Background: an optimization exercise with open tools, aiming at small area, a short achievable clock period and few clock cycles. Do not read the settings as production practice.
In this exercise RTL edits were held to simulation tests only and were not proved equivalent to the original.
The series may have gaps, and a smaller design here may also do less where the tests do not look.

==> flow/flow/run.sh <==
#!/bin/bash
# The standard layout, with faster port buffers and timing repair aimed
# at a shorter period than the design's (the SDC itself is unchanged).
set -euo pipefail
bash standard.sh \
  BUFFER_PORTS_ARGS="-buffer_cell sky130_fd_sc_hd__buf_4" \
  SETUP_SLACK_MARGIN=20.7 \
  finish > standard.log 2>&1
==> flow/standard.sh <==
#!/bin/bash
# synth_recipe.tcl (not shown) runs the flow's synth.tcl, then flattens the netlist and writes it again
# the make line also repeats each setting of config.mk as NAME=value (left out here)
make -C /OpenROAD-flow-scripts/flow DESIGN_CONFIG=/design/flow/config.mk WORK_HOME=/design/flow/orfs CLKGATE_MAP_FILE= SYNTH_SCRIPT=/design/flow/synth_recipe.tcl "${@:-finish}"
==> flow/config.mk <==
export PLATFORM = sky130hd
export DESIGN_NAME = alu
export DESIGN_NICKNAME = alu
export VERILOG_FILES = /design/flow/design.v
export SDC_FILE = /design/flow/constraint.sdc
export NUM_CORES = 4
export LEC_CHECK = 0
export ABC_AREA = 1
export CAP_MARGIN = 20
export CORE_MARGIN = 2
export CORE_UTILIZATION = 40
export SLEW_MARGIN = 20
==> flow/constraint.sdc <==
create_clock -name core_clock -period 27.0 [get_ports {i_clk}]
set_input_delay 5.4000 -clock core_clock [delete_from_list [all_inputs] [get_ports {i_clk}]]
set_output_delay 5.4000 -clock core_clock [all_outputs]
set_load 0.01 [all_outputs]
==> flow/design.v <==
module alu #(
    parameter INST_W = 4,
    parameter INT_W  = 6,
    parameter FRAC_W = 10,
    parameter DATA_W = INT_W + FRAC_W
)(
    input                      i_clk,
    input                      i_rst_n,
    input                      i_in_valid,
    output                     o_busy,
    input         [INST_W-1:0] i_inst,
    input  signed [DATA_W-1:0] i_data_a,
    input  signed [DATA_W-1:0] i_data_b,
    output                     o_out_valid,
    output        [DATA_W-1:0] o_data
);
reg        v0;
reg [3:0]  op0;
reg [15:0] a0, b0;
reg        busy_r;       
reg        busy_i;       
always @(posedge i_clk) begin
    op0 <= i_inst;
    b0  <= i_data_b;
    if (!busy_i) a0 <= i_data_a;
end
reg        s1_res;       
reg        s1_mac;       
reg        s1_sin;       
reg        s1_neg;       
reg  [2:0] row_cnt;      
reg  [3:0] t_cnt;        
reg        out_valid_r;
wire s0_res  = v0 && (op0 != 4'b1001);
wire s0_row  = v0 && (op0 == 4'b1001);
wire s0_last = s0_row && (row_cnt == 3'd7);
wire rows7   = s0_row ? (row_cnt == 3'd6) : (row_cnt == 3'd7);
wire mac0    = s0_res && (op0 == 4'b0010);
wire last_in = i_in_valid && rows7;
always @(posedge i_clk or negedge i_rst_n) begin
    if (!i_rst_n) begin
        v0          <= 1'b0;
        s1_res      <= 1'b0;
        s1_mac      <= 1'b0;
        row_cnt     <= 3'd0;
        t_cnt       <= 4'd0;
        busy_r      <= 1'b0;
        busy_i      <= 1'b0;
        out_valid_r <= 1'b0;
    end else begin
        v0          <= i_in_valid;
        s1_res      <= s0_res;
        s1_mac      <= mac0;
        if (s0_row) row_cnt <= row_cnt + 3'd1;
        if (last_in) t_cnt <= 4'd9;
        else if (t_cnt != 4'd0) t_cnt <= t_cnt + 4'd1;
        busy_r      <= last_in || (busy_r && (t_cnt != 4'd13));
        busy_i      <= last_in || (busy_i && (t_cnt != 4'd13));
        out_valid_r <= last_in || s1_res || t_cnt[3];
    end
end
always @(posedge i_clk) begin
    s1_sin <= (op0 == 4'b0011);
    s1_neg <= a0[11];
end
assign o_busy      = busy_r;
assign o_out_valid = out_valid_r;
reg [13:0] m [0:7];
reg [1:0]  r7lo;
integer i;
always @(posedge i_clk) begin
    if (s0_row && !s0_last) begin
        for (i = 0; i < 8; i = i + 1)
            m[i] <= {m[i][11:0], a0[(14-i*2)+:2]};
    end
    if (s0_last) r7lo <= a0[1:0];
end
wire        is_sub = op0[0];
wire [15:0] bx     = is_sub ? ~b0 : b0;
wire [15:0] sum_r  = a0 + bx + {15'd0, is_sub};
reg  [15:0] addsub_r;
always @(*) begin
    if (!a0[15] && !bx[15] && sum_r[15])      addsub_r = 16'h7FFF;
    else if (a0[15] && bx[15] && !sum_r[15])  addsub_r = 16'h8000;
    else                                      addsub_r = sum_r;
end
reg  [35:0] acc;
wire [15:0] ma = a0;
wire [15:0] mb = b0;
wire bm_w1 = mb[1];
wire bm_w2 = mb[0] ^ 1'b0;
wire bm_w3 = (mb[1] & ~mb[0] & ~1'b0) | (~mb[1] & mb[0] & 1'b0);
wire bm_w4 = ((bm_w2 & ma[0])) ^ bm_w1;
wire bm_w5 = ((bm_w2 & ma[1]) | (bm_w3 & ma[0])) ^ bm_w1;
wire bm_w6 = ((bm_w2 & ma[2]) | (bm_w3 & ma[1])) ^ bm_w1;
wire bm_w7 = ((bm_w2 & ma[3]) | (bm_w3 & ma[2])) ^ bm_w1;
wire bm_w8 = ((bm_w2 & ma[4]) | (bm_w3 & ma[3])) ^ bm_w1;
wire bm_w9 = ((bm_w2 & ma[5]) | (bm_w3 & ma[4])) ^ bm_w1;
wire bm_w10 = ((bm_w2 & ma[6]) | (bm_w3 & ma[5])) ^ bm_w1;
wire bm_w11 = ((bm_w2 & ma[7]) | (bm_w3 & ma[6])) ^ bm_w1;
wire bm_w12 = ((bm_w2 & ma[8]) | (bm_w3 & ma[7])) ^ bm_w1;
wire bm_w13 = ((bm_w2 & ma[9]) | (bm_w3 & ma[8])) ^ bm_w1;
wire bm_w14 = ((bm_w2 & ma[10]) | (bm_w3 & ma[9])) ^ bm_w1;
wire bm_w15 = ((bm_w2 & ma[11]) | (bm_w3 & ma[10])) ^ bm_w1;
wire bm_w16 = ((bm_w2 & ma[12]) | (bm_w3 & ma[11])) ^ bm_w1;
wire bm_w17 = ((bm_w2 & ma[13]) | (bm_w3 & ma[12])) ^ bm_w1;
wire bm_w18 = ((bm_w2 & ma[14]) | (bm_w3 & ma[13])) ^ bm_w1;
wire bm_w19 = ((bm_w2 & ma[15]) | (bm_w3 & ma[14])) ^ bm_w1;
wire bm_w20 = ~(((bm_w2 & ma[15]) | (bm_w3 & ma[15])) ^ bm_w1);
wire bm_w21 = mb[3];
wire bm_w22 = mb[2] ^ mb[1];
wire bm_w23 = (mb[3] & ~mb[2] & ~mb[1]) | (~mb[3] & mb[2] & mb[1]);
wire bm_w24 = ((bm_w22 & ma[0])) ^ bm_w21;
wire bm_w25 = ((bm_w22 & ma[1]) | (bm_w23 & ma[0])) ^ bm_w21;
wire bm_w26 = ((bm_w22 & ma[2]) | (bm_w23 & ma[1])) ^ bm_w21;
wire bm_w27 = ((bm_w22 & ma[3]) | (bm_w23 & ma[2])) ^ bm_w21;
wire bm_w28 = ((bm_w22 & ma[4]) | (bm_w23 & ma[3])) ^ bm_w21;
wire bm_w29 = ((bm_w22 & ma[5]) | (bm_w23 & ma[4])) ^ bm_w21;
wire bm_w30 = ((bm_w22 & ma[6]) | (bm_w23 & ma[5])) ^ bm_w21;
wire bm_w31 = ((bm_w22 & ma[7]) | (bm_w23 & ma[6])) ^ bm_w21;
wire bm_w32 = ((bm_w22 & ma[8]) | (bm_w23 & ma[7])) ^ bm_w21;
wire bm_w33 = ((bm_w22 & ma[9]) | (bm_w23 & ma[8])) ^ bm_w21;
wire bm_w34 = ((bm_w22 & ma[10]) | (bm_w23 & ma[9])) ^ bm_w21;
wire bm_w35 = ((bm_w22 & ma[11]) | (bm_w23 & ma[10])) ^ bm_w21;
wire bm_w36 = ((bm_w22 & ma[12]) | (bm_w23 & ma[11])) ^ bm_w21;
wire bm_w37 = ((bm_w22 & ma[13]) | (bm_w23 & ma[12])) ^ bm_w21;
wire bm_w38 = ((bm_w22 & ma[14]) | (bm_w23 & ma[13])) ^ bm_w21;
wire bm_w39 = ((bm_w22 & ma[15]) | (bm_w23 & ma[14])) ^ bm_w21;
wire bm_w40 = ~(((bm_w22 & ma[15]) | (bm_w23 & ma[15])) ^ bm_w21);
wire bm_w41 = mb[5];
wire bm_w42 = mb[4] ^ mb[3];
wire bm_w43 = (mb[5] & ~mb[4] & ~mb[3]) | (~mb[5] & mb[4] & mb[3]);
wire bm_w44 = ((bm_w42 & ma[0])) ^ bm_w41;
wire bm_w45 = ((bm_w42 & ma[1]) | (bm_w43 & ma[0])) ^ bm_w41;
wire bm_w46 = ((bm_w42 & ma[2]) | (bm_w43 & ma[1])) ^ bm_w41;
wire bm_w47 = ((bm_w42 & ma[3]) | (bm_w43 & ma[2])) ^ bm_w41;
wire bm_w48 = ((bm_w42 & ma[4]) | (bm_w43 & ma[3])) ^ bm_w41;
wire bm_w49 = ((bm_w42 & ma[5]) | (bm_w43 & ma[4])) ^ bm_w41;
wire bm_w50 = ((bm_w42 & ma[6]) | (bm_w43 & ma[5])) ^ bm_w41;
wire bm_w51 = ((bm_w42 & ma[7]) | (bm_w43 & ma[6])) ^ bm_w41;
wire bm_w52 = ((bm_w42 & ma[8]) | (bm_w43 & ma[7])) ^ bm_w41;
wire bm_w53 = ((bm_w42 & ma[9]) | (bm_w43 & ma[8])) ^ bm_w41;
wire bm_w54 = ((bm_w42 & ma[10]) | (bm_w43 & ma[9])) ^ bm_w41;
wire bm_w55 = ((bm_w42 & ma[11]) | (bm_w43 & ma[10])) ^ bm_w41;
wire bm_w56 = ((bm_w42 & ma[12]) | (bm_w43 & ma[11])) ^ bm_w41;
wire bm_w57 = ((bm_w42 & ma[13]) | (bm_w43 & ma[12])) ^ bm_w41;
wire bm_w58 = ((bm_w42 & ma[14]) | (bm_w43 & ma[13])) ^ bm_w41;
wire bm_w59 = ((bm_w42 & ma[15]) | (bm_w43 & ma[14])) ^ bm_w41;
wire bm_w60 = ~(((bm_w42 & ma[15]) | (bm_w43 & ma[15])) ^ bm_w41);
wire bm_w61 = mb[7];
wire bm_w62 = mb[6] ^ mb[5];
wire bm_w63 = (mb[7] & ~mb[6] & ~mb[5]) | (~mb[7] & mb[6] & mb[5]);
wire bm_w64 = ((bm_w62 & ma[0])) ^ bm_w61;
wire bm_w65 = ((bm_w62 & ma[1]) | (bm_w63 & ma[0])) ^ bm_w61;
wire bm_w66 = ((bm_w62 & ma[2]) | (bm_w63 & ma[1])) ^ bm_w61;
wire bm_w67 = ((bm_w62 & ma[3]) | (bm_w63 & ma[2])) ^ bm_w61;
wire bm_w68 = ((bm_w62 & ma[4]) | (bm_w63 & ma[3])) ^ bm_w61;
wire bm_w69 = ((bm_w62 & ma[5]) | (bm_w63 & ma[4])) ^ bm_w61;
wire bm_w70 = ((bm_w62 & ma[6]) | (bm_w63 & ma[5])) ^ bm_w61;
wire bm_w71 = ((bm_w62 & ma[7]) | (bm_w63 & ma[6])) ^ bm_w61;
wire bm_w72 = ((bm_w62 & ma[8]) | (bm_w63 & ma[7])) ^ bm_w61;
wire bm_w73 = ((bm_w62 & ma[9]) | (bm_w63 & ma[8])) ^ bm_w61;
wire bm_w74 = ((bm_w62 & ma[10]) | (bm_w63 & ma[9])) ^ bm_w61;
wire bm_w75 = ((bm_w62 & ma[11]) | (bm_w63 & ma[10])) ^ bm_w61;
wire bm_w76 = ((bm_w62 & ma[12]) | (bm_w63 & ma[11])) ^ bm_w61;
wire bm_w77 = ((bm_w62 & ma[13]) | (bm_w63 & ma[12])) ^ bm_w61;
wire bm_w78 = ((bm_w62 & ma[14]) | (bm_w63 & ma[13])) ^ bm_w61;
wire bm_w79 = ((bm_w62 & ma[15]) | (bm_w63 & ma[14])) ^ bm_w61;
wire bm_w80 = ~(((bm_w62 & ma[15]) | (bm_w63 & ma[15])) ^ bm_w61);
wire bm_w81 = mb[9];
wire bm_w82 = mb[8] ^ mb[7];
wire bm_w83 = (mb[9] & ~mb[8] & ~mb[7]) | (~mb[9] & mb[8] & mb[7]);
wire bm_w84 = ((bm_w82 & ma[0])) ^ bm_w81;
wire bm_w85 = ((bm_w82 & ma[1]) | (bm_w83 & ma[0])) ^ bm_w81;
wire bm_w86 = ((bm_w82 & ma[2]) | (bm_w83 & ma[1])) ^ bm_w81;
wire bm_w87 = ((bm_w82 & ma[3]) | (bm_w83 & ma[2])) ^ bm_w81;
wire bm_w88 = ((bm_w82 & ma[4]) | (bm_w83 & ma[3])) ^ bm_w81;
wire bm_w89 = ((bm_w82 & ma[5]) | (bm_w83 & ma[4])) ^ bm_w81;
wire bm_w90 = ((bm_w82 & ma[6]) | (bm_w83 & ma[5])) ^ bm_w81;
wire bm_w91 = ((bm_w82 & ma[7]) | (bm_w83 & ma[6])) ^ bm_w81;
wire bm_w92 = ((bm_w82 & ma[8]) | (bm_w83 & ma[7])) ^ bm_w81;
wire bm_w93 = ((bm_w82 & ma[9]) | (bm_w83 & ma[8])) ^ bm_w81;
wire bm_w94 = ((bm_w82 & ma[10]) | (bm_w83 & ma[9])) ^ bm_w81;
wire bm_w95 = ((bm_w82 & ma[11]) | (bm_w83 & ma[10])) ^ bm_w81;
wire bm_w96 = ((bm_w82 & ma[12]) | (bm_w83 & ma[11])) ^ bm_w81;
wire bm_w97 = ((bm_w82 & ma[13]) | (bm_w83 & ma[12])) ^ bm_w81;
wire bm_w98 = ((bm_w82 & ma[14]) | (bm_w83 & ma[13])) ^ bm_w81;
wire bm_w99 = ((bm_w82 & ma[15]) | (bm_w83 & ma[14])) ^ bm_w81;
wire bm_w100 = ~(((bm_w82 & ma[15]) | (bm_w83 & ma[15])) ^ bm_w81);
wire bm_w101 = mb[11];
wire bm_w102 = mb[10] ^ mb[9];
wire bm_w103 = (mb[11] & ~mb[10] & ~mb[9]) | (~mb[11] & mb[10] & mb[9]);
wire bm_w104 = ((bm_w102 & ma[0])) ^ bm_w101;
wire bm_w105 = ((bm_w102 & ma[1]) | (bm_w103 & ma[0])) ^ bm_w101;
wire bm_w106 = ((bm_w102 & ma[2]) | (bm_w103 & ma[1])) ^ bm_w101;
wire bm_w107 = ((bm_w102 & ma[3]) | (bm_w103 & ma[2])) ^ bm_w101;
wire bm_w108 = ((bm_w102 & ma[4]) | (bm_w103 & ma[3])) ^ bm_w101;
wire bm_w109 = ((bm_w102 & ma[5]) | (bm_w103 & ma[4])) ^ bm_w101;
wire bm_w110 = ((bm_w102 & ma[6]) | (bm_w103 & ma[5])) ^ bm_w101;
wire bm_w111 = ((bm_w102 & ma[7]) | (bm_w103 & ma[6])) ^ bm_w101;
wire bm_w112 = ((bm_w102 & ma[8]) | (bm_w103 & ma[7])) ^ bm_w101;
wire bm_w113 = ((bm_w102 & ma[9]) | (bm_w103 & ma[8])) ^ bm_w101;
wire bm_w114 = ((bm_w102 & ma[10]) | (bm_w103 & ma[9])) ^ bm_w101;
wire bm_w115 = ((bm_w102 & ma[11]) | (bm_w103 & ma[10])) ^ bm_w101;
wire bm_w116 = ((bm_w102 & ma[12]) | (bm_w103 & ma[11])) ^ bm_w101;
wire bm_w117 = ((bm_w102 & ma[13]) | (bm_w103 & ma[12])) ^ bm_w101;
wire bm_w118 = ((bm_w102 & ma[14]) | (bm_w103 & ma[13])) ^ bm_w101;
wire bm_w119 = ((bm_w102 & ma[15]) | (bm_w103 & ma[14])) ^ bm_w101;
wire bm_w120 = ~(((bm_w102 & ma[15]) | (bm_w103 & ma[15])) ^ bm_w101);
wire bm_w121 = mb[13];
wire bm_w122 = mb[12] ^ mb[11];
wire bm_w123 = (mb[13] & ~mb[12] & ~mb[11]) | (~mb[13] & mb[12] & mb[11]);
wire bm_w124 = ((bm_w122 & ma[0])) ^ bm_w121;
wire bm_w125 = ((bm_w122 & ma[1]) | (bm_w123 & ma[0])) ^ bm_w121;
wire bm_w126 = ((bm_w122 & ma[2]) | (bm_w123 & ma[1])) ^ bm_w121;
wire bm_w127 = ((bm_w122 & ma[3]) | (bm_w123 & ma[2])) ^ bm_w121;
wire bm_w128 = ((bm_w122 & ma[4]) | (bm_w123 & ma[3])) ^ bm_w121;
wire bm_w129 = ((bm_w122 & ma[5]) | (bm_w123 & ma[4])) ^ bm_w121;
wire bm_w130 = ((bm_w122 & ma[6]) | (bm_w123 & ma[5])) ^ bm_w121;
wire bm_w131 = ((bm_w122 & ma[7]) | (bm_w123 & ma[6])) ^ bm_w121;
wire bm_w132 = ((bm_w122 & ma[8]) | (bm_w123 & ma[7])) ^ bm_w121;
wire bm_w133 = ((bm_w122 & ma[9]) | (bm_w123 & ma[8])) ^ bm_w121;
wire bm_w134 = ((bm_w122 & ma[10]) | (bm_w123 & ma[9])) ^ bm_w121;
wire bm_w135 = ((bm_w122 & ma[11]) | (bm_w123 & ma[10])) ^ bm_w121;
wire bm_w136 = ((bm_w122 & ma[12]) | (bm_w123 & ma[11])) ^ bm_w121;
wire bm_w137 = ((bm_w122 & ma[13]) | (bm_w123 & ma[12])) ^ bm_w121;
wire bm_w138 = ((bm_w122 & ma[14]) | (bm_w123 & ma[13])) ^ bm_w121;
wire bm_w139 = ((bm_w122 & ma[15]) | (bm_w123 & ma[14])) ^ bm_w121;
wire bm_w140 = ~(((bm_w122 & ma[15]) | (bm_w123 & ma[15])) ^ bm_w121);
wire bm_w141 = mb[15];
wire bm_w142 = mb[14] ^ mb[13];
wire bm_w143 = (mb[15] & ~mb[14] & ~mb[13]) | (~mb[15] & mb[14] & mb[13]);
wire bm_w144 = ((bm_w142 & ma[0])) ^ bm_w141;
wire bm_w145 = ((bm_w142 & ma[1]) | (bm_w143 & ma[0])) ^ bm_w141;
wire bm_w146 = ((bm_w142 & ma[2]) | (bm_w143 & ma[1])) ^ bm_w141;
wire bm_w147 = ((bm_w142 & ma[3]) | (bm_w143 & ma[2])) ^ bm_w141;
wire bm_w148 = ((bm_w142 & ma[4]) | (bm_w143 & ma[3])) ^ bm_w141;
wire bm_w149 = ((bm_w142 & ma[5]) | (bm_w143 & ma[4])) ^ bm_w141;
wire bm_w150 = ((bm_w142 & ma[6]) | (bm_w143 & ma[5])) ^ bm_w141;
wire bm_w151 = ((bm_w142 & ma[7]) | (bm_w143 & ma[6])) ^ bm_w141;
wire bm_w152 = ((bm_w142 & ma[8]) | (bm_w143 & ma[7])) ^ bm_w141;
wire bm_w153 = ((bm_w142 & ma[9]) | (bm_w143 & ma[8])) ^ bm_w141;
wire bm_w154 = ((bm_w142 & ma[10]) | (bm_w143 & ma[9])) ^ bm_w141;
wire bm_w155 = ((bm_w142 & ma[11]) | (bm_w143 & ma[10])) ^ bm_w141;
wire bm_w156 = ((bm_w142 & ma[12]) | (bm_w143 & ma[11])) ^ bm_w141;
wire bm_w157 = ((bm_w142 & ma[13]) | (bm_w143 & ma[12])) ^ bm_w141;
wire bm_w158 = ((bm_w142 & ma[14]) | (bm_w143 & ma[13])) ^ bm_w141;
wire bm_w159 = ((bm_w142 & ma[15]) | (bm_w143 & ma[14])) ^ bm_w141;
wire bm_w160 = ~(((bm_w142 & ma[15]) | (bm_w143 & ma[15])) ^ bm_w141);
wire bm_w161 = bm_w18 ^ bm_w36;
wire bm_w162 = bm_w18 & bm_w36;
wire bm_w163 = bm_w19 ^ bm_w37;
wire bm_w164 = bm_w19 & bm_w37;
wire bm_w165 = bm_w20 ^ bm_w38 ^ bm_w56;
wire bm_w166 = (bm_w20 & bm_w38) | (bm_w20 & bm_w56) | (bm_w38 & bm_w56);
wire bm_w167 = bm_w39 ^ bm_w57;
wire bm_w168 = bm_w39 & bm_w57;
wire bm_w169 = bm_w12 ^ bm_w30;
wire bm_w170 = bm_w12 & bm_w30;
wire bm_w171 = bm_w13 ^ bm_w31;
wire bm_w172 = bm_w13 & bm_w31;
wire bm_w173 = bm_w14 ^ bm_w32 ^ bm_w50;
wire bm_w174 = (bm_w14 & bm_w32) | (bm_w14 & bm_w50) | (bm_w32 & bm_w50);
wire bm_w175 = bm_w68 ^ bm_w86;
wire bm_w176 = bm_w68 & bm_w86;
wire bm_w177 = bm_w15 ^ bm_w33 ^ bm_w51;
wire bm_w178 = (bm_w15 & bm_w33) | (bm_w15 & bm_w51) | (bm_w33 & bm_w51);
wire bm_w179 = bm_w69 ^ bm_w87;
wire bm_w180 = bm_w69 & bm_w87;
wire bm_w181 = bm_w16 ^ bm_w34 ^ bm_w52;
wire bm_w182 = (bm_w16 & bm_w34) | (bm_w16 & bm_w52) | (bm_w34 & bm_w52);
wire bm_w183 = bm_w70 ^ bm_w88 ^ bm_w106;
wire bm_w184 = (bm_w70 & bm_w88) | (bm_w70 & bm_w106) | (bm_w88 & bm_w106);
wire bm_w185 = bm_w124 ^ bm_w121;
wire bm_w186 = bm_w124 & bm_w121;
wire bm_w187 = bm_w17 ^ bm_w35 ^ bm_w53;
wire bm_w188 = (bm_w17 & bm_w35) | (bm_w17 & bm_w53) | (bm_w35 & bm_w53);
wire bm_w189 = bm_w71 ^ bm_w89 ^ bm_w107;
wire bm_w190 = (bm_w71 & bm_w89) | (bm_w71 & bm_w107) | (bm_w89 & bm_w107);
wire bm_w191 = bm_w125 ^ acc[13];
wire bm_w192 = bm_w125 & acc[13];
wire bm_w193 = bm_w161 ^ bm_w54 ^ bm_w72;
wire bm_w194 = (bm_w161 & bm_w54) | (bm_w161 & bm_w72) | (bm_w54 & bm_w72);
wire bm_w195 = bm_w90 ^ bm_w108 ^ bm_w126;
wire bm_w196 = (bm_w90 & bm_w108) | (bm_w90 & bm_w126) | (bm_w108 & bm_w126);
wire bm_w197 = bm_w144 ^ bm_w141 ^ acc[14];
wire bm_w198 = (bm_w144 & bm_w141) | (bm_w144 & acc[14]) | (bm_w141 & acc[14]);
wire bm_w199 = bm_w162 ^ bm_w163 ^ bm_w55;
wire bm_w200 = (bm_w162 & bm_w163) | (bm_w162 & bm_w55) | (bm_w163 & bm_w55);
wire bm_w201 = bm_w73 ^ bm_w91 ^ bm_w109;
wire bm_w202 = (bm_w73 & bm_w91) | (bm_w73 & bm_w109) | (bm_w91 & bm_w109);
wire bm_w203 = bm_w127 ^ bm_w145 ^ acc[15];
wire bm_w204 = (bm_w127 & bm_w145) | (bm_w127 & acc[15]) | (bm_w145 & acc[15]);
wire bm_w205 = bm_w164 ^ bm_w165 ^ bm_w74;
wire bm_w206 = (bm_w164 & bm_w165) | (bm_w164 & bm_w74) | (bm_w165 & bm_w74);
wire bm_w207 = bm_w92 ^ bm_w110 ^ bm_w128;
wire bm_w208 = (bm_w92 & bm_w110) | (bm_w92 & bm_w128) | (bm_w110 & bm_w128);
wire bm_w209 = bm_w146 ^ acc[16] ^ 1'b1;
wire bm_w210 = (bm_w146 & acc[16]) | (bm_w146 & 1'b1) | (acc[16] & 1'b1);
wire bm_w211 = bm_w166 ^ bm_w167 ^ bm_w75;
wire bm_w212 = (bm_w166 & bm_w167) | (bm_w166 & bm_w75) | (bm_w167 & bm_w75);
wire bm_w213 = bm_w93 ^ bm_w111 ^ bm_w129;
wire bm_w214 = (bm_w93 & bm_w111) | (bm_w93 & bm_w129) | (bm_w111 & bm_w129);
wire bm_w215 = bm_w147 ^ acc[17] ^ 1'b1;
wire bm_w216 = (bm_w147 & acc[17]) | (bm_w147 & 1'b1) | (acc[17] & 1'b1);
wire bm_w217 = bm_w168 ^ bm_w40 ^ bm_w58;
wire bm_w218 = (bm_w168 & bm_w40) | (bm_w168 & bm_w58) | (bm_w40 & bm_w58);
wire bm_w219 = bm_w76 ^ bm_w94 ^ bm_w112;
wire bm_w220 = (bm_w76 & bm_w94) | (bm_w76 & bm_w112) | (bm_w94 & bm_w112);
wire bm_w221 = bm_w130 ^ bm_w148 ^ acc[18];
wire bm_w222 = (bm_w130 & bm_w148) | (bm_w130 & acc[18]) | (bm_w148 & acc[18]);
wire bm_w223 = bm_w59 ^ bm_w77 ^ bm_w95;
wire bm_w224 = (bm_w59 & bm_w77) | (bm_w59 & bm_w95) | (bm_w77 & bm_w95);
wire bm_w225 = bm_w113 ^ bm_w131 ^ bm_w149;
wire bm_w226 = (bm_w113 & bm_w131) | (bm_w113 & bm_w149) | (bm_w131 & bm_w149);
wire bm_w227 = acc[19] ^ 1'b1;
wire bm_w228 = acc[19] & 1'b1;
wire bm_w229 = bm_w60 ^ bm_w78 ^ bm_w96;
wire bm_w230 = (bm_w60 & bm_w78) | (bm_w60 & bm_w96) | (bm_w78 & bm_w96);
wire bm_w231 = bm_w114 ^ bm_w132 ^ bm_w150;
wire bm_w232 = (bm_w114 & bm_w132) | (bm_w114 & bm_w150) | (bm_w132 & bm_w150);
wire bm_w233 = bm_w79 ^ bm_w97 ^ bm_w115;
wire bm_w234 = (bm_w79 & bm_w97) | (bm_w79 & bm_w115) | (bm_w97 & bm_w115);
wire bm_w235 = bm_w133 ^ bm_w151;
wire bm_w236 = bm_w133 & bm_w151;
wire bm_w237 = bm_w80 ^ bm_w98 ^ bm_w116;
wire bm_w238 = (bm_w80 & bm_w98) | (bm_w80 & bm_w116) | (bm_w98 & bm_w116);
wire bm_w239 = bm_w99 ^ bm_w117;
wire bm_w240 = bm_w99 & bm_w117;
wire bm_w241 = bm_w8 ^ bm_w26;
wire bm_w242 = bm_w8 & bm_w26;
wire bm_w243 = bm_w9 ^ bm_w27;
wire bm_w244 = bm_w9 & bm_w27;
wire bm_w245 = bm_w10 ^ bm_w28 ^ bm_w46;
wire bm_w246 = (bm_w10 & bm_w28) | (bm_w10 & bm_w46) | (bm_w28 & bm_w46);
wire bm_w247 = bm_w64 ^ bm_w61;
wire bm_w248 = bm_w64 & bm_w61;
wire bm_w249 = bm_w11 ^ bm_w29 ^ bm_w47;
wire bm_w250 = (bm_w11 & bm_w29) | (bm_w11 & bm_w47) | (bm_w29 & bm_w47);
wire bm_w251 = bm_w65 ^ acc[7];
wire bm_w252 = bm_w65 & acc[7];
wire bm_w253 = bm_w169 ^ bm_w48 ^ bm_w66;
wire bm_w254 = (bm_w169 & bm_w48) | (bm_w169 & bm_w66) | (bm_w48 & bm_w66);
wire bm_w255 = bm_w84 ^ bm_w81 ^ acc[8];
wire bm_w256 = (bm_w84 & bm_w81) | (bm_w84 & acc[8]) | (bm_w81 & acc[8]);
wire bm_w257 = bm_w170 ^ bm_w171 ^ bm_w49;
wire bm_w258 = (bm_w170 & bm_w171) | (bm_w170 & bm_w49) | (bm_w171 & bm_w49);
wire bm_w259 = bm_w67 ^ bm_w85 ^ acc[9];
wire bm_w260 = (bm_w67 & bm_w85) | (bm_w67 & acc[9]) | (bm_w85 & acc[9]);
wire bm_w261 = bm_w172 ^ bm_w173 ^ bm_w175;
wire bm_w262 = (bm_w172 & bm_w173) | (bm_w172 & bm_w175) | (bm_w173 & bm_w175);
wire bm_w263 = bm_w104 ^ bm_w101 ^ acc[10];
wire bm_w264 = (bm_w104 & bm_w101) | (bm_w104 & acc[10]) | (bm_w101 & acc[10]);
wire bm_w265 = bm_w174 ^ bm_w176 ^ bm_w177;
wire bm_w266 = (bm_w174 & bm_w176) | (bm_w174 & bm_w177) | (bm_w176 & bm_w177);
wire bm_w267 = bm_w179 ^ bm_w105 ^ acc[11];
wire bm_w268 = (bm_w179 & bm_w105) | (bm_w179 & acc[11]) | (bm_w105 & acc[11]);
wire bm_w269 = bm_w178 ^ bm_w180 ^ bm_w181;
wire bm_w270 = (bm_w178 & bm_w180) | (bm_w178 & bm_w181) | (bm_w180 & bm_w181);
wire bm_w271 = bm_w183 ^ bm_w185 ^ acc[12];
wire bm_w272 = (bm_w183 & bm_w185) | (bm_w183 & acc[12]) | (bm_w185 & acc[12]);
wire bm_w273 = bm_w182 ^ bm_w184 ^ bm_w186;
wire bm_w274 = (bm_w182 & bm_w184) | (bm_w182 & bm_w186) | (bm_w184 & bm_w186);
wire bm_w275 = bm_w187 ^ bm_w189 ^ bm_w191;
wire bm_w276 = (bm_w187 & bm_w189) | (bm_w187 & bm_w191) | (bm_w189 & bm_w191);
wire bm_w277 = bm_w188 ^ bm_w190 ^ bm_w192;
wire bm_w278 = (bm_w188 & bm_w190) | (bm_w188 & bm_w192) | (bm_w190 & bm_w192);
wire bm_w279 = bm_w193 ^ bm_w195 ^ bm_w197;
wire bm_w280 = (bm_w193 & bm_w195) | (bm_w193 & bm_w197) | (bm_w195 & bm_w197);
wire bm_w281 = bm_w194 ^ bm_w196 ^ bm_w198;
wire bm_w282 = (bm_w194 & bm_w196) | (bm_w194 & bm_w198) | (bm_w196 & bm_w198);
wire bm_w283 = bm_w199 ^ bm_w201 ^ bm_w203;
wire bm_w284 = (bm_w199 & bm_w201) | (bm_w199 & bm_w203) | (bm_w201 & bm_w203);
wire bm_w285 = bm_w200 ^ bm_w202 ^ bm_w204;
wire bm_w286 = (bm_w200 & bm_w202) | (bm_w200 & bm_w204) | (bm_w202 & bm_w204);
wire bm_w287 = bm_w205 ^ bm_w207 ^ bm_w209;
wire bm_w288 = (bm_w205 & bm_w207) | (bm_w205 & bm_w209) | (bm_w207 & bm_w209);
wire bm_w289 = bm_w206 ^ bm_w208 ^ bm_w210;
wire bm_w290 = (bm_w206 & bm_w208) | (bm_w206 & bm_w210) | (bm_w208 & bm_w210);
wire bm_w291 = bm_w211 ^ bm_w213 ^ bm_w215;
wire bm_w292 = (bm_w211 & bm_w213) | (bm_w211 & bm_w215) | (bm_w213 & bm_w215);
wire bm_w293 = bm_w212 ^ bm_w214 ^ bm_w216;
wire bm_w294 = (bm_w212 & bm_w214) | (bm_w212 & bm_w216) | (bm_w214 & bm_w216);
wire bm_w295 = bm_w217 ^ bm_w219 ^ bm_w221;
wire bm_w296 = (bm_w217 & bm_w219) | (bm_w217 & bm_w221) | (bm_w219 & bm_w221);
wire bm_w297 = bm_w218 ^ bm_w220 ^ bm_w222;
wire bm_w298 = (bm_w218 & bm_w220) | (bm_w218 & bm_w222) | (bm_w220 & bm_w222);
wire bm_w299 = bm_w223 ^ bm_w225 ^ bm_w227;
wire bm_w300 = (bm_w223 & bm_w225) | (bm_w223 & bm_w227) | (bm_w225 & bm_w227);
wire bm_w301 = bm_w224 ^ bm_w226 ^ bm_w228;
wire bm_w302 = (bm_w224 & bm_w226) | (bm_w224 & bm_w228) | (bm_w226 & bm_w228);
wire bm_w303 = bm_w229 ^ bm_w231 ^ acc[20];
wire bm_w304 = (bm_w229 & bm_w231) | (bm_w229 & acc[20]) | (bm_w231 & acc[20]);
wire bm_w305 = bm_w230 ^ bm_w232 ^ bm_w233;
wire bm_w306 = (bm_w230 & bm_w232) | (bm_w230 & bm_w233) | (bm_w232 & bm_w233);
wire bm_w307 = bm_w235 ^ acc[21] ^ 1'b1;
wire bm_w308 = (bm_w235 & acc[21]) | (bm_w235 & 1'b1) | (acc[21] & 1'b1);
wire bm_w309 = bm_w234 ^ bm_w236 ^ bm_w237;
wire bm_w310 = (bm_w234 & bm_w236) | (bm_w234 & bm_w237) | (bm_w236 & bm_w237);
wire bm_w311 = bm_w134 ^ bm_w152 ^ acc[22];
wire bm_w312 = (bm_w134 & bm_w152) | (bm_w134 & acc[22]) | (bm_w152 & acc[22]);
wire bm_w313 = bm_w238 ^ bm_w239 ^ bm_w135;
wire bm_w314 = (bm_w238 & bm_w239) | (bm_w238 & bm_w135) | (bm_w239 & bm_w135);
wire bm_w315 = bm_w153 ^ acc[23] ^ 1'b1;
wire bm_w316 = (bm_w153 & acc[23]) | (bm_w153 & 1'b1) | (acc[23] & 1'b1);
wire bm_w317 = bm_w240 ^ bm_w100 ^ bm_w118;
wire bm_w318 = (bm_w240 & bm_w100) | (bm_w240 & bm_w118) | (bm_w100 & bm_w118);
wire bm_w319 = bm_w136 ^ bm_w154 ^ acc[24];
wire bm_w320 = (bm_w136 & bm_w154) | (bm_w136 & acc[24]) | (bm_w154 & acc[24]);
wire bm_w321 = bm_w119 ^ bm_w137 ^ bm_w155;
wire bm_w322 = (bm_w119 & bm_w137) | (bm_w119 & bm_w155) | (bm_w137 & bm_w155);
wire bm_w323 = acc[25] ^ 1'b1;
wire bm_w324 = acc[25] & 1'b1;
wire bm_w325 = bm_w120 ^ bm_w138 ^ bm_w156;
wire bm_w326 = (bm_w120 & bm_w138) | (bm_w120 & bm_w156) | (bm_w138 & bm_w156);
wire bm_w327 = bm_w139 ^ bm_w157;
wire bm_w328 = bm_w139 & bm_w157;
wire bm_w329 = bm_w6 ^ bm_w24;
wire bm_w330 = bm_w6 & bm_w24;
wire bm_w331 = bm_w7 ^ bm_w25;
wire bm_w332 = bm_w7 & bm_w25;
wire bm_w333 = bm_w241 ^ bm_w44 ^ bm_w41;
wire bm_w334 = (bm_w241 & bm_w44) | (bm_w241 & bm_w41) | (bm_w44 & bm_w41);
wire bm_w335 = bm_w242 ^ bm_w243 ^ bm_w45;
wire bm_w336 = (bm_w242 & bm_w243) | (bm_w242 & bm_w45) | (bm_w243 & bm_w45);
wire bm_w337 = bm_w244 ^ bm_w245 ^ bm_w247;
wire bm_w338 = (bm_w244 & bm_w245) | (bm_w244 & bm_w247) | (bm_w245 & bm_w247);
wire bm_w339 = bm_w246 ^ bm_w248 ^ bm_w249;
wire bm_w340 = (bm_w246 & bm_w248) | (bm_w246 & bm_w249) | (bm_w248 & bm_w249);
wire bm_w341 = bm_w250 ^ bm_w252 ^ bm_w253;
wire bm_w342 = (bm_w250 & bm_w252) | (bm_w250 & bm_w253) | (bm_w252 & bm_w253);
wire bm_w343 = bm_w254 ^ bm_w256 ^ bm_w257;
wire bm_w344 = (bm_w254 & bm_w256) | (bm_w254 & bm_w257) | (bm_w256 & bm_w257);
wire bm_w345 = bm_w258 ^ bm_w260 ^ bm_w261;
wire bm_w346 = (bm_w258 & bm_w260) | (bm_w258 & bm_w261) | (bm_w260 & bm_w261);
wire bm_w347 = bm_w262 ^ bm_w264 ^ bm_w265;
wire bm_w348 = (bm_w262 & bm_w264) | (bm_w262 & bm_w265) | (bm_w264 & bm_w265);
wire bm_w349 = bm_w266 ^ bm_w268 ^ bm_w269;
wire bm_w350 = (bm_w266 & bm_w268) | (bm_w266 & bm_w269) | (bm_w268 & bm_w269);
wire bm_w351 = bm_w270 ^ bm_w272 ^ bm_w273;
wire bm_w352 = (bm_w270 & bm_w272) | (bm_w270 & bm_w273) | (bm_w272 & bm_w273);
wire bm_w353 = bm_w274 ^ bm_w276 ^ bm_w277;
wire bm_w354 = (bm_w274 & bm_w276) | (bm_w274 & bm_w277) | (bm_w276 & bm_w277);
wire bm_w355 = bm_w278 ^ bm_w280 ^ bm_w281;
wire bm_w356 = (bm_w278 & bm_w280) | (bm_w278 & bm_w281) | (bm_w280 & bm_w281);
wire bm_w357 = bm_w282 ^ bm_w284 ^ bm_w285;
wire bm_w358 = (bm_w282 & bm_w284) | (bm_w282 & bm_w285) | (bm_w284 & bm_w285);
wire bm_w359 = bm_w286 ^ bm_w288 ^ bm_w289;
wire bm_w360 = (bm_w286 & bm_w288) | (bm_w286 & bm_w289) | (bm_w288 & bm_w289);
wire bm_w361 = bm_w290 ^ bm_w292 ^ bm_w293;
wire bm_w362 = (bm_w290 & bm_w292) | (bm_w290 & bm_w293) | (bm_w292 & bm_w293);
wire bm_w363 = bm_w294 ^ bm_w296 ^ bm_w297;
wire bm_w364 = (bm_w294 & bm_w296) | (bm_w294 & bm_w297) | (bm_w296 & bm_w297);
wire bm_w365 = bm_w298 ^ bm_w300 ^ bm_w301;
wire bm_w366 = (bm_w298 & bm_w300) | (bm_w298 & bm_w301) | (bm_w300 & bm_w301);
wire bm_w367 = bm_w302 ^ bm_w304 ^ bm_w305;
wire bm_w368 = (bm_w302 & bm_w304) | (bm_w302 & bm_w305) | (bm_w304 & bm_w305);
wire bm_w369 = bm_w306 ^ bm_w308 ^ bm_w309;
wire bm_w370 = (bm_w306 & bm_w308) | (bm_w306 & bm_w309) | (bm_w308 & bm_w309);
wire bm_w371 = bm_w310 ^ bm_w312 ^ bm_w313;
wire bm_w372 = (bm_w310 & bm_w312) | (bm_w310 & bm_w313) | (bm_w312 & bm_w313);
wire bm_w373 = bm_w314 ^ bm_w316 ^ bm_w317;
wire bm_w374 = (bm_w314 & bm_w316) | (bm_w314 & bm_w317) | (bm_w316 & bm_w317);
wire bm_w375 = bm_w318 ^ bm_w320 ^ bm_w321;
wire bm_w376 = (bm_w318 & bm_w320) | (bm_w318 & bm_w321) | (bm_w320 & bm_w321);
wire bm_w377 = bm_w322 ^ bm_w324 ^ bm_w325;
wire bm_w378 = (bm_w322 & bm_w324) | (bm_w322 & bm_w325) | (bm_w324 & bm_w325);
wire bm_w379 = bm_w326 ^ bm_w327 ^ acc[27];
wire bm_w380 = (bm_w326 & bm_w327) | (bm_w326 & acc[27]) | (bm_w327 & acc[27]);
wire bm_w381 = bm_w328 ^ bm_w140 ^ bm_w158;
wire bm_w382 = (bm_w328 & bm_w140) | (bm_w328 & bm_w158) | (bm_w140 & bm_w158);
wire bm_w383 = bm_w159 ^ acc[29];
wire bm_w384 = bm_w159 & acc[29];
wire bm_w385 = bm_w4 ^ bm_w1;
wire bm_w386 = bm_w4 & bm_w1;
wire bm_w387 = bm_w5 ^ acc[1];
wire bm_w388 = bm_w5 & acc[1];
wire bm_w389 = bm_w329 ^ bm_w21 ^ acc[2];
wire bm_w390 = (bm_w329 & bm_w21) | (bm_w329 & acc[2]) | (bm_w21 & acc[2]);
wire bm_w391 = bm_w330 ^ bm_w331 ^ acc[3];
wire bm_w392 = (bm_w330 & bm_w331) | (bm_w330 & acc[3]) | (bm_w331 & acc[3]);
wire bm_w393 = bm_w332 ^ bm_w333 ^ acc[4];
wire bm_w394 = (bm_w332 & bm_w333) | (bm_w332 & acc[4]) | (bm_w333 & acc[4]);
wire bm_w395 = bm_w334 ^ bm_w335 ^ acc[5];
wire bm_w396 = (bm_w334 & bm_w335) | (bm_w334 & acc[5]) | (bm_w335 & acc[5]);
wire bm_w397 = bm_w336 ^ bm_w337 ^ acc[6];
wire bm_w398 = (bm_w336 & bm_w337) | (bm_w336 & acc[6]) | (bm_w337 & acc[6]);
wire bm_w399 = bm_w338 ^ bm_w339 ^ bm_w251;
wire bm_w400 = (bm_w338 & bm_w339) | (bm_w338 & bm_w251) | (bm_w339 & bm_w251);
wire bm_w401 = bm_w340 ^ bm_w341 ^ bm_w255;
wire bm_w402 = (bm_w340 & bm_w341) | (bm_w340 & bm_w255) | (bm_w341 & bm_w255);
wire bm_w403 = bm_w342 ^ bm_w343 ^ bm_w259;
wire bm_w404 = (bm_w342 & bm_w343) | (bm_w342 & bm_w259) | (bm_w343 & bm_w259);
wire bm_w405 = bm_w344 ^ bm_w345 ^ bm_w263;
wire bm_w406 = (bm_w344 & bm_w345) | (bm_w344 & bm_w263) | (bm_w345 & bm_w263);
wire bm_w407 = bm_w346 ^ bm_w347 ^ bm_w267;
wire bm_w408 = (bm_w346 & bm_w347) | (bm_w346 & bm_w267) | (bm_w347 & bm_w267);
wire bm_w409 = bm_w348 ^ bm_w349 ^ bm_w271;
wire bm_w410 = (bm_w348 & bm_w349) | (bm_w348 & bm_w271) | (bm_w349 & bm_w271);
wire bm_w411 = bm_w350 ^ bm_w351 ^ bm_w275;
wire bm_w412 = (bm_w350 & bm_w351) | (bm_w350 & bm_w275) | (bm_w351 & bm_w275);
wire bm_w413 = bm_w352 ^ bm_w353 ^ bm_w279;
wire bm_w414 = (bm_w352 & bm_w353) | (bm_w352 & bm_w279) | (bm_w353 & bm_w279);
wire bm_w415 = bm_w354 ^ bm_w355 ^ bm_w283;
wire bm_w416 = (bm_w354 & bm_w355) | (bm_w354 & bm_w283) | (bm_w355 & bm_w283);
wire bm_w417 = bm_w356 ^ bm_w357 ^ bm_w287;
wire bm_w418 = (bm_w356 & bm_w357) | (bm_w356 & bm_w287) | (bm_w357 & bm_w287);
wire bm_w419 = bm_w358 ^ bm_w359 ^ bm_w291;
wire bm_w420 = (bm_w358 & bm_w359) | (bm_w358 & bm_w291) | (bm_w359 & bm_w291);
wire bm_w421 = bm_w360 ^ bm_w361 ^ bm_w295;
wire bm_w422 = (bm_w360 & bm_w361) | (bm_w360 & bm_w295) | (bm_w361 & bm_w295);
wire bm_w423 = bm_w362 ^ bm_w363 ^ bm_w299;
wire bm_w424 = (bm_w362 & bm_w363) | (bm_w362 & bm_w299) | (bm_w363 & bm_w299);
wire bm_w425 = bm_w364 ^ bm_w365 ^ bm_w303;
wire bm_w426 = (bm_w364 & bm_w365) | (bm_w364 & bm_w303) | (bm_w365 & bm_w303);
wire bm_w427 = bm_w366 ^ bm_w367 ^ bm_w307;
wire bm_w428 = (bm_w366 & bm_w367) | (bm_w366 & bm_w307) | (bm_w367 & bm_w307);
wire bm_w429 = bm_w368 ^ bm_w369 ^ bm_w311;
wire bm_w430 = (bm_w368 & bm_w369) | (bm_w368 & bm_w311) | (bm_w369 & bm_w311);
wire bm_w431 = bm_w370 ^ bm_w371 ^ bm_w315;
wire bm_w432 = (bm_w370 & bm_w371) | (bm_w370 & bm_w315) | (bm_w371 & bm_w315);
wire bm_w433 = bm_w372 ^ bm_w373 ^ bm_w319;
wire bm_w434 = (bm_w372 & bm_w373) | (bm_w372 & bm_w319) | (bm_w373 & bm_w319);
wire bm_w435 = bm_w374 ^ bm_w375 ^ bm_w323;
wire bm_w436 = (bm_w374 & bm_w375) | (bm_w374 & bm_w323) | (bm_w375 & bm_w323);
wire bm_w437 = bm_w376 ^ bm_w377 ^ acc[26];
wire bm_w438 = (bm_w376 & bm_w377) | (bm_w376 & acc[26]) | (bm_w377 & acc[26]);
wire bm_w439 = bm_w378 ^ bm_w379 ^ 1'b1;
wire bm_w440 = (bm_w378 & bm_w379) | (bm_w378 & 1'b1) | (bm_w379 & 1'b1);
wire bm_w441 = bm_w380 ^ bm_w381 ^ acc[28];
wire bm_w442 = (bm_w380 & bm_w381) | (bm_w380 & acc[28]) | (bm_w381 & acc[28]);
wire bm_w443 = bm_w382 ^ bm_w383 ^ 1'b1;
wire bm_w444 = (bm_w382 & bm_w383) | (bm_w382 & 1'b1) | (bm_w383 & 1'b1);
wire bm_w445 = bm_w384 ^ bm_w160 ^ acc[30];
wire bm_w446 = (bm_w384 & bm_w160) | (bm_w384 & acc[30]) | (bm_w160 & acc[30]);
wire bm_w447 = acc[31] ^ 1'b1;
wire bm_w448 = acc[31] & 1'b1;
wire bm_w449 = acc[32] ^ 1'b1;
wire bm_w450 = acc[32] & 1'b1;
wire bm_w451 = acc[33] ^ 1'b1;
wire bm_w452 = acc[33] & 1'b1;
wire bm_w453 = acc[34] ^ 1'b1;
wire bm_w454 = acc[34] & 1'b1;
wire bm_w455 = acc[35] ^ 1'b1;
wire bm_w456 = acc[35] & 1'b1;
wire [35:0] bm_x = {bm_w454, bm_w452, bm_w450, bm_w448, bm_w446, bm_w444, bm_w442, bm_w440, bm_w438, bm_w436, bm_w434, bm_w432, bm_w430, bm_w428, bm_w426, bm_w424, bm_w422, bm_w420, bm_w418, bm_w416, bm_w414, bm_w412, bm_w410, bm_w408, bm_w406, bm_w404, bm_w402, bm_w400, bm_w398, bm_w396, bm_w394, bm_w392, bm_w390, bm_w388, bm_w386, bm_w385};
wire [35:0] bm_y = {bm_w455, bm_w453, bm_w451, bm_w449, bm_w447, bm_w445, bm_w443, bm_w441, bm_w439, bm_w437, bm_w435, bm_w433, bm_w431, bm_w429, bm_w427, bm_w425, bm_w423, bm_w421, bm_w419, bm_w417, bm_w415, bm_w413, bm_w411, bm_w409, bm_w407, bm_w405, bm_w403, bm_w401, bm_w399, bm_w397, bm_w395, bm_w393, bm_w391, bm_w389, bm_w387, acc[0]};
wire [35:0] mac   = bm_x + bm_y;
wire        psign = (a0[15] ^ b0[15]) && (|a0) && (|b0);
reg  [35:0] acc_n;
always @(*) begin
    if (!psign && !acc[35] && mac[35])      acc_n = {1'b0, {35{1'b1}}};
    else if (psign && acc[35] && !mac[35])  acc_n = {1'b1, {35{1'b0}}};
    else                                    acc_n = mac;
end
always @(posedge i_clk or negedge i_rst_n) begin
    if (!i_rst_n) acc <= 36'd0;
    else if (mac0) acc <= acc_n;
end
wire [11:0] sin_x = a0[11:0];
wire [10:0] sin_u = sin_x[11] ? (~sin_x[10:0] + 11'd1) : sin_x[10:0];
wire [12:0] sin_rom;
localparam [2047:0] SIN_T0 = 2048'h71c70e3c78f0e1e1e1f0f83e0f81f01f80ff00ff800fff800007fffffffffff80000fff800ff807f80f7871e38f1c71ce38c739c6739cc663319998cccccc9999b3266cd9366d936c926dbffe003ff007f807f80fc07e07e07c1f83e1f078471e38e71c71ce39c639ce718ce7398ce63399ccc66633333199999999b33332666ccd993266c99326c9b26c9b64db649b6d924924924924925b6d24b6d25b4b696d2d2d2d2d2d2d296b4a5ad294a5294a56b5a95ad4ad4ad5a952a54a952ad5aa55aad56ab55aa955aab556aa9556aaa5556aaa95554aaaad55556aaaaab55555552aaaaaaaaa55555555555555552aaaaaaaaaaaaaaaaaaaaaaaaaaaaaaaaaaaa;
assign sin_rom[0] = SIN_T0[sin_u];
localparam [2047:0] SIN_T1 = 2048'hfc0fe03f80fe01fe00ff801ff800fff8000ffff8000007fffffffffffffffffffff000000ffff8000f7f81fc0fe07e0fc0f83e0783e0f87c3e1e1f0f0f0f1e1e3c3870e1c78e1c70e38e3fffffc00007fff8000fff8007ff801ffc01ff8007e03f07e07e0fc1f83e0f81f0f83e0f07c3e1f0f8783c3c3e1e1e1e1e3c3c3c7870f1e1c3870e1c38f1c38f1c78e3871c71e38e38e38e38e39c71c738e39c738e71ce31ce31ce31ce738c631ce739ce7398c6319ce7318ce6319cc67319cce63399cce673399cce66333998cce6673339998ccce66673333199998cccccc666666633333333339999999999999999ccccccccccccccccccccccccccccccccccccc;
assign sin_rom[1] = SIN_T1[sin_u];
localparam [2047:0] SIN_T2 = 2048'h3ffe0007ffe0001ffff800007fffff800000007fffffffffffffffffffffffffffffffff3fffffff08001fff0007ff000ffc007fc00ff803fe01ff00ff01fe03fc07f01f80fe07f03f03ffffffffff80000000ffffff800001ffffe000078003ff8007ff001ffc00ffe00ffdff007fc01ff007fc03fc01fe01fe03fc03f807f01fe03f80fe03f01fc0fe07f03f81f81fc0fc0fc0fc0fc1f81f83f03e07c0f81f03e0fc1f03e0f83f07c1f07c1f07c1f07c1e0f83e0f07c1e0f87c1e0f07c3e1f0f87c3e1f0f87c3c1e0f0f8783c3e1e0f0f078783c3c1e1e1f0f0f0f87878783c3c3c3c3c1e1e1e1e1e1e1e1e0f0f0f0f0f0f0f0f0f0f0f0f0f0f0f0f0f0f0;
assign sin_rom[2] = SIN_T2[sin_u];
localparam [2047:0] SIN_T3 = 2048'h1ffffffe000000007ffffffffff8000000000000000000000000000000000000000003fffffffffffe0000007fffff000007ffff00003fffe0000fffe0003fff8001fff0007ffc003ffffffffffffffffff000000000001fffffffffffffc000007ffffe00000fffff00000007fffe00007fffc0001fffe0003fffc0007ffe0003fff0003ffe000fff8003ffe001fff000fff000ffe001ffc003ff800ffe003ff001ffc00ffc007fe007fe007fe007fe00ffc00ff801ff007fe00ff803fe00ff803fe00ff803fe00ff007fc03fe00ff007f803fc01fe01ff00ff007f807fc03fc03fc01fe01fe01fe01fe00ff00ff00ff00ff00ff00ff00ff00ff00ff00;
assign sin_rom[3] = SIN_T3[sin_u];
localparam [2047:0] SIN_T4 = 2048'h1fffffffffffffffffff8000000000000000000000000000000000000000003ffffffff00000000007ffffffffff8000000003ffffffff00000003ffffffe0000007fffffdfffffffffffffffffffffffffffffe00000000000000000007ffffffffff0000000000007ffffffff800000001fffffffc00000007ffffffc0000003ffffff0000003fffffe000000ffffff000001fffffc00000fffffc00001fffff000007ffff800007ffff80000fffff00001ffff80000ffffc0000ffffc0000ffffc0000ffff80003ffff00007fffc0001fffe0000ffff80007fffc0003fffe0001fffe0001ffff0000ffff0000ffff0000ffff0000ffff0000;
assign sin_rom[4] = SIN_T4[sin_u];
localparam [2047:0] SIN_T5 = 2048'h7ffffffffffffffffffffffffffffffffffffffffffffffffffffffffffff800000000000000000003fffffffffffffffc00000000000007fffffffffffffffffffffffffffffffffffffffffffffffffffffff8000000000000000001ffff800000000000000001fffffffffffffff800000000000003ffffffffffffc000000000000fffffffffffe00000000000ffffffffffe00000000007fffffffff8000000000fffffffffe000000000fffffffff000000000fffffffff000000003ffffffff800000001ffffffff000000007fffffffc00000001fffffffe00000000ffffffff00000000ffffffff00000000;
assign sin_rom[5] = SIN_T5[sin_u];
localparam [2047:0] SIN_T6 = 2048'h3ffffffffffffffffffffffffffffffffffffffc000000000000000000000000000007fffffffffffffffffffffffffffffffffffffffffffff800000000000000000000000000000000000000000000000001fffffffffffffffffffffffffffffc0000000000000000000000000fffffffffffffffffffffff0000000000000000000007fffffffffffffffffff0000000000000000000ffffffffffffffffff000000000000000003ffffffffffffffffe00000000000000007fffffffffffffffe0000000000000000ffffffffffffffff0000000000000000;
assign sin_rom[6] = SIN_T6[sin_u];
localparam [2047:0] SIN_T7 = 2048'h3ffffffff0000000000000000000000000000000000000000000000000000000000007fffffe0000000000000000000000000000000000000007fffffffffffffffffffffffffffffffffffffffffffffffffe0000000000000000000000000000000000000000000000000000000ffffffffffffffffffffffffffffffffffffffffffff800000000000000000000000000000000000000fffffffffffffffffffffffffffffffffffc0000000000000000000000000000000007ffffffffffffffffffffffffffffffff00000000000000000000000000000000;
assign sin_rom[7] = SIN_T7[sin_u];
localparam [2047:0] SIN_T8 = 2048'h3ffffffffffffffffffffffffffffffffffffffffffffffffffffffffffffffffffff80000000000000000000000000000000000000000000007fffffffffffffffffffffffffffffffffffffffffffffffffffffffffffffffffffffffffffffffffffffffffffffffffffffffff00000000000000000000000000000000000000000000000000000000000000000000000000000000000fffffffffffffffffffffffffffffffffffffffffffffffffffffffffffffffffffff80000000000000000000000000000000000000000000000000000000000000000;
assign sin_rom[8] = SIN_T8[sin_u];
localparam [2047:0] SIN_T9 = 2048'h3ffffffff0000000000000000000000000000000000000000000000000000000000000000001ffffffffffffffffffffffffffffffffffffffffffffffffffffffffffffffffffffffffffffffffffffffffffffffffffffffffffffffffffffffffffffffffffffffffffffffffffffffffffffffffffffffffffffffffffffffffffffffffffffffffffffffffffffffffffffffffffff00000000000000000000000000000000000000000000000000000000000000000000000000000000000000000000000000000000000000000000000000000000000000;
assign sin_rom[9] = SIN_T9[sin_u];
localparam [2047:0] SIN_T10 = 2048'h3ffffffffffffffffffffffffffffffffffffffffffffffffffffffffffffffffffffffffffffffffffffffffffffffffffffffffffffffffff80000000000000000000000000000000000000000000000000000000000000000000000000000000000000000000000000000000000000000000000000000000000000000000000000000000000000000000000000000000000000000000000000000000000000000000000000000000000000000000000000000000000000000000000000000000000000000000000000000000000000000000000000000000000;
assign sin_rom[10] = SIN_T10[sin_u];
localparam [2047:0] SIN_T11 = 2048'hffffffffffffffffffffffffffffffffffffffffffffffffffffffffffffffffffffffffffc00000000000000000000000000000000000000000000000000000000000000000000000000000000000000000000000000000000000000000000000000000000000000000000000000000000000000000000000000000000000000000000000000000000000000000000000000000000000000000000000000000000000000000000000000000000000000000000000000000000000000000000000000000000000000000000000000000000000000000000000000000000000000000000000000000000000000000000000000000000000000000000000000000;
assign sin_rom[11] = SIN_T11[sin_u];
localparam [2047:0] SIN_T12 = 2048'hffffffffffffffffffffffffffffffffffffffffffffffffffffffffffffffffffffffffffc00000000000000000000000000000000000000000000000000000000000000000000000000000000000000000000000000000000000000000000000000000000000000000000000000000000000000000000000000000000000000000000000000000000000000000000000000000000000000000000000000000000000000000000000000000000000000000000000000000000000000000000000000000000000000000000000000000000000000000000000000000000000000000000000000000000000000000000000000000000000000000000000000000;
assign sin_rom[12] = SIN_T12[sin_u];
wire [12:0] sin_m = {sin_rom[12], sin_rom[11] | (sin_x == 12'h800), sin_rom[10:0]};
wire [15:0] gray_r = a0 ^ {1'b0, a0[15:1]};
wire pc_w1 = ~a0[0] ^ ~a0[1] ^ ~a0[2];
wire pc_w2 = (~a0[0] & ~a0[1]) | (~a0[0] & ~a0[2]) | (~a0[1] & ~a0[2]);
wire pc_w3 = ~a0[3] ^ ~a0[4] ^ ~a0[5];
wire pc_w4 = (~a0[3] & ~a0[4]) | (~a0[3] & ~a0[5]) | (~a0[4] & ~a0[5]);
wire pc_w5 = ~a0[6] ^ ~a0[7] ^ ~a0[8];
wire pc_w6 = (~a0[6] & ~a0[7]) | (~a0[6] & ~a0[8]) | (~a0[7] & ~a0[8]);
wire pc_w7 = ~a0[9] ^ ~a0[10] ^ ~a0[11];
wire pc_w8 = (~a0[9] & ~a0[10]) | (~a0[9] & ~a0[11]) | (~a0[10] & ~a0[11]);
wire pc_w9 = ~a0[12] ^ ~a0[13] ^ ~a0[14];
wire pc_w10 = (~a0[12] & ~a0[13]) | (~a0[12] & ~a0[14]) | (~a0[13] & ~a0[14]);
wire pc_w11 = pc_w1 ^ pc_w3 ^ pc_w5;
wire pc_w12 = (pc_w1 & pc_w3) | (pc_w1 & pc_w5) | (pc_w3 & pc_w5);
wire pc_w13 = pc_w7 ^ pc_w9 ^ ~a0[15];
wire pc_w14 = (pc_w7 & pc_w9) | (pc_w7 & ~a0[15]) | (pc_w9 & ~a0[15]);
wire pc_w15 = pc_w2 ^ pc_w4 ^ pc_w6;
wire pc_w16 = (pc_w2 & pc_w4) | (pc_w2 & pc_w6) | (pc_w4 & pc_w6);
wire pc_w17 = pc_w12 ^ pc_w14 ^ pc_w15;
wire pc_w18 = (pc_w12 & pc_w14) | (pc_w12 & pc_w15) | (pc_w14 & pc_w15);
wire pc_w19 = pc_w17 ^ pc_w8 ^ pc_w10;
wire pc_w20 = (pc_w17 & pc_w8) | (pc_w17 & pc_w10) | (pc_w8 & pc_w10);
wire pc_w21 = pc_w20 ^ pc_w18 ^ pc_w16;
wire pc_w22 = (pc_w20 & pc_w18) | (pc_w20 & pc_w16) | (pc_w18 & pc_w16);
wire [4:0] pc_x = {1'b0, pc_w22, pc_w21, pc_w19, pc_w11};
wire [4:0] pc_y = {1'b0, 1'b0, 1'b0, 1'b0, pc_w13};
wire [4:0]  zeros   = pc_x + pc_y;
wire        is_lrcw = (op0 == 4'b0101);
wire [15:0] rt_src  = is_lrcw ? b0 : a0;
wire [3:0]  rt_amt  = is_lrcw ? zeros[3:0] : b0[3:0];
wire [31:0] rt_w    = {rt_src, rt_src} >> rt_amt;
reg  [15:0] lr_mask;
integer j;
always @(*) begin
    for (j = 0; j < 16; j = j + 1) lr_mask[j] = is_lrcw && ({1'b0, zeros} < 6'd16 - j[5:0]);
end
wire [15:0] fs_r    = rt_w[15:0] ^ lr_mask;
reg  [4:0] clz;
integer k;
always @(*) begin
    clz = 5'd16;
    for (k = 0; k < 16; k = k + 1) if (a0[k]) clz = 5'd15 - k[4:0];
end
wire [15:0] clz_r = {11'd0, clz};
reg  [15:0] rm_r;
integer n;
always @(*) begin
    for (n = 0; n < 13; n = n + 1) rm_r[n] = (a0[n+:4] == b0[(15-n)-:4]);
    rm_r[15:13] = 3'b000;
end
reg [15:0] res0;
always @(*) begin
    case (op0)
    4'b0000, 4'b0001: res0 = addsub_r;
    4'b0011:          res0 = {3'b000, sin_m};
    4'b0100:          res0 = gray_r;
    4'b0101, 4'b0110: res0 = fs_r;
    4'b0111:          res0 = clz_r;
    default:          res0 = rm_r;
    endcase
end
reg [15:0] r1;
always @(posedge i_clk) r1 <= res0;
reg [15:0] mac_r;
always @(*) begin
    if (acc[35] == 1'b0) begin
        if (acc[34:0] >= {{10{1'b0}}, {16{1'b1}}, {9{1'b0}}}) mac_r = 16'h7FFF;
        else mac_r = acc[25:10] + {15'd0, acc[9]};
    end else begin
        if (acc[34:0] <= {{10{1'b1}}, {16{1'b0}}, {9{1'b1}}}) mac_r = 16'h8000;
        else mac_r = acc[25:10] + {15'd0, acc[9]};
    end
end
wire [12:0] sin_s = s1_neg ? (~r1[12:0] + 13'd1) : r1[12:0];
wire [2:0]  tc    = t_cnt[2:0];
wire [1:0]  t_lst = (tc == 3'd7) ? r7lo : a0[(14-tc*2)+:2];
wire [15:0] t_col = {m[tc], t_lst};
wire [15:0] t_0   = s0_row ? {m[0][11:0], a0[15:14], i_data_a[15:14]}
                           : {m[0], i_data_a[15:14]};
reg [15:0] o_data_r;
always @(posedge i_clk) begin
    if (last_in)     o_data_r <= t_0;
    else if (t_cnt[3]) o_data_r <= t_col;
    else if (s1_mac) o_data_r <= mac_r;
    else if (s1_sin) o_data_r <= {{3{sin_s[12]}}, sin_s};
    else             o_data_r <= r1;
end
assign o_data = o_data_r;
endmodule
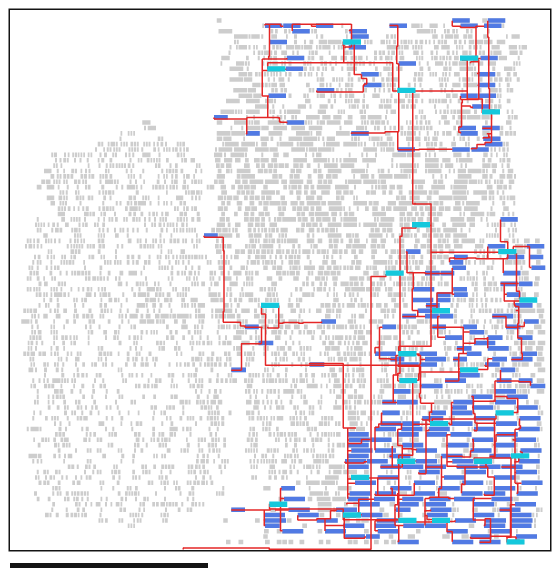
(run_1/clk_routes.png)
The bar under the picture is 100 um long.
legend:
  clock wires:
    colour: red
    length: 3520 um
  flip-flops:
    colour: blue
    count: 233
  clock drivers:
    colour: cyan
    count: 25
routed clock nets: 26

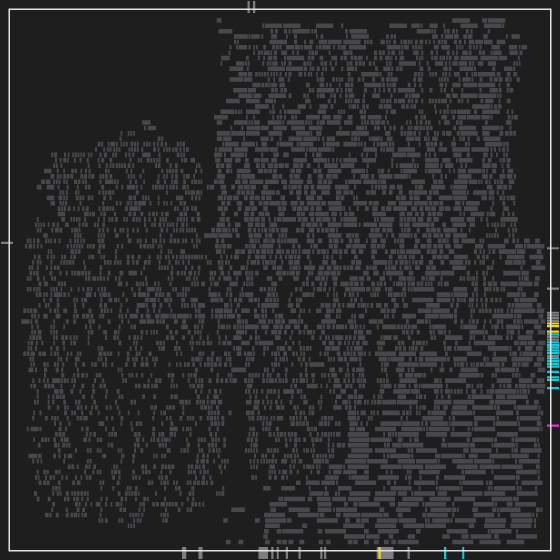
(run_1/io_placement.png)
Pins as bars across the die edge, other pins in grey.
legend:
  o_data:
    colour: cyan
    pins: 16
    direction: output
    edge: 14 right, 2 bottom
  i_inst:
    colour: yellow
    pins: 4
    direction: input
    edge: 3 right, 1 bottom
  i_rst_n:
    colour: magenta
    pins: 1
    direction: input
    edge: right
all pins by edge: 27 bottom, 27 right, 2 top, 1 left

==> impl_metrics.tcl, run 1 <==
set metrics [dict create \
    die-area_um2 74600 \
    syn_avg_cell_area_um2 6.59 \
    rows 98 \
    drv_cap 0 \
    clockBufferDepth 3 \
    synthDistinctLibCells 64 \
    final_core_util_pct 44.1 \
    start_util_pct 40.5 \
    fillers 7691 \
    drt_pre_antenna_iters 8 \
    gr-usage-all-layers_pct 32.6 \
    critPathRequiredTime_ps 21600 \
    grt_pass1_vias 29800 \
    syn_area_um2 29000 \
    crit_fanout 2 \
    synthFlopType "edfxtp_1" \
    ys_ff_latch 233 \
    drc 0 \
    setup_tns_ps 0 \
    dp.cells 5227 \
    ant_nets 0 \
    hpwlAfterDp_um 90800 \
    synth_edf_count 130 \
    core_um2 71600 \
    crit_slowest_cell "dfrtp_1" \
    syn-num-nets 4700 \
    layout.nets 4661 \
    ys_warn_count 2 \
    cp-start-kind "register" \
    timing.final.ws_setup_ps 20470 \
    hold_class "register to register" \
    worst_ep_arrival_time_ps 1130 \
    pre_cts_slack_ps 19640 \
    grt_overflow 0 \
    vias 31400 \
    slew_headroom_pct 20.6 \
    cts_hold_buf 0 \
    grt_pass1_wl_um 186000 \
    critical_path_class "register to output port" \
    io_pins 57 \
    rsz0062_at_grt "true" \
    wirelength_um 126000 \
    min_period_ps 6530 \
    status "no timing/DRC/antenna violations" \
    hold_viol 0 \
    layout-drive-gt1-share_pct 8.45 \
    wl_per_cell_um 23.6 \
    fp.dieH_um 273 \
    worstMarginPinSlew_ps 1190 \
    antenna_found_initial 3 \
    skew_ps 9.70 \
    timing.hold.ws_ps 446 \
    slew_violations 0 \
    area_growth_pct 9.02 \
    die_w_um 273 \
    synth_cells 4398 \
    max_freq_ghz 0.153 \
    drt_iter0_drc 4268 \
    cpPeakStageDelay_ps 420 \
    crit_family "flip-flops" \
    clock-sinks 233 \
    port_buffers 56 \
    stdcell_count 5329 \
    crit_buf_inv 1 \
]
Testbench counts for the RTL of run 1, summed over its fixed seeds: cycles 3,420.
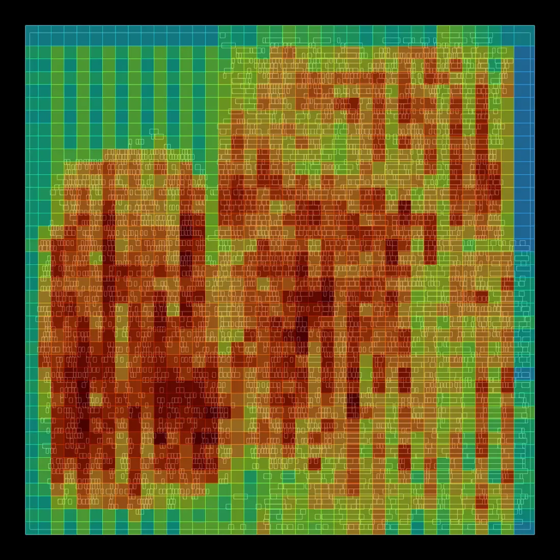
(run_1/congestion.png)
GR Util met1: 42.7%
GRT Max-Usage Layer: met2

## run 1: sequential cells by signal, indices dropped and copies added (netlist names), 3 cells and up
signal and flops:
row_cnt 3, r1 16, op0 4, b0 16, t_cnt 4, a0 16
acc 36, m 112, o_data_r 16
## run 1: worst paths after layout
kind | startpoint | to | slack (ps) | cells past startpoint
setup / recovery | busy_r | o_busy | 20470 | 1
hold / removal | m[4][9] | m[4][11] | 450 | 0
setup reg to reg | b0[9] | acc[22] | 20940 | 26
hold reg to reg | m[4][9] | m[4][11] | 450 | 0
max in group asynchronous | i_rst_n | acc[11] | 21510 | 1
min in group asynchronous | i_rst_n | busy_r | 4870 | 1
## run 1: routing by layer
metal / GRT usage, % / share of wire, %
met5: 0 / 0.012
met4: 19.2 / 6.6
met3: 4.27 / 10
met2: 51.3 / 44
met1: 42.7 / 39
## run 1: worst register-to-register path, stage by stage (launching register included)
cell and delay, ps:
dfxtp_1 330, buf_6 260, clkinvlp_4 250, buf_4 200
o21ai_4 210, buf_4 190, buf_4 130, o22ai_1 70
xor2_1 200, fa_1 540, inv_1 60, fa_1 380
inv_1 80, fa_1 410, inv_1 80, fa_1 420
ha_1 380, a21oi_1 150, inv_1 70, a21oi_1 220
inv_1 70, a21oi_1 360, o21ai_0 330, a21oi_1 260
xnor2_1 140, nand2_1 70, a21oi_1 130
## run 1: synth_stat cells, types with 4 or more instances
master	number	share of area, %
a211oi_1	26	0.67
a21oi_1	268	4.6
a221oi_1	7	0.21
a22oi_1	8	0.21
a31oi_1	22	0.47
buf_1	21	0.27
buf_2	90	1.6
buf_4	13	0.34
buf_6	11	0.43
clkbuf_1	99	1.3
clkinv_1	7	0.091
dfrtp_1	49	4.2
dfxtp_1	54	3.7
edfxtp_1	130	13
fa_1	123	8.5
ha_1	140	6.0
inv_1	428	5.5
inv_2	20	0.26
nand2_1	1361	18
nand2_2	23	0.50
nand2_4	6	0.23
nand3_1	328	5.7
nand3b_1	10	0.26
nand4_1	79	1.7
nor2_1	288	3.7
nor2_2	10	0.22
nor3_1	31	0.54
nor4_1	13	0.28
o211ai_1	27	0.70
o21ai_0	192	3.3
o21ai_1	84	1.5
o21ai_2	10	0.30
o21bai_1	5	0.13
o22ai_1	122	2.6
or2_1	4	0.086
or2_2	6	0.13
xnor2_1	45	1.4
xor2_1	187	5.7
## run 1: area by class of cell
type / count / area (um2) / share of cell area (%)
flip-flops and latches: 233 / 6240 / 19.7
clock inverters: 13 / 139 / 0.439
well taps: 950 / 1190 / 3.76
inverters: 456 / 1780 / 5.62
repair buffers: 162 / 1350 / 4.26
clock buffers: 33 / 741 / 2.34
multi-input cells: 3476 / 20100 / 63.7
repair inverters: 5 / 30.0 / 0.0950
diodes: 1 / 2.50 / 0.00792
## run 1: placed cells by master (no fill, tap or decap), types with 27 or more instances in the layout
cell type and count:
nand2_1 1350, inv_1 416, nand3_1 328, nor2_1 281
a21oi_1 265, o21ai_0 190, xor2_1 187, ha_1 140
buf_4 134, edfxtp_1 130, fa_1 123, o22ai_1 122
o21ai_1 81, nand4_1 79, dfrtp_1 49, xnor2_1 45
dfxtp_1 31, nor3_1 30, nand2_2 27, o211ai_1 27
## run 1: kinds of logic (layout without fill, tap and decap cells)
group | Yosys count | after routing | share of synthesized area, %
compound gates | 804 | 804 | 15.7
xor+xnor | 232 | 232 | 7.01
fa+ha+maj | 263 | 263 | 14.5
buf+inv | 690 | 669 | 9.79
flops | 233 | 233 | 21.4
mux | 3 | 3 | 0.112
other cells | 0 | 1 | 0
simple gates | 2173 | 2174 | 31.4
## run 1: timing repair
item                       CTS  global route
setup endpoints to repair   53            53
buffers inserted            10            39
resized for setup           54            56
pin swaps                    3             9
gates cloned                 0             6
==> run_1/clock_tree.png <==
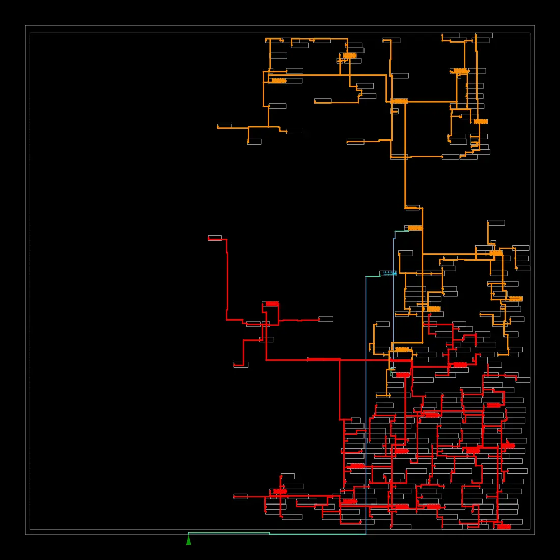

==> run 2: changes to the inputs <==
--- a/flow/flow/run.sh
+++ b/flow/flow/run.sh
@@ -4,5 +4,5 @@
 set -euo pipefail
 bash standard.sh \
   BUFFER_PORTS_ARGS="-buffer_cell sky130_fd_sc_hd__buf_4" \
-  SETUP_SLACK_MARGIN=20.7 \
+  SETUP_SLACK_MARGIN=20.6 \
   finish > standard.log 2>&1
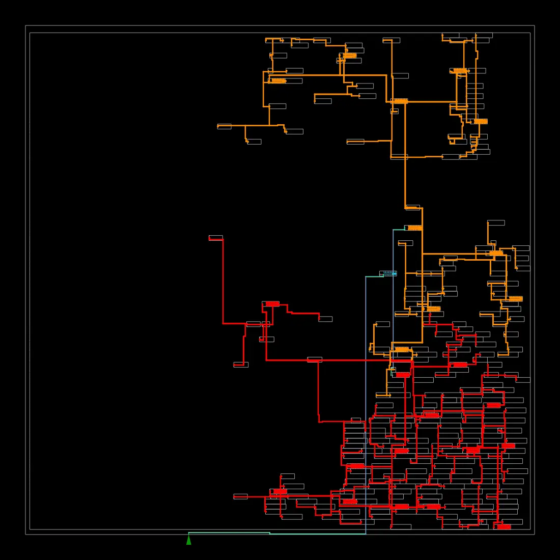
(run_2/clock_tree.png)
CTS H-Tree Depth: 1
Clock Sinks: 233
cts bufs inserted: 25
final sequential cell count: 233

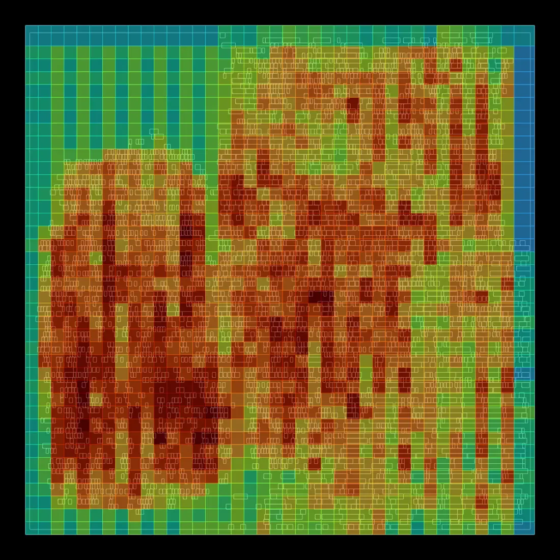
(run_2/congestion.png)
met3 Usage GRT: 4.48%
met2 Use GR: 51.3%
Wirelength per Cell: 23.6 um
GR Util All Layers: 32.5%

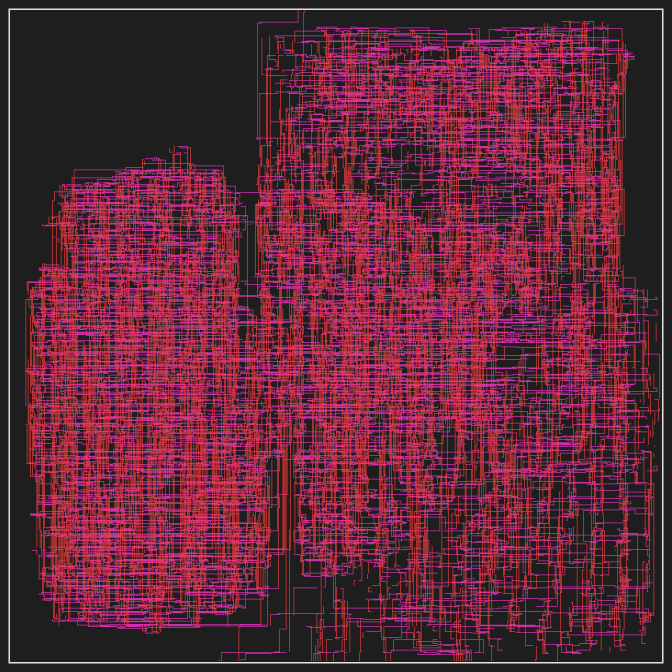
(run_2/wires.png)
Two of the layers only.
legend:
  metal 1:
    colour: magenta
    wire_length: 49.4 mm
  metal 2:
    colour: red
    wire_length: 55.2 mm

==> impl_metrics.tcl, run 2 <==
set metrics [dict create \
    fp.dieH_um 273 \
    synth_top_cell_area_share_pct 17.6 \
    drt_iter0_drc 4238 \
    min_period_ps 6530 \
    ys_warn_count 2 \
    synth_common_cells "1361 x nand2_1, 428 x inv_1, 328 x nand3_1" \
    place.gp.congestion 1.02 \
    setup_tns_ps 0 \
    clock_latency_ps 570 \
    synthFlopType "edfxtp_1" \
    yosysMostFrequentCell "nand2_1" \
    die-area_um2 74600 \
    area_growth_pct 8.57 \
    layout-drive-gt1-share_pct 8.11 \
    grt_max_degree 64 \
    skew_ps 10.6 \
    hpwlAfterDp_um 90800 \
    synth_top_area_cell "nand2_1" \
    max_freq_ghz 0.153 \
    critical_path_class "register to output port" \
    rsz0062_at_grt "true" \
    rows 98 \
    syn_avg_cell_area_um2 6.59 \
    slew_violations 0 \
    viasPerCell 5.92 \
    status "no timing/DRC/antenna violations" \
    final_cell_mix "1350 x nand2_1, 416 x inv_1, 328 x nand3_1" \
    largest_reg_flops 112 \
    drc 0 \
    drv_cap 0 \
    synthTopCellsByArea "nand2_1 18%, edfxtp_1 13%, fa_1 8.5%" \
    clkTransAtPathRegs_ps 60 \
    async_reset_ff_share_pct 21.0 \
    grt_pass1_vias 29700 \
    cp-start-kind "register" \
    layout.nets 4648 \
    die_w_um 273 \
    hold_viol 0 \
    clockBufferDepth 3 \
    cpPeakStageDelay_ps 430 \
    io_pins 57 \
    crit_slowest_cell "dfrtp_1" \
    port_buffers 56 \
    wirelength_um 125000 \
    crit_fanout 2 \
    ys_ff_latch 233 \
    vias 31500 \
    synthDistinctLibCells 64 \
    syn-num-nets 4700 \
    dpl_cell_area_um2 29900 \
    worstMarginPinSlew_ps 1170 \
    crit_family "flip-flops" \
    antenna_found_initial 2 \
    grt_pass1_wl_um 186000 \
    synth_edf_count 130 \
    cts_tree "done" \
    synth_cells 4398 \
    reg_top3 "m (112), acc (36)" \
    core_um2 71600 \
    crit_buf_inv 1 \
    path_cells "buf_6" \
    largest_register "m" \
    critPathRequiredTime_ps 21600 \
    slew_headroom_pct 21.6 \
    synth_seq_area_share_pct 21.4 \
    drt_pre_antenna_iters 6 \
    final_area_um2 31500 \
    final_common_cell "nand2_1" \
    syn_area_um2 29000 \
    grt_overflow 0 \
    endpoint_kind "output port" \
    worst_ep_arrival_time_ps 1130 \
    setup_viol 0 \
    hold_class "register to register" \
    start_util_pct 40.5 \
    cts-root-buf "clkbuf_16" \
    finalCritPeriodShare_pct 24.2 \
    ant_nets 0 \
]
-- run 2: through the flow --
stage / util [%] / hold slack [ps] / setup WS (ps) / std cells
4_1_cts: 43.3 / 447 / 20440 / 5275
5_1_grt: 43.9 / 452 / 20440 / 5315
3_5_place_dp: 41.8 / 432 / 19640 / 5227
6_report: 43.9 / 445 / 20470 / 5317
3_3_place_gp: 41.8 / 427 / 19770 / 5226
2_1_floorplan: - / 412 / 20790 / 4398
-- run 2: final timing paths --
check	startpoint	endpoint	slack (ps)	cells past startpoint
worst max-delay path	busy_r	o_busy	20470	1
worst min-delay path	s1_res	out_valid_r	450	1
worst max register to register	b0[9]	acc[25]	20810	26
worst min register to register	s1_res	out_valid_r	450	1
max in group asynchronous	i_rst_n	acc[11]	21510	1
min in group asynchronous	i_rst_n	busy_r	4870	1
-- run 2: cells by family (layout without fill, tap and decap cells) --
group	Yosys count	after routing	share of synthesized area, %
XOR/XNOR	232	232	7.01
multiplexers	3	3	0.112
AO/OA/AOI/OAI	804	804	15.7
other	0	2	0
adder cells (fa/ha/maj)	263	263	14.5
AND/OR/NAND/NOR	2173	2173	31.4
buffers and inverters	690	657	9.79
flip-flops	233	233	21.4
-- run 2: metal layers --
metal	vias to the layer above	GRT usage, %	wire (um)
met1	14700	42.6	49400
li1	14400	-	-
met3	463	4.48	12300
met2	1910	51.3	55200
met4	2	19.1	8550
met5	-	0	15
-- run 2: final cells by class --
type | instances | area, um2
fillers | 7711 | 40100
multi-input cells | 3475 | 20100
flip-flops and latches | 233 | 6240
inverters | 456 | 1780
repair buffers | 150 | 1250
well taps | 950 | 1190
clock buffers | 33 | 741
clock inverters | 13 | 139
repair inverters | 5 | 32.5
diodes | 2 | 5.00
-- run 2: repair_timing --
action,4_1_cts,5_1_grt
endpoints found under the setup margin,53,49
buffers inserted,2,35
hold buffers,0,0
gates cloned,0,5
pin swaps,1,4
gates resized for setup,47,55
==> run_2/io_placement.png <==
Pins as bars across the die edge, other pins in grey.
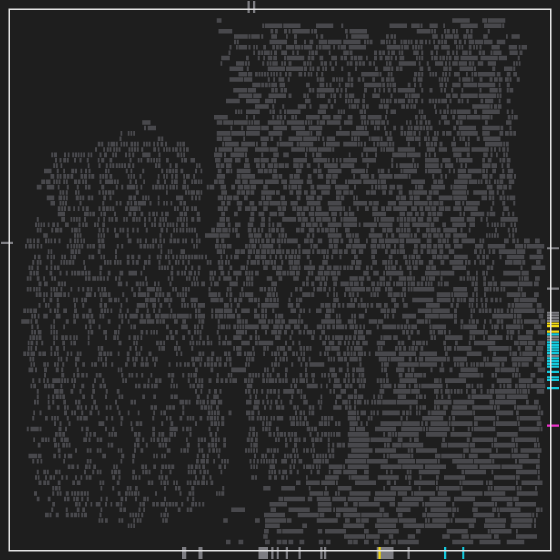

==> run 3: changes to the inputs <==
--- a/flow/design.v
+++ b/flow/design.v
@@ -24,6 +24,9 @@
     b0  <= i_data_b;
     if (!busy_i) a0 <= i_data_a;
 end
+reg [10:0] u0;
+always @(posedge i_clk)
+    u0 <= i_data_a[11] ? (~i_data_a[10:0] + 11'd1) : i_data_a[10:0];
 reg        s1_res;       
 reg        s1_mac;       
 reg        s1_sin;       
@@ -558,7 +561,7 @@
     else if (mac0) acc <= acc_n;
 end
 wire [11:0] sin_x = a0[11:0];
-wire [10:0] sin_u = sin_x[11] ? (~sin_x[10:0] + 11'd1) : sin_x[10:0];
+wire [10:0] sin_u = u0;
 wire [12:0] sin_rom;
 localparam [2047:0] SIN_T0 = 2048'h71c70e3c78f0e1e1e1f0f83e0f81f01f80ff00ff800fff800007fffffffffff80000fff800ff807f80f7871e38f1c71ce38c739c6739cc663319998cccccc9999b3266cd9366d936c926dbffe003ff007f807f80fc07e07e07c1f83e1f078471e38e71c71ce39c639ce718ce7398ce63399ccc66633333199999999b33332666ccd993266c99326c9b26c9b64db649b6d924924924924925b6d24b6d25b4b696d2d2d2d2d2d2d296b4a5ad294a5294a56b5a95ad4ad4ad5a952a54a952ad5aa55aad56ab55aa955aab556aa9556aaa5556aaa95554aaaad55556aaaaab55555552aaaaaaaaa55555555555555552aaaaaaaaaaaaaaaaaaaaaaaaaaaaaaaaaaaa;
 assign sin_rom[0] = SIN_T0[sin_u];
--- a/flow/flow/run.sh
+++ b/flow/flow/run.sh
@@ -4,5 +4,5 @@
 set -euo pipefail
 bash standard.sh \
   BUFFER_PORTS_ARGS="-buffer_cell sky130_fd_sc_hd__buf_4" \
-  SETUP_SLACK_MARGIN=20.6 \
+  SETUP_SLACK_MARGIN=20.5 \
   finish > standard.log 2>&1
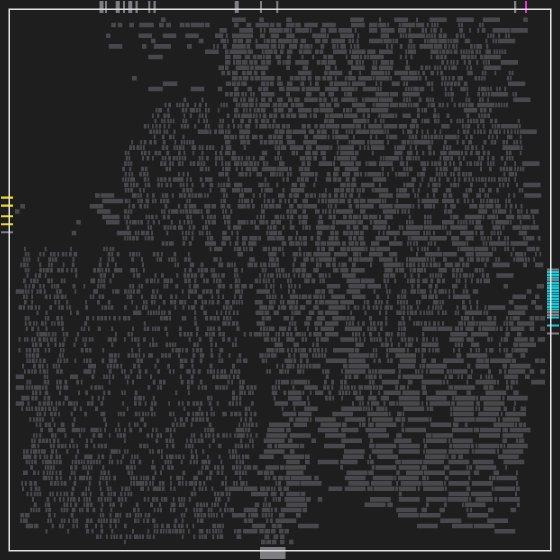
(run_3/io_placement.png)
Pins as bars across the die edge, other pins in grey.
legend:
  i_inst:
    colour: yellow
    pins: 4
    direction: input
    edge: left
  i_rst_n:
    colour: magenta
    pins: 1
    direction: input
    edge: top
  o_data:
    colour: cyan
    pins: 16
    direction: output
    edge: right

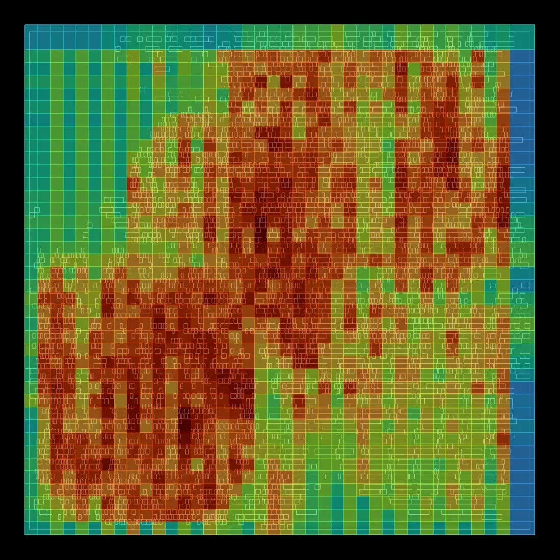
(run_3/congestion.png)
met3 Usage GRT: 6.36%
Wirelength per Cell: 22.8 um
met2 Use GR: 48.6%

==> impl_metrics.tcl, run 3 <==
set metrics [dict create \
    min_period_ps 6510 \
    wirelength_um 123000 \
    multi_input_area_um2 20200 \
    synth_seq_area_share_pct 21.8 \
    worstMarginPinSlew_ps 1140 \
    yosys.area_share.simple_pct 32.0 \
    layout-drive-gt1-share_pct 7.39 \
    drt_pre_antenna_iters 9 \
    largest_register "m" \
    cp-start-kind "register" \
    worst_ep_arrival_time_ps 1110 \
    synth_top_area_cell "nand2_1" \
    synthAdderAreaFrac_pct 14.3 \
    core_um2 73000 \
    ant_nets 0 \
    stdcell_count 5386 \
    syn_avg_cell_area_um2 6.62 \
    synth_xor_area_share_pct 7.12 \
    ys_ff_latch 244 \
    reg_top3 "m (112), acc (36)" \
    final_cell_mix "1378 x nand2_1, 446 x inv_1, 365 x nand3_1" \
    area_growth_pct 8.32 \
    crit_fanout 2 \
    finalCritPeriodShare_pct 24.1 \
    clock_latency_ps 620 \
    grt_pass1_vias 29800 \
    synth_edf_count 130 \
    crit_family "flip-flops" \
    final_common_cell "nand2_1" \
    fillers 7670 \
    cts_tree "done" \
    synth_cells 4457 \
    synthTopCellsByArea "nand2_1 18%, edfxtp_1 13%, fa_1 8.3%" \
    die-area_um2 76000 \
    synth-compound-area-share_pct 14.6 \
    rsz0062_at_grt "true" \
    synth_top_cell_area_share_pct 17.6 \
    start_util_pct 40.4 \
    antenna_found_initial 2 \
    largest_reg_flops 112 \
    clkTransAtPathRegs_ps 60 \
    status "no timing/DRC/antenna violations" \
    pre_cts_slack_ps 20150 \
    fp.dieH_um 276 \
    async_reset_ff_share_pct 20.1 \
    max_freq_ghz 0.154 \
    rows 99 \
    place.gp.congestion 1.07 \
    setup_viol 0 \
    cpPeakStageDelay_ps 400 \
    synth_top_family_by_area "simple AND/OR/NAND/NOR gates" \
    io_pins 57 \
    crit_buf_inv 1 \
    ff_latch_area_um2 6460 \
    gr-usage-all-layers_pct 31.6 \
    hold_class "register to register" \
    drt_iter0_drc 4104 \
    vias 31500 \
    die_w_um 276 \
    synthFlopType "edfxtp_1" \
    ys_warn_count 2 \
    hold_viol 0 \
    crit_slowest_cell "dfrtp_1" \
    grt_overflow 0 \
    slew_headroom_pct 23.5 \
    clockBufferDepth 3 \
    grt_max_degree 80 \
    syn_area_um2 29500 \
    port_buffers 56 \
    yosysMostFrequentCell "nand2_1" \
    layout.nets 4705 \
    timing.hold.ws_ps 442 \
    cts-htree-levels 1 \
    grt_pass1_wl_um 184000 \
    drc 0 \
    setup_tns_ps 0 \
    synth_common_cells "1383 x nand2_1, 449 x inv_1, 365 x nand3_1" \
    timing.final.ws_setup_ps 20490 \
    drv_cap 0 \
    viasPerCell 5.85 \
    skew_ps 35.9 \
    syn-num-nets 4759 \
]
Testbench counts for the RTL of run 3, summed over its fixed seeds: cycles 3,420.
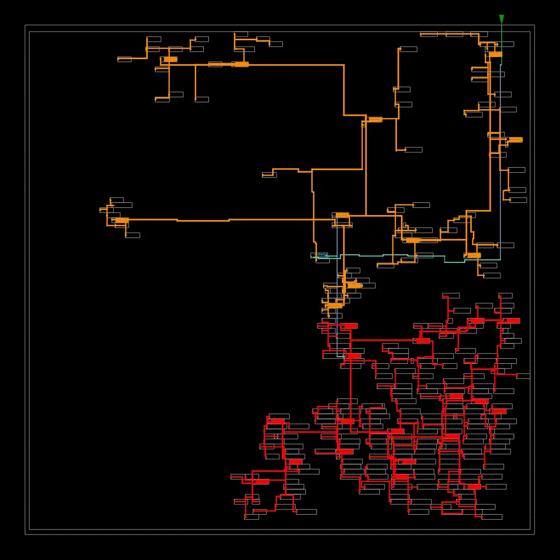
(run_3/clock_tree.png)
clk root buf: clkbuf_16
cts bufs inserted: 30
final sequential cell count: 244
Clock Sinks: 244

-- run 3: changes by cell type in the layout (fill, tap and decap cells not counted), sizes merged, moves of 20 or more --
cell,change
a21oi,-56
nand3,+39
o21ai,-33
nor2,+22
inv,+20
-- run 3: cell families (layout without fill, tap and decap cells) --
family	count (synthesis)	after routing
AND/OR/NAND/NOR	2250	2252
AO/OA/AOI/OAI	740	740
buffers and inverters	718	685
adder cells (fa/ha/maj)	263	263
flip-flops	244	244
XOR/XNOR	240	240
multiplexers	2	2
other	0	1
-- run 3: area by class of cell --
cell class,instances,area share (%)
multi-input cells,3497,63.3
flip-flops and latches,244,20.2
inverters,479,5.73
well taps,959,3.75
repair buffers,150,3.68
clock buffers,35,2.44
clock inverters,20,0.842
repair inverters,1,0.0157
diodes,1,0.00783
-- run 3: layer usage --
metal  vias to the layer above  GRT usage [%]  part of all wire, %
met1                     14500           41.8                   40
met2                      1955           48.6                   43
li1                      14600              -                    -
met5                         -              0                    0
met3                       455           6.36                   10
met4                         0           16.4                  6.2
-- run 3: final timing paths --
check | to | start | cells after the start | slack, ps
min reg2reg | m[6][8] | m[6][6] | 0 | 440
min | m[6][8] | m[6][6] | 0 | 440
max in group asynchronous | t_cnt[1] | i_rst_n | 1 | 21590
max reg2reg | acc[25] | b0[13] | 26 | 20830
min in group asynchronous | acc[0] | i_rst_n | 1 | 4850
max | o_busy | busy_r | 1 | 20490
-- run 3: through the flow --
step           instance area (um2)  utilization, %
2_1_floorplan                29500               -
6_report                     32000            43.8
4_1_cts                      31600            43.3
3_5_place_dp                 30500            41.8
5_1_grt                      32000            43.8
3_3_place_gp                 30500            41.8
-- run 3: repair_timing --
item / in CTS / in global routing
gates cloned: 0 / 3
resized for setup: 18 / 28
pin swaps: 0 / 2
hold buffers: 0 / 0
setup buffers: 1 / 24
endpoints found under the setup margin: 45 / 53
==> run_3/clk_routes.png <==
The bar under the picture is 100 um long.
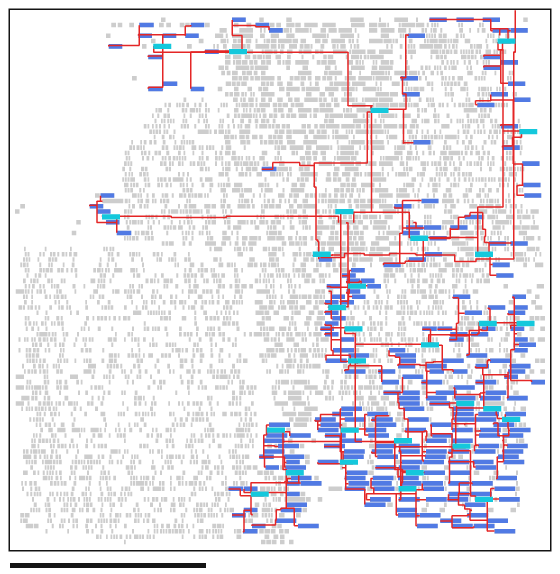

==> run 4: changes to the inputs <==
--- a/flow/design.v
+++ b/flow/design.v
@@ -24,9 +24,6 @@
     b0  <= i_data_b;
     if (!busy_i) a0 <= i_data_a;
 end
-reg [10:0] u0;
-always @(posedge i_clk)
-    u0 <= i_data_a[11] ? (~i_data_a[10:0] + 11'd1) : i_data_a[10:0];
 reg        s1_res;       
 reg        s1_mac;       
 reg        s1_sin;       
@@ -57,7 +54,7 @@
         if (s0_row) row_cnt <= row_cnt + 3'd1;
         if (last_in) t_cnt <= 4'd9;
         else if (t_cnt != 4'd0) t_cnt <= t_cnt + 4'd1;
-        busy_r      <= last_in || (busy_r && (t_cnt != 4'd13));
+        busy_r      <= last_in || (t_cnt[3] && (t_cnt[2:0] != 3'd0) && (t_cnt[2:0] < 3'd5));
         busy_i      <= last_in || (busy_i && (t_cnt != 4'd13));
         out_valid_r <= last_in || s1_res || t_cnt[3];
     end
@@ -561,7 +558,7 @@
     else if (mac0) acc <= acc_n;
 end
 wire [11:0] sin_x = a0[11:0];
-wire [10:0] sin_u = u0;
+wire [10:0] sin_u = sin_x[11] ? (~sin_x[10:0] + 11'd1) : sin_x[10:0];
 wire [12:0] sin_rom;
 localparam [2047:0] SIN_T0 = 2048'h71c70e3c78f0e1e1e1f0f83e0f81f01f80ff00ff800fff800007fffffffffff80000fff800ff807f80f7871e38f1c71ce38c739c6739cc663319998cccccc9999b3266cd9366d936c926dbffe003ff007f807f80fc07e07e07c1f83e1f078471e38e71c71ce39c639ce718ce7398ce63399ccc66633333199999999b33332666ccd993266c99326c9b26c9b64db649b6d924924924924925b6d24b6d25b4b696d2d2d2d2d2d2d296b4a5ad294a5294a56b5a95ad4ad4ad5a952a54a952ad5aa55aad56ab55aa955aab556aa9556aaa5556aaa95554aaaad55556aaaaab55555552aaaaaaaaa55555555555555552aaaaaaaaaaaaaaaaaaaaaaaaaaaaaaaaaaaa;
 assign sin_rom[0] = SIN_T0[sin_u];
==> flow/flow/run.sh (replaced) <==
#!/bin/bash
# The standard layout, with faster port buffers, timing repair aimed at
# a shorter period than the design's (the SDC itself is unchanged), and a
# clock tree built without dummy loads.
set -euo pipefail
bash standard.sh \
  BUFFER_PORTS_ARGS="-buffer_cell sky130_fd_sc_hd__buf_4" \
  SETUP_SLACK_MARGIN=20.5 \
  CTS_ARGS="-sink_clustering_enable -repair_clock_nets -dont_use_dummy_load" \
  finish > standard.log 2>&1
--- a/flow/config.mk
+++ b/flow/config.mk
@@ -8,5 +8,5 @@
 export ABC_AREA = 1
 export CAP_MARGIN = 20
 export CORE_MARGIN = 2
-export CORE_UTILIZATION = 40
+export CORE_UTILIZATION = 50
 export SLEW_MARGIN = 20
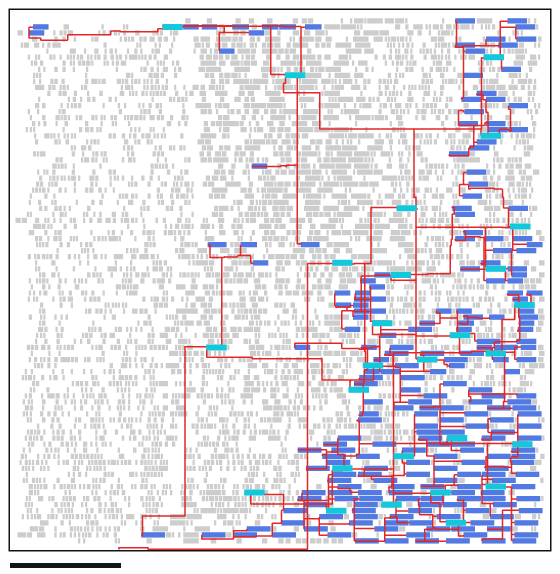
(run_4/clk_routes.png)
The bar under the picture is 50 um long.
Clock Skew: 46.5 ps
Worst-Skew Late Latency: 570 ps

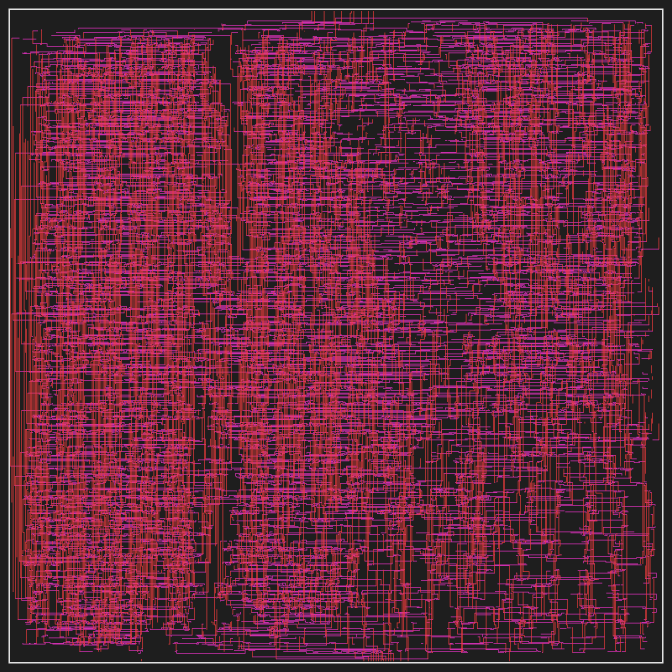
(run_4/wires.png)
Two of the layers only.
legend:
  metal 1:
    colour: magenta
    wire_length: 46.8 mm
  metal 2:
    colour: red
    wire_length: 52.1 mm

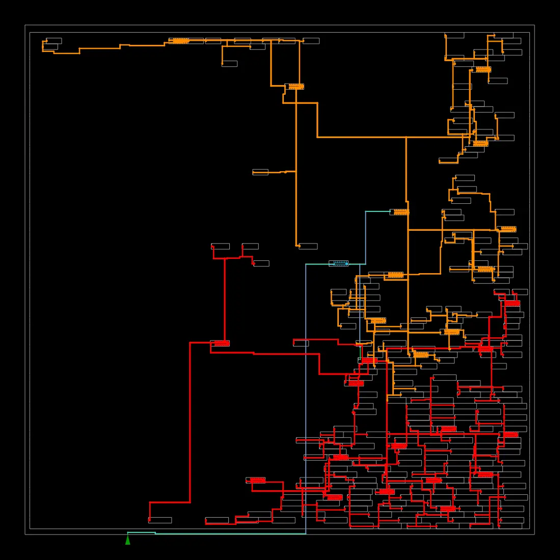
(run_4/clock_tree.png)
Clock Sinks: 233
final sequential cell count: 233
cts bufs inserted: 27

==> impl_metrics.tcl, run 4 <==
set metrics [dict create \
    viasPerCell 6.25 \
    hold_class "register to register" \
    synth_cells 4236 \
    antenna_found_initial 4 \
    hold_viol 0 \
    cp-start-kind "register" \
    finalCritPeriodShare_pct 24.1 \
    grt_max_degree 90 \
    dpl_cell_area_um2 29200 \
    crit_slowest_cell "dfrtp_1" \
    ys_ff_latch 233 \
    gr-usage-all-layers_pct 40.6 \
    fp.dieH_um 243 \
    largest_register "m" \
    synth_common_cells "1225 x nand2_1, 406 x inv_1, 343 x nand3_1" \
    final_common_cell "nand2_1" \
    wl_per_cell_um 24.9 \
    critical_path_class "register to output port" \
    yosysMostFrequentCell "nand2_1" \
    setup_viol 0 \
    timing.hold.ws_ps 439 \
    cpPeakStageDelay_ps 410 \
    worstMarginPinSlew_ps 1200 \
    rsz0062_at_grt "true" \
    drv_cap 0 \
    port_buffers 56 \
    final_area_um2 30300 \
    die_w_um 243 \
    crit_family "flip-flops" \
    drt_iter0_drc 3845 \
    worst_ep_arrival_time_ps 1110 \
    syn_area_um2 28500 \
    drt_pre_antenna_iters 8 \
    final_core_util_pct 53.8 \
    cts-htree-levels 1 \
    grt_pass1_wl_um 183000 \
    synth_top_cell_area_share_pct 16.1 \
    setup_tns_ps 0 \
    place.gp.congestion 1.06 \
    clockBufferDepth 3 \
    async_reset_ff_share_pct 21.0 \
    grt_pass1_vias 29300 \
    status "no timing/DRC/antenna violations" \
    cts_tree "done" \
    clkTransAtPathRegs_ps 60 \
    crit_fanout 1 \
    synthFlopType "edfxtp_1" \
    io_pins 57 \
    synth_edf_count 130 \
    grt_overflow 0 \
    max_freq_ghz 0.154 \
    largest_reg_flops 112 \
    start_util_pct 50.6 \
    ys_warn_count 2 \
    synthTopCellsByArea "nand2_1 16%, edfxtp_1 14%, fa_1 8.6%" \
    slew_headroom_pct 19.5 \
    synth_top_area_cell "nand2_1" \
    rows 87 \
    final_cell_mix "1219 x nand2_1, 399 x inv_1, 343 x nand3_1" \
    reg_top3 "m (112), acc (36)" \
    die-area_um2 59000 \
    cts-root-buf "clkbuf_16" \
    syn-num-nets 4528 \
    drc 0 \
    area_growth_pct 6.25 \
    wirelength_um 123000 \
    crit_buf_inv 1 \
]
Testbench counts for the RTL of run 4, summed over its fixed seeds: cycles 3,420.
==> run 4: changes by cell type after synthesis, sizes merged, moves of 9 or more <==
cell,delta
nand2,-145
inv,-40
nor2,-40
o21ai,+35
nand3,-23
a22oi,+19
a21oi,+16
clkbuf,-13
dfxtp,-11
ha,-10
nor3,-10
buf,+9
==> run 4: kinds of logic after synthesis <==
family	share of synthesized area [%]
DFF	21.8
AOI/OAI and AO/OA	16.5
and+or+nand+nor	30.1
buffers and inverters	9.86
adders and majority gates	14.3
muxes	0.180
xor gates and xnor gates	7.27
==> run 4: final cells by class <==
cell class | count | area, um2
fillers | 5856 | 26100
multi-input cells | 3334 | 19700
flip-flops and latches | 233 | 6230
inverters | 434 | 1690
repair buffers | 145 | 1120
well taps | 756 | 946
clock buffers | 27 | 676
diodes | 1 | 2.50
==> run 4: path summary, 6_finish.rpt <==
check	from	end	slack [ps]	cells past startpoint
setup / recovery	busy_r	o_busy	20490	1
hold / removal	m[5][9]	m[5][11]	440	0
setup reg to reg	b0[15]	acc[8]	20850	24
hold reg to reg	m[5][9]	m[5][11]	440	0
max in group asynchronous	i_rst_n	acc[31]	21640	1
min in group asynchronous	i_rst_n	row_cnt[1]	4860	1
==> run 4: per-layer routing <==
layer  GRT usage, %  vias to the layer above  wire length [um]
met5              0                        -                16
met4           29.8                        2             11000
met3           6.98                      637             12600
met2           62.0                     2013             52100
met1           51.9                    14200             46800
li1               -                    14000                 -
==> run 4: stage by stage <==
step,setup slack [ps],cells
3_5_place_dp,19580,4876
4_1_cts,20450,4903
5_1_grt,20440,4930
3_3_place_gp,19700,4876
6_report,20490,4930
2_1_floorplan,20830,4236
==> run 4: timing repair <==
item | in CTS | in global routing
setup endpoints to repair | 38 | 36
gates resized for setup | 14 | 41
pin swaps | 0 | 5
buffers inserted | 0 | 26
endpoints found under the hold margin | 0 | 0
hold buffers | 0 | 0
==> run_4/io_placement.png <==
Pins as bars across the die edge, other pins in grey.
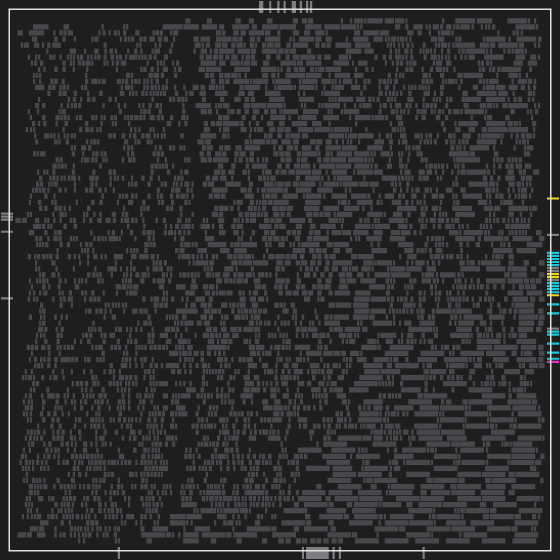

==> run 5: changes to the inputs <==
--- a/flow/config.mk
+++ b/flow/config.mk
@@ -8,5 +8,5 @@
 export ABC_AREA = 1
 export CAP_MARGIN = 20
 export CORE_MARGIN = 2
-export CORE_UTILIZATION = 50
+export CORE_UTILIZATION = 40
 export SLEW_MARGIN = 20
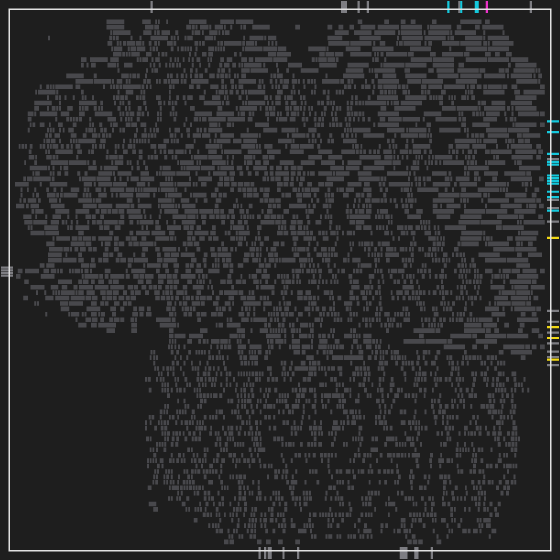
(run_5/io_placement.png)
Pins as bars across the die edge, other pins in grey.
legend:
  o_data:
    colour: cyan
    pins: 16
    direction: output
    edge: 12 right, 4 top
  i_rst_n:
    colour: magenta
    pins: 1
    direction: input
    edge: top
  i_inst:
    colour: yellow
    pins: 4
    direction: input
    edge: right
all pins by edge: 27 right, 13 top, 13 bottom, 4 left

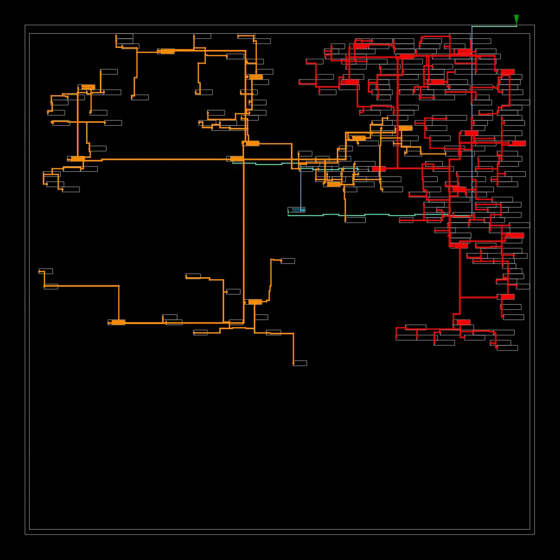
(run_5/clock_tree.png)
cts bufs inserted: 26

==> impl_metrics.tcl, run 5 <==
set metrics [dict create \
    clockBufferDepth 3 \
    grt_overflow 0 \
    max_freq_ghz 0.154 \
    wl_per_cell_um 24.1 \
    fillers 7456 \
    synthFlopType "edfxtp_1" \
    core_um2 70300 \
    io_pins 57 \
    finalCritPeriodShare_pct 24.1 \
    antenna_found_initial 1 \
    syn_area_um2 28500 \
    grt_pass1_vias 28600 \
    worstMarginPinSlew_ps 1220 \
    synth_edf_count 130 \
    ys_ff_latch 233 \
    synth_common_cells "1225 x nand2_1, 406 x inv_1, 343 x nand3_1" \
    wirelength_um 123000 \
    hold_class "register to register" \
    async_reset_ff_share_pct 21.0 \
    slew_headroom_pct 18.5 \
    rows 97 \
    port_buffers 56 \
    synth_cells 4236 \
    syn_avg_cell_area_um2 6.74 \
    hold_viol 0 \
    final_area_um2 30500 \
    drv_cap 0 \
    cp-start-kind "register" \
    die-area_um2 73500 \
    dpl_cell_area_um2 29400 \
    cpPeakStageDelay_ps 410 \
    cts-htree-levels 1 \
    grt_pass1_wl_um 183000 \
    synth_top_cell_area_share_pct 16.1 \
    critPathRequiredTime_ps 21600 \
    final_common_cell "nand2_1" \
    clkTransAtPathRegs_ps 60 \
    rsz0062_at_grt "true" \
    multi_input_area_um2 19600 \
    setup_viol 0 \
    drt_pre_antenna_iters 6 \
    synth_top_area_cell "nand2_1" \
    synth_seq_area_share_pct 21.8 \
    place.gp.congestion 1.02 \
    area_growth_pct 6.83 \
    ant_nets 0 \
    largest_reg_flops 112 \
    status "no timing/DRC/antenna violations" \
    ff_latch_area_um2 6220 \
    hpwlAfterDp_um 90900 \
    crit_family "flip-flops" \
    layout-drive-gt1-share_pct 7.17 \
    synthDistinctLibCells 65 \
    path_cells "buf_6" \
    min_period_ps 6510 \
    setup_tns_ps 0 \
    largest_register "m" \
    die_w_um 271 \
    endpoint_kind "output port" \
    drc 0 \
    cts-root-buf "clkbuf_16" \
    syn-num-nets 4528 \
    yosysMostFrequentCell "nand2_1" \
    vias 30700 \
    viasPerCell 6.00 \
    reg_top3 "m (112), acc (36)" \
    layout.nets 4465 \
    grt_max_degree 86 \
    skew_ps 23.8 \
    start_util_pct 40.6 \
    clock_latency_ps 560 \
    worst_ep_arrival_time_ps 1110 \
    drt_iter0_drc 4290 \
    final_cell_mix "1215 x nand2_1, 399 x inv_1, 343 x nand3_1" \
    crit_buf_inv 1 \
    clock-sinks 233 \
    cts_tree "done" \
    slew_violations 0 \
    fp.dieH_um 271 \
    crit_slowest_cell "dfrtp_1" \
    synthTopCellsByArea "nand2_1 16%, edfxtp_1 14%, fa_1 8.6%" \
    critical_path_class "register to output port" \
    crit_fanout 1 \
    ys_warn_count 2 \
]
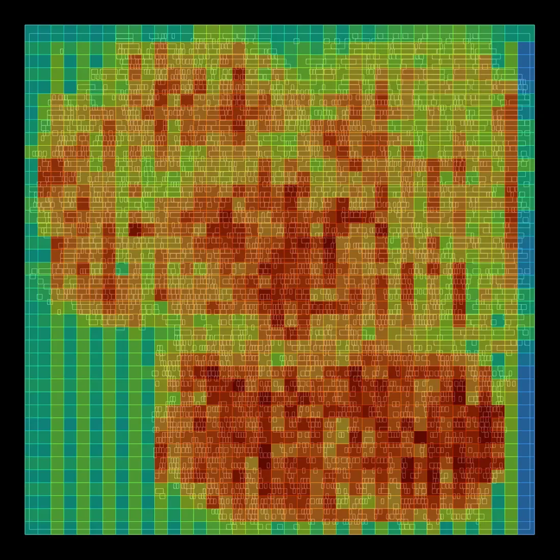
(run_5/congestion.png)
met3 Usage GRT: 7.97%
GR Util met1: 46.5%
GR Util All Layers: 32.5%
Post-Route Utilization: 43.4%

[run 5: final cells by class]
class / count / area share [%]
Antenna cell: 2 / 0.0164
Tap cell: 940 / 3.86
Timing Repair Buffer: 144 / 3.64
Clock buffer: 26 / 2.13
Multi-Input combinational cell: 3334 / 64.4
Sequential cell: 233 / 20.4
Inverter: 434 / 5.49
[run 5: what timing repair did]
action                                  CTS  global route
cloned                                    0             0
hold buffers                              0             0
pin swaps                                 2             1
buffers inserted                          5            21
endpoints found under the setup margin   41            36
resized for setup                        19            39
hold endpoints to repair                  0             0
[run 5: worst paths after layout]
kind / startpoint / end / slack (ps) / cells past startpoint
max in group asynchronous: i_rst_n / acc[11] / 21550 / 1
hold reg to reg: m[5][7] / m[5][9] / 450 / 0
setup reg to reg: a0[1] / r1[2] / 20580 / 23
setup / recovery: busy_r / o_busy / 20490 / 1
hold / removal: m[5][7] / m[5][9] / 450 / 0
min in group asynchronous: i_rst_n / out_valid_r / 4900 / 1
[run 5: logic make-up (layout without fill, tap and decap cells)]
family                   after synthesis  in the layout  share of synthesized area (%)
multiplexers                           5              5                          0.180
AO/OA/AOI/OAI                        814            814                           16.5
flip-flops                           233            233                           21.8
adder cells (fa/ha/maj)              253            253                           14.3
buffers and inverters                669            604                           9.86
XOR/XNOR                             234            234                           7.27
other                                  0              2                              0
AND/OR/NAND/NOR                     2028           2028                           30.1
[run 5: per-layer routing]
layer | vias up | part of all wire (%) | global-route usage [%] | wire length (um)
li1 | 14000 | - | - | -
met3 | 314 | 12 | 7.97 | 14900
met1 | 14400 | 42 | 46.5 | 52300
met2 | 1988 | 41 | 47.2 | 50900
met4 | 0 | 4.1 | 11.7 | 5020
met5 | - | 0 | 0 | 0
[run 5: through the flow]
step	hold slack, ps	util [%]	setup slack, ps	cells
after global placement	431	41.9	19760	5059
final	445	43.4	20490	5113
after global routing	456	43.4	20470	5111
after floorplan	412	-	20830	4236
after CTS	445	43.0	20470	5090
after detailed placement	434	41.9	19680	5059
==> run_5/clk_routes.png <==
The bar under the picture is 100 um long.
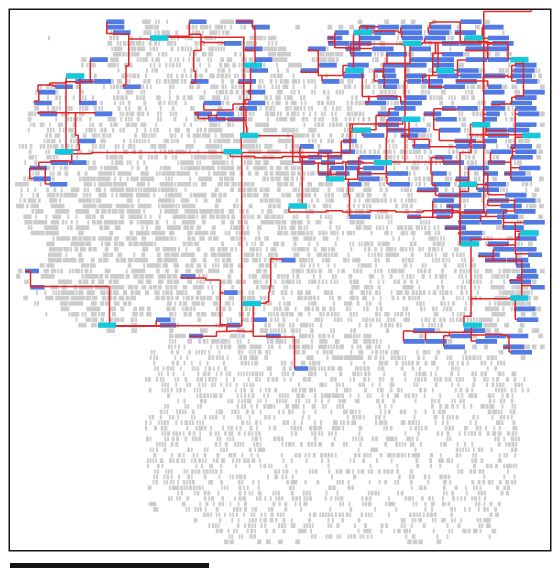

==> run 6: changes to the inputs <==
==> flow/flow/run.sh (replaced) <==
#!/bin/bash
# The standard layout, with faster port buffers, timing repair aimed at
# a shorter period than the design's (the SDC itself is unchanged), and a
# clock tree built without dummy loads and with smaller leaf buffers.
set -euo pipefail
bash standard.sh \
  BUFFER_PORTS_ARGS="-buffer_cell sky130_fd_sc_hd__buf_4" \
  SETUP_SLACK_MARGIN=20.5 \
  CTS_ARGS="-sink_clustering_enable -repair_clock_nets -dont_use_dummy_load -sink_clustering_buffer sky130_fd_sc_hd__clkbuf_8" \
  finish > standard.log 2>&1
--- a/flow/config.mk
+++ b/flow/config.mk
@@ -8,5 +8,5 @@
 export ABC_AREA = 1
 export CAP_MARGIN = 20
 export CORE_MARGIN = 2
-export CORE_UTILIZATION = 40
+export CORE_UTILIZATION = 50
 export SLEW_MARGIN = 20
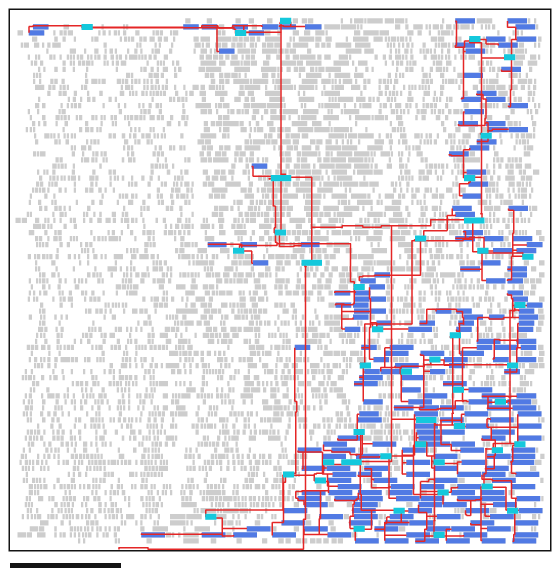
(run_6/clk_routes.png)
The bar under the picture is 50 um long.
Clock Skew: 62.4 ps
Worst-Skew Late Latency: 540 ps

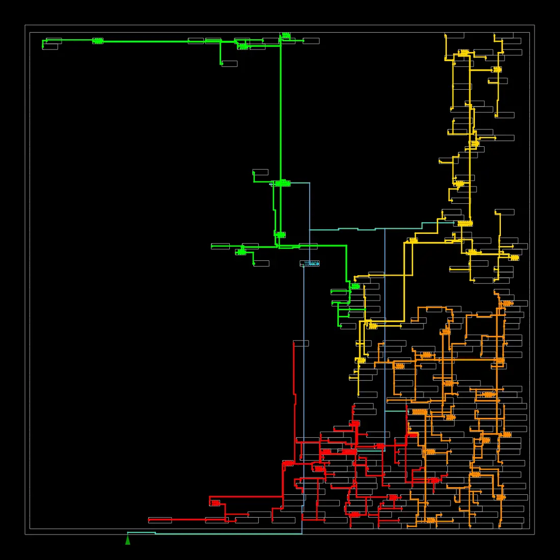
(run_6/clock_tree.png)
CTS H-Tree Depth: 2
cts bufs inserted: 44

==> impl_metrics.tcl, run 6 <==
set metrics [dict create \
    hold_start "m[6][9]" \
    clock-sinks 233 \
    crit_slowest_cell "dfrtp_1" \
    yosysMostFrequentCell "nand2_1" \
    max_freq_ghz 0.154 \
    die-area_um2 59000 \
    cp-start-kind "register" \
    hold_depth 0 \
    final_cell_mix "1219 x nand2_1, 400 x inv_1, 343 x nand3_1" \
    largest_register "m" \
    reg2regPathDepth 21 \
    port_buffers 56 \
    io_pins 57 \
    core_um2 56400 \
    met3_usage_pct 8.04 \
    hold_viol 0 \
    critPathRequiredTime_ps 21600 \
    async_reset_ff_share_pct 21.0 \
    synth_cells 4236 \
    rows 87 \
    crit_buf_inv 1 \
    vias 30800 \
    final_common_cell "nand2_1" \
    setup_tns_ps 0 \
    area_growth_pct 5.99 \
    grt_pass1_vias 29500 \
    gr-usage-all-layers_pct 40.8 \
    grt_overflow 0 \
    crit_fanout 1 \
    rsz0062_at_grt "true" \
    drt_iter0_drc 4073 \
    reg_top3 "m (112), acc (36)" \
    hold_class "register to register" \
    drc 0 \
    met2_usage_pct 62.5 \
    syn_area_um2 28500 \
    clkTransAtPathRegs_ps 60 \
    drt_pre_antenna_iters 7 \
    hpwlAfterDp_um 89700 \
    syn-num-nets 4528 \
    worstReg2RegEnd "acc[21]" \
    synthTopCellsByArea "nand2_1 16%, edfxtp_1 14%, fa_1 8.6%" \
    crit_family "flip-flops" \
    antenna_found_initial 4 \
    finalCritPeriodShare_pct 24.1 \
    largest_reg_flops 112 \
    ys_ff_latch 233 \
    wirelength_um 123000 \
    worst_hold_path.endpoint "m[6][11]" \
    layout.nets 4477 \
    stdcell_count 4942 \
    synthDistinctLibCells 65 \
    cpPeakStageDelay_ps 420 \
    fp.dieH_um 243 \
    synth_common_cells "1225 x nand2_1, 406 x inv_1, 343 x nand3_1" \
    layout-drive-gt1-share_pct 7.34 \
    synth_edf_count 130 \
    dp.cells 4876 \
    viasPerCell 6.24 \
    min_period_ps 6500 \
    endpoint_kind "output port" \
    syn_avg_cell_area_um2 6.74 \
    synthFlopType "edfxtp_1" \
    synth_top_cell_area_share_pct 16.1 \
    setup_viol 0 \
    cts-root-buf "clkbuf_16" \
    status "no timing/DRC/antenna violations" \
]
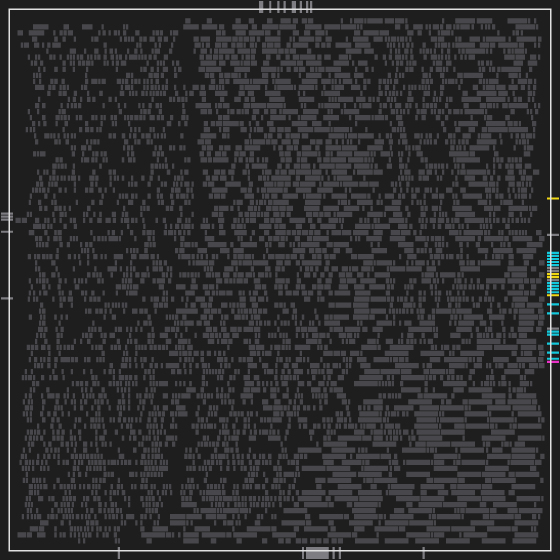
(run_6/io_placement.png)
Pins as bars across the die edge, other pins in grey.
legend:
  o_data:
    colour: cyan
    pins: 16
    direction: output
    edge: right
  i_inst:
    colour: yellow
    pins: 4
    direction: input
    edge: right
  i_rst_n:
    colour: magenta
    pins: 1
    direction: input
    edge: right
all pins by edge: 26 right, 16 bottom, 10 top, 5 left

-- run 6: routing by layer --
layer / vias to the layer above / routed length, um
li1: 14000 / -
met1: 14200 / 47200
met2: 2058 / 52400
met3: 613 / 12700
met4: 2 / 10600
met5: - / 11
-- run 6: cells by family (layout without fill, tap and decap cells) --
kind of cell	Yosys count	in the layout	synth area share, %
flops	233	233	21.8
simple gates	2028	2028	30.1
mux	5	5	0.180
other cells	0	3	0
compound gates	814	814	16.5
fa+ha+maj	253	253	14.3
buf+inv	669	616	9.86
xor+xnor	234	234	7.27
-- run 6: metrics by stage --
| stage | utilization (%) | setup slack (ps) | hold slack [ps] | area (um2) |
|---|---|---|---|---|
| after floorplan | - | 20830 | 412 | 28500 |
| after global placement | 51.9 | 19700 | 431 | 29200 |
| after detailed placement | 51.9 | 19580 | 433 | 29200 |
| after CTS | 53.1 | 20480 | 403 | 29900 |
| after global routing | 53.6 | 20480 | 417 | 30200 |
| final | 53.6 | 20500 | 401 | 30200 |
-- run 6: how the worst max path moves through the flow --
stage	endpoint	from
floorplan	o_data_r[6]	i_in_valid
global placement	acc[30]	b0[5]
detailed placement	acc[8]	b0[5]
CTS	o_busy	busy_r
global route	acc[8]	a0[14]
finish	o_busy	busy_r
-- run 6: final cells by class --
class / count / area (um2)
multi-input cells: 3334 / 19700
repair buffers: 138 / 1060
well taps: 756 / 946
flip-flops and latches: 233 / 6220
inverters: 434 / 1690
diodes: 3 / 7.51
fillers: 5839 / 26100
clock buffers: 44 / 662
-- run 6: what timing repair did --
action                                  in CTS  in global routing
endpoints found under the setup margin      37                 36
resized for setup                           13                 37
cloned                                       0                  0
pin swaps                                    0                  4
setup buffers                                1                 18
==> run_6/io_fan.png <==
The bar under the picture is 50 um long.
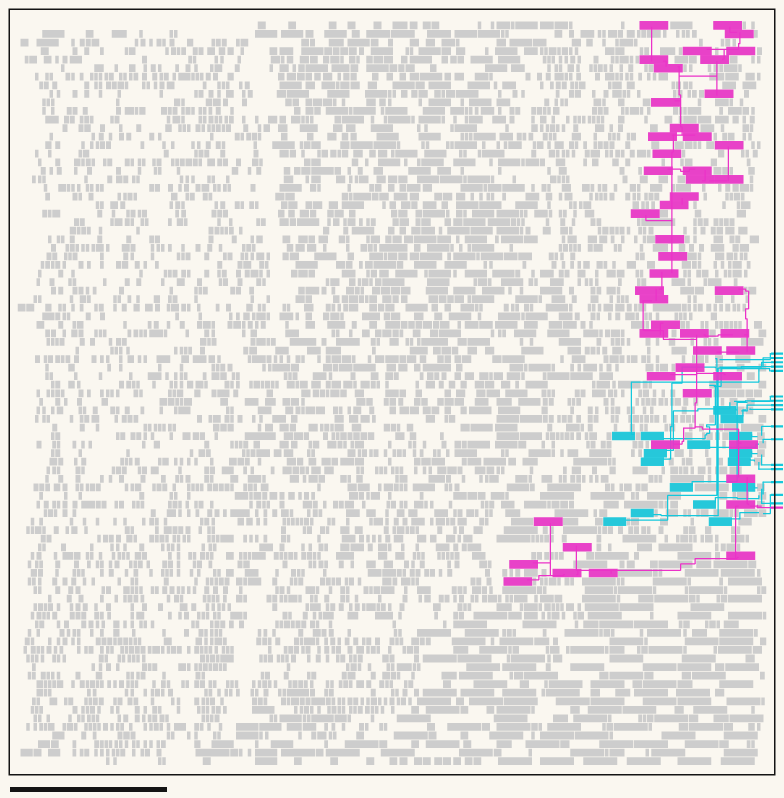

==> run 7: changes to the inputs <==
--- a/flow/flow/run.sh
+++ b/flow/flow/run.sh
@@ -4,7 +4,7 @@
 # clock tree built without dummy loads and with smaller leaf buffers.
 set -euo pipefail
 bash standard.sh \
-  BUFFER_PORTS_ARGS="-buffer_cell sky130_fd_sc_hd__buf_4" \
+  BUFFER_PORTS_ARGS="-buffer_cell sky130_fd_sc_hd__buf_2" \
   SETUP_SLACK_MARGIN=20.5 \
   CTS_ARGS="-sink_clustering_enable -repair_clock_nets -dont_use_dummy_load -sink_clustering_buffer sky130_fd_sc_hd__clkbuf_8" \
   finish > standard.log 2>&1
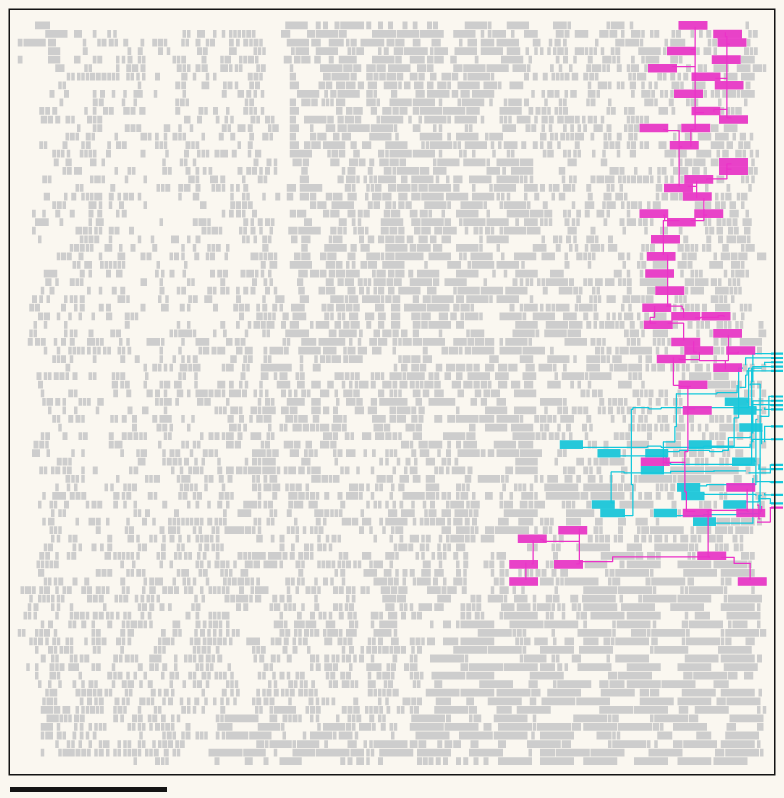
(run_7/io_fan.png)
The bar under the picture is 50 um long.
legend:
  o_data:
    colour: cyan
    bits: 16
    direction: output
    edge: right
    end_cells: 16
    buffers: 16
    wire: 700 um
  i_rst_n:
    colour: magenta
    bits: 1
    direction: input
    edge: right
    end_cells: 49
    buffers: 2
    wire: 477 um

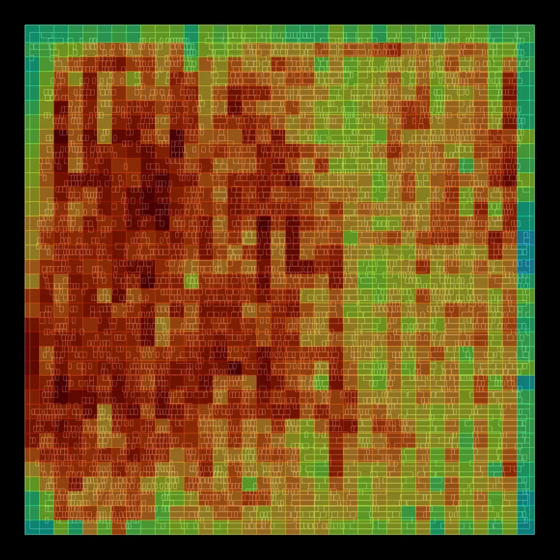
(run_7/congestion.png)
met2 Use GR: 63.5%
met3 Usage GRT: 8.06%
GR Util All Layers: 40.7%
Post-Route Utilization: 53.5%

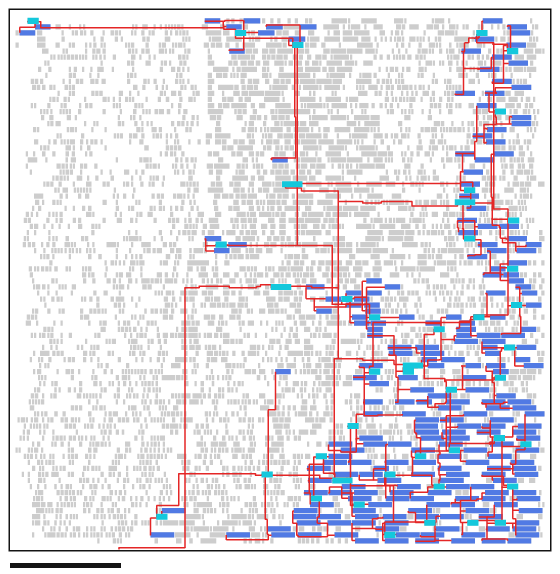
(run_7/clk_routes.png)
The bar under the picture is 50 um long.
Worst-Skew Late Latency: 530 ps
Clock Skew: 49.8 ps

==> impl_metrics.tcl, run 7 <==
set metrics [dict create \
    status "no timing/DRC/antenna violations" \
    syn_avg_cell_area_um2 6.74 \
    fillers 5832 \
    hpwlAfterDp_um 91000 \
    die-area_um2 59000 \
    die_w_um 243 \
    slew_violations 0 \
    largest_reg_flops 112 \
    worstMarginPinSlew_ps 1110 \
    synth_xor_area_share_pct 7.27 \
    synthAdderAreaFrac_pct 14.3 \
    start_util_pct 50.6 \
    port_buffers 56 \
    yosys.area_share.simple_pct 30.1 \
    viasPerCell 6.21 \
    ys_ff_latch 233 \
    synth_common_cells "1225 x nand2_1, 406 x inv_1, 343 x nand3_1" \
    r2r_slack_ps 20770 \
    final_cell_mix "1216 x nand2_1, 400 x inv_1, 343 x nand3_1" \
    cp-start-kind "register" \
    place.gp.congestion 1.06 \
    grt_pass1_wl_um 183000 \
    wl_per_cell_um 24.9 \
    synth_top_cell_area_share_pct 16.1 \
    synth_cells 4236 \
    crit_family "flip-flops" \
    ys_warn_count 2 \
    layout-drive-gt1-share_pct 7.79 \
    ff_latch_area_um2 6230 \
    hold_class "register to register" \
    slew_headroom_pct 25.7 \
    drt_pre_antenna_iters 8 \
    setup_tns_ps 0 \
    drc 0 \
    min_period_ps 6460 \
    cpPeakStageDelay_ps 380 \
    cts-htree-levels 2 \
    async_reset_ff_share_pct 21.0 \
    setup_viol 0 \
    critPathRequiredTime_ps 21600 \
    largest_register "m" \
    finalCritPeriodShare_pct 23.9 \
    crit_slowest_cell "dfxtp_1" \
    crit_buf_inv 1 \
    synth_top_family_by_area "simple AND/OR/NAND/NOR gates" \
    grt_pass1_vias 29200 \
    layout.nets 4490 \
    worst_ep_arrival_time_ps 1060 \
    antennaDiodeCount 0 \
    area_growth_pct 5.79 \
    clockBufferDepth 3 \
    max_freq_ghz 0.155 \
    cts-root-buf "clkbuf_16" \
    endpoint_kind "output port" \
    synth_edf_count 130 \
    synth_top_area_cell "nand2_1" \
    muxShareOfSynthArea_pct 0.180 \
    io_pins 57 \
    drv_cap 0 \
    syn_area_um2 28500 \
    synth_seq_area_share_pct 21.8 \
    clock-sinks 233 \
    synthDistinctLibCells 65 \
    critical_path_class "register to output port" \
    grt_max_degree 90 \
    cts_tree "done" \
    wirelength_um 123000 \
    synth-compound-area-share_pct 16.5 \
    rows 87 \
    clkTransAtPathRegs_ps 60 \
    drt_iter0_drc 3757 \
    antenna_found_initial 4 \
    synthFlopType "edfxtp_1" \
    crit_fanout 1 \
    cts_hold_buf 0 \
    rsz0062_at_grt "true" \
    vias 30800 \
    ant_nets 0 \
    grt_overflow 0 \
    fp.dieH_um 243 \
    synthTopCellsByArea "nand2_1 16%, edfxtp_1 14%, fa_1 8.6%" \
    syn-num-nets 4528 \
    multi_input_area_um2 19700 \
    path_cells "buf_2" \
    hold_viol 0 \
    cts_inserted_buffers 43 \
    reg_top3 "m (112), acc (36)" \
    yosysMostFrequentCell "nand2_1" \
    core_um2 56400 \
    final_common_cell "nand2_1" \
]
run 7: cell counts after synthesis:
No cell type changed its count.
run 7: layer usage:
layer	vias up	GRT usage (%)	wire length, um
met2	1955	63.5	53600
met4	0	28.1	10200
li1	14000	-	-
met3	577	8.06	12300
met1	14200	50.8	47100
met5	-	0	0
run 7: cell type report:
| type | instances | share of cell area, % |
|---|---|---|
| Tap cell | 756 | 3.13 |
| Clock buffer | 43 | 2.15 |
| Sequential cell | 233 | 20.6 |
| Timing Repair Buffer | 152 | 3.41 |
| Multi-Input combinational cell | 3334 | 65.2 |
| Inverter | 434 | 5.53 |
run 7: repair_timing:
item | 4_1_cts | 5_1_grt
pin swaps | 0 | 5
buffers inserted | 5 | 29
gates resized for setup | 23 | 33
hold endpoints to repair | 0 | 0
endpoints found under the setup margin | 36 | 36
run 7: final timing paths:
path / from / end / cells past startpoint
setup / recovery: o_data_r[0] / o_data[0] / 1
hold / removal: m[5][2] / m[5][4] / 0
setup reg to reg: b0[0] / acc[8] / 24
hold reg to reg: m[5][2] / m[5][4] / 0
max in group asynchronous: i_rst_n / acc[26] / 2
min in group asynchronous: i_rst_n / busy_i / 2
run 7: through the flow:
stage / worst slack [ps] / util [%] / hold WS [ps] / instances / instance area (um2)
final: 20540 / 53.5 / 443 / 4952 / 30200
after global routing: 20500 / 53.5 / 448 / 4952 / 30200
after CTS: 20510 / 52.9 / 442 / 4923 / 29800
after detailed placement: 19380 / 51.6 / 434 / 4875 / 29100
after global placement: 19560 / 51.6 / 430 / 4875 / 29100
after floorplan: 20830 / - / 412 / 4236 / 28500
run 7: cell families after synthesis:
| group | Yosys count |
|---|---|
| AND/OR/NAND/NOR | 2028 |
| AO/OA/AOI/OAI | 814 |
| buffers and inverters | 669 |
| adder cells (fa/ha/maj) | 253 |
| XOR/XNOR | 234 |
| flip-flops | 233 |
| multiplexers | 5 |
run 7: worst reg2reg max path: stages, from the launching register on:
cell      delay [ps]
dfxtp_1          640
inv_4            220
o21ai_0          270
o21ai_0          270
fa_1             510
fa_1             540
inv_1             50
fa_1             410
inv_1             90
fa_1             410
inv_1             80
fa_1             420
inv_1             70
ha_1             300
a21oi_1          180
inv_1             80
a31oi_1          220
a21boi_0         270
nand2_1           90
nand2_1           80
nand4_1          120
nand4_1          210
nand2_1          120
inv_4            290
a22oi_1          130

## re-timing with driven ports
The results above use ideal ports. As a check the final layouts listed here were re-extracted and re-timed, cells and wires unchanged. Step 1 (the two cells are an assumption about what drives the block):
set clk [get_ports {i_clk}]
set_driving_cell -lib_cell sky130_fd_sc_hd__clkbuf_16 $clk
set_driving_cell -lib_cell sky130_fd_sc_hd__buf_2 [delete_from_list [all_inputs] $clk]
Step 2, shift: input delay + t, output delay - t, t = (earliest + latest rising clock arrival at the registers) / 2. This alone moves slack from input paths to output paths. Slacks: ideal ports / drivers / drivers and shift; pairs: ideal ports / drivers.
run | t (ns) | setup WS [ns] | worst register clock-pin slew, ns | pins driven straight from the clock port
run 1 | 0.625 | 20.473 / 20.414 / 20.291 | 0.07 / 0.07 | 1
run 2 | 0.625 | 20.468 / 20.409 / 20.294 | 0.08 / 0.08 | 1
run 3 | 0.662 | 20.488 / 20.423 / 20.305 | 0.07 / 0.07 | 1
run 4 | 0.607 | 20.489 / 20.431 / 20.288 | 0.06 / 0.06 | 1
run 5 | 0.606 | 20.495 / 20.433 / 20.158 | 0.06 / 0.06 | 1
run 6 | 0.564 | 20.505 / 20.449 / 20.354 | 0.06 / 0.06 | 1
run 7 | 0.566 | 20.535 / 20.478 / 20.375 | 0.06 / 0.06 | 1
After both steps every run listed still meets setup and hold. The setup slack of run 5, which loses most, moves by -0.062 ns with the drivers and by -0.337 ns with both steps.
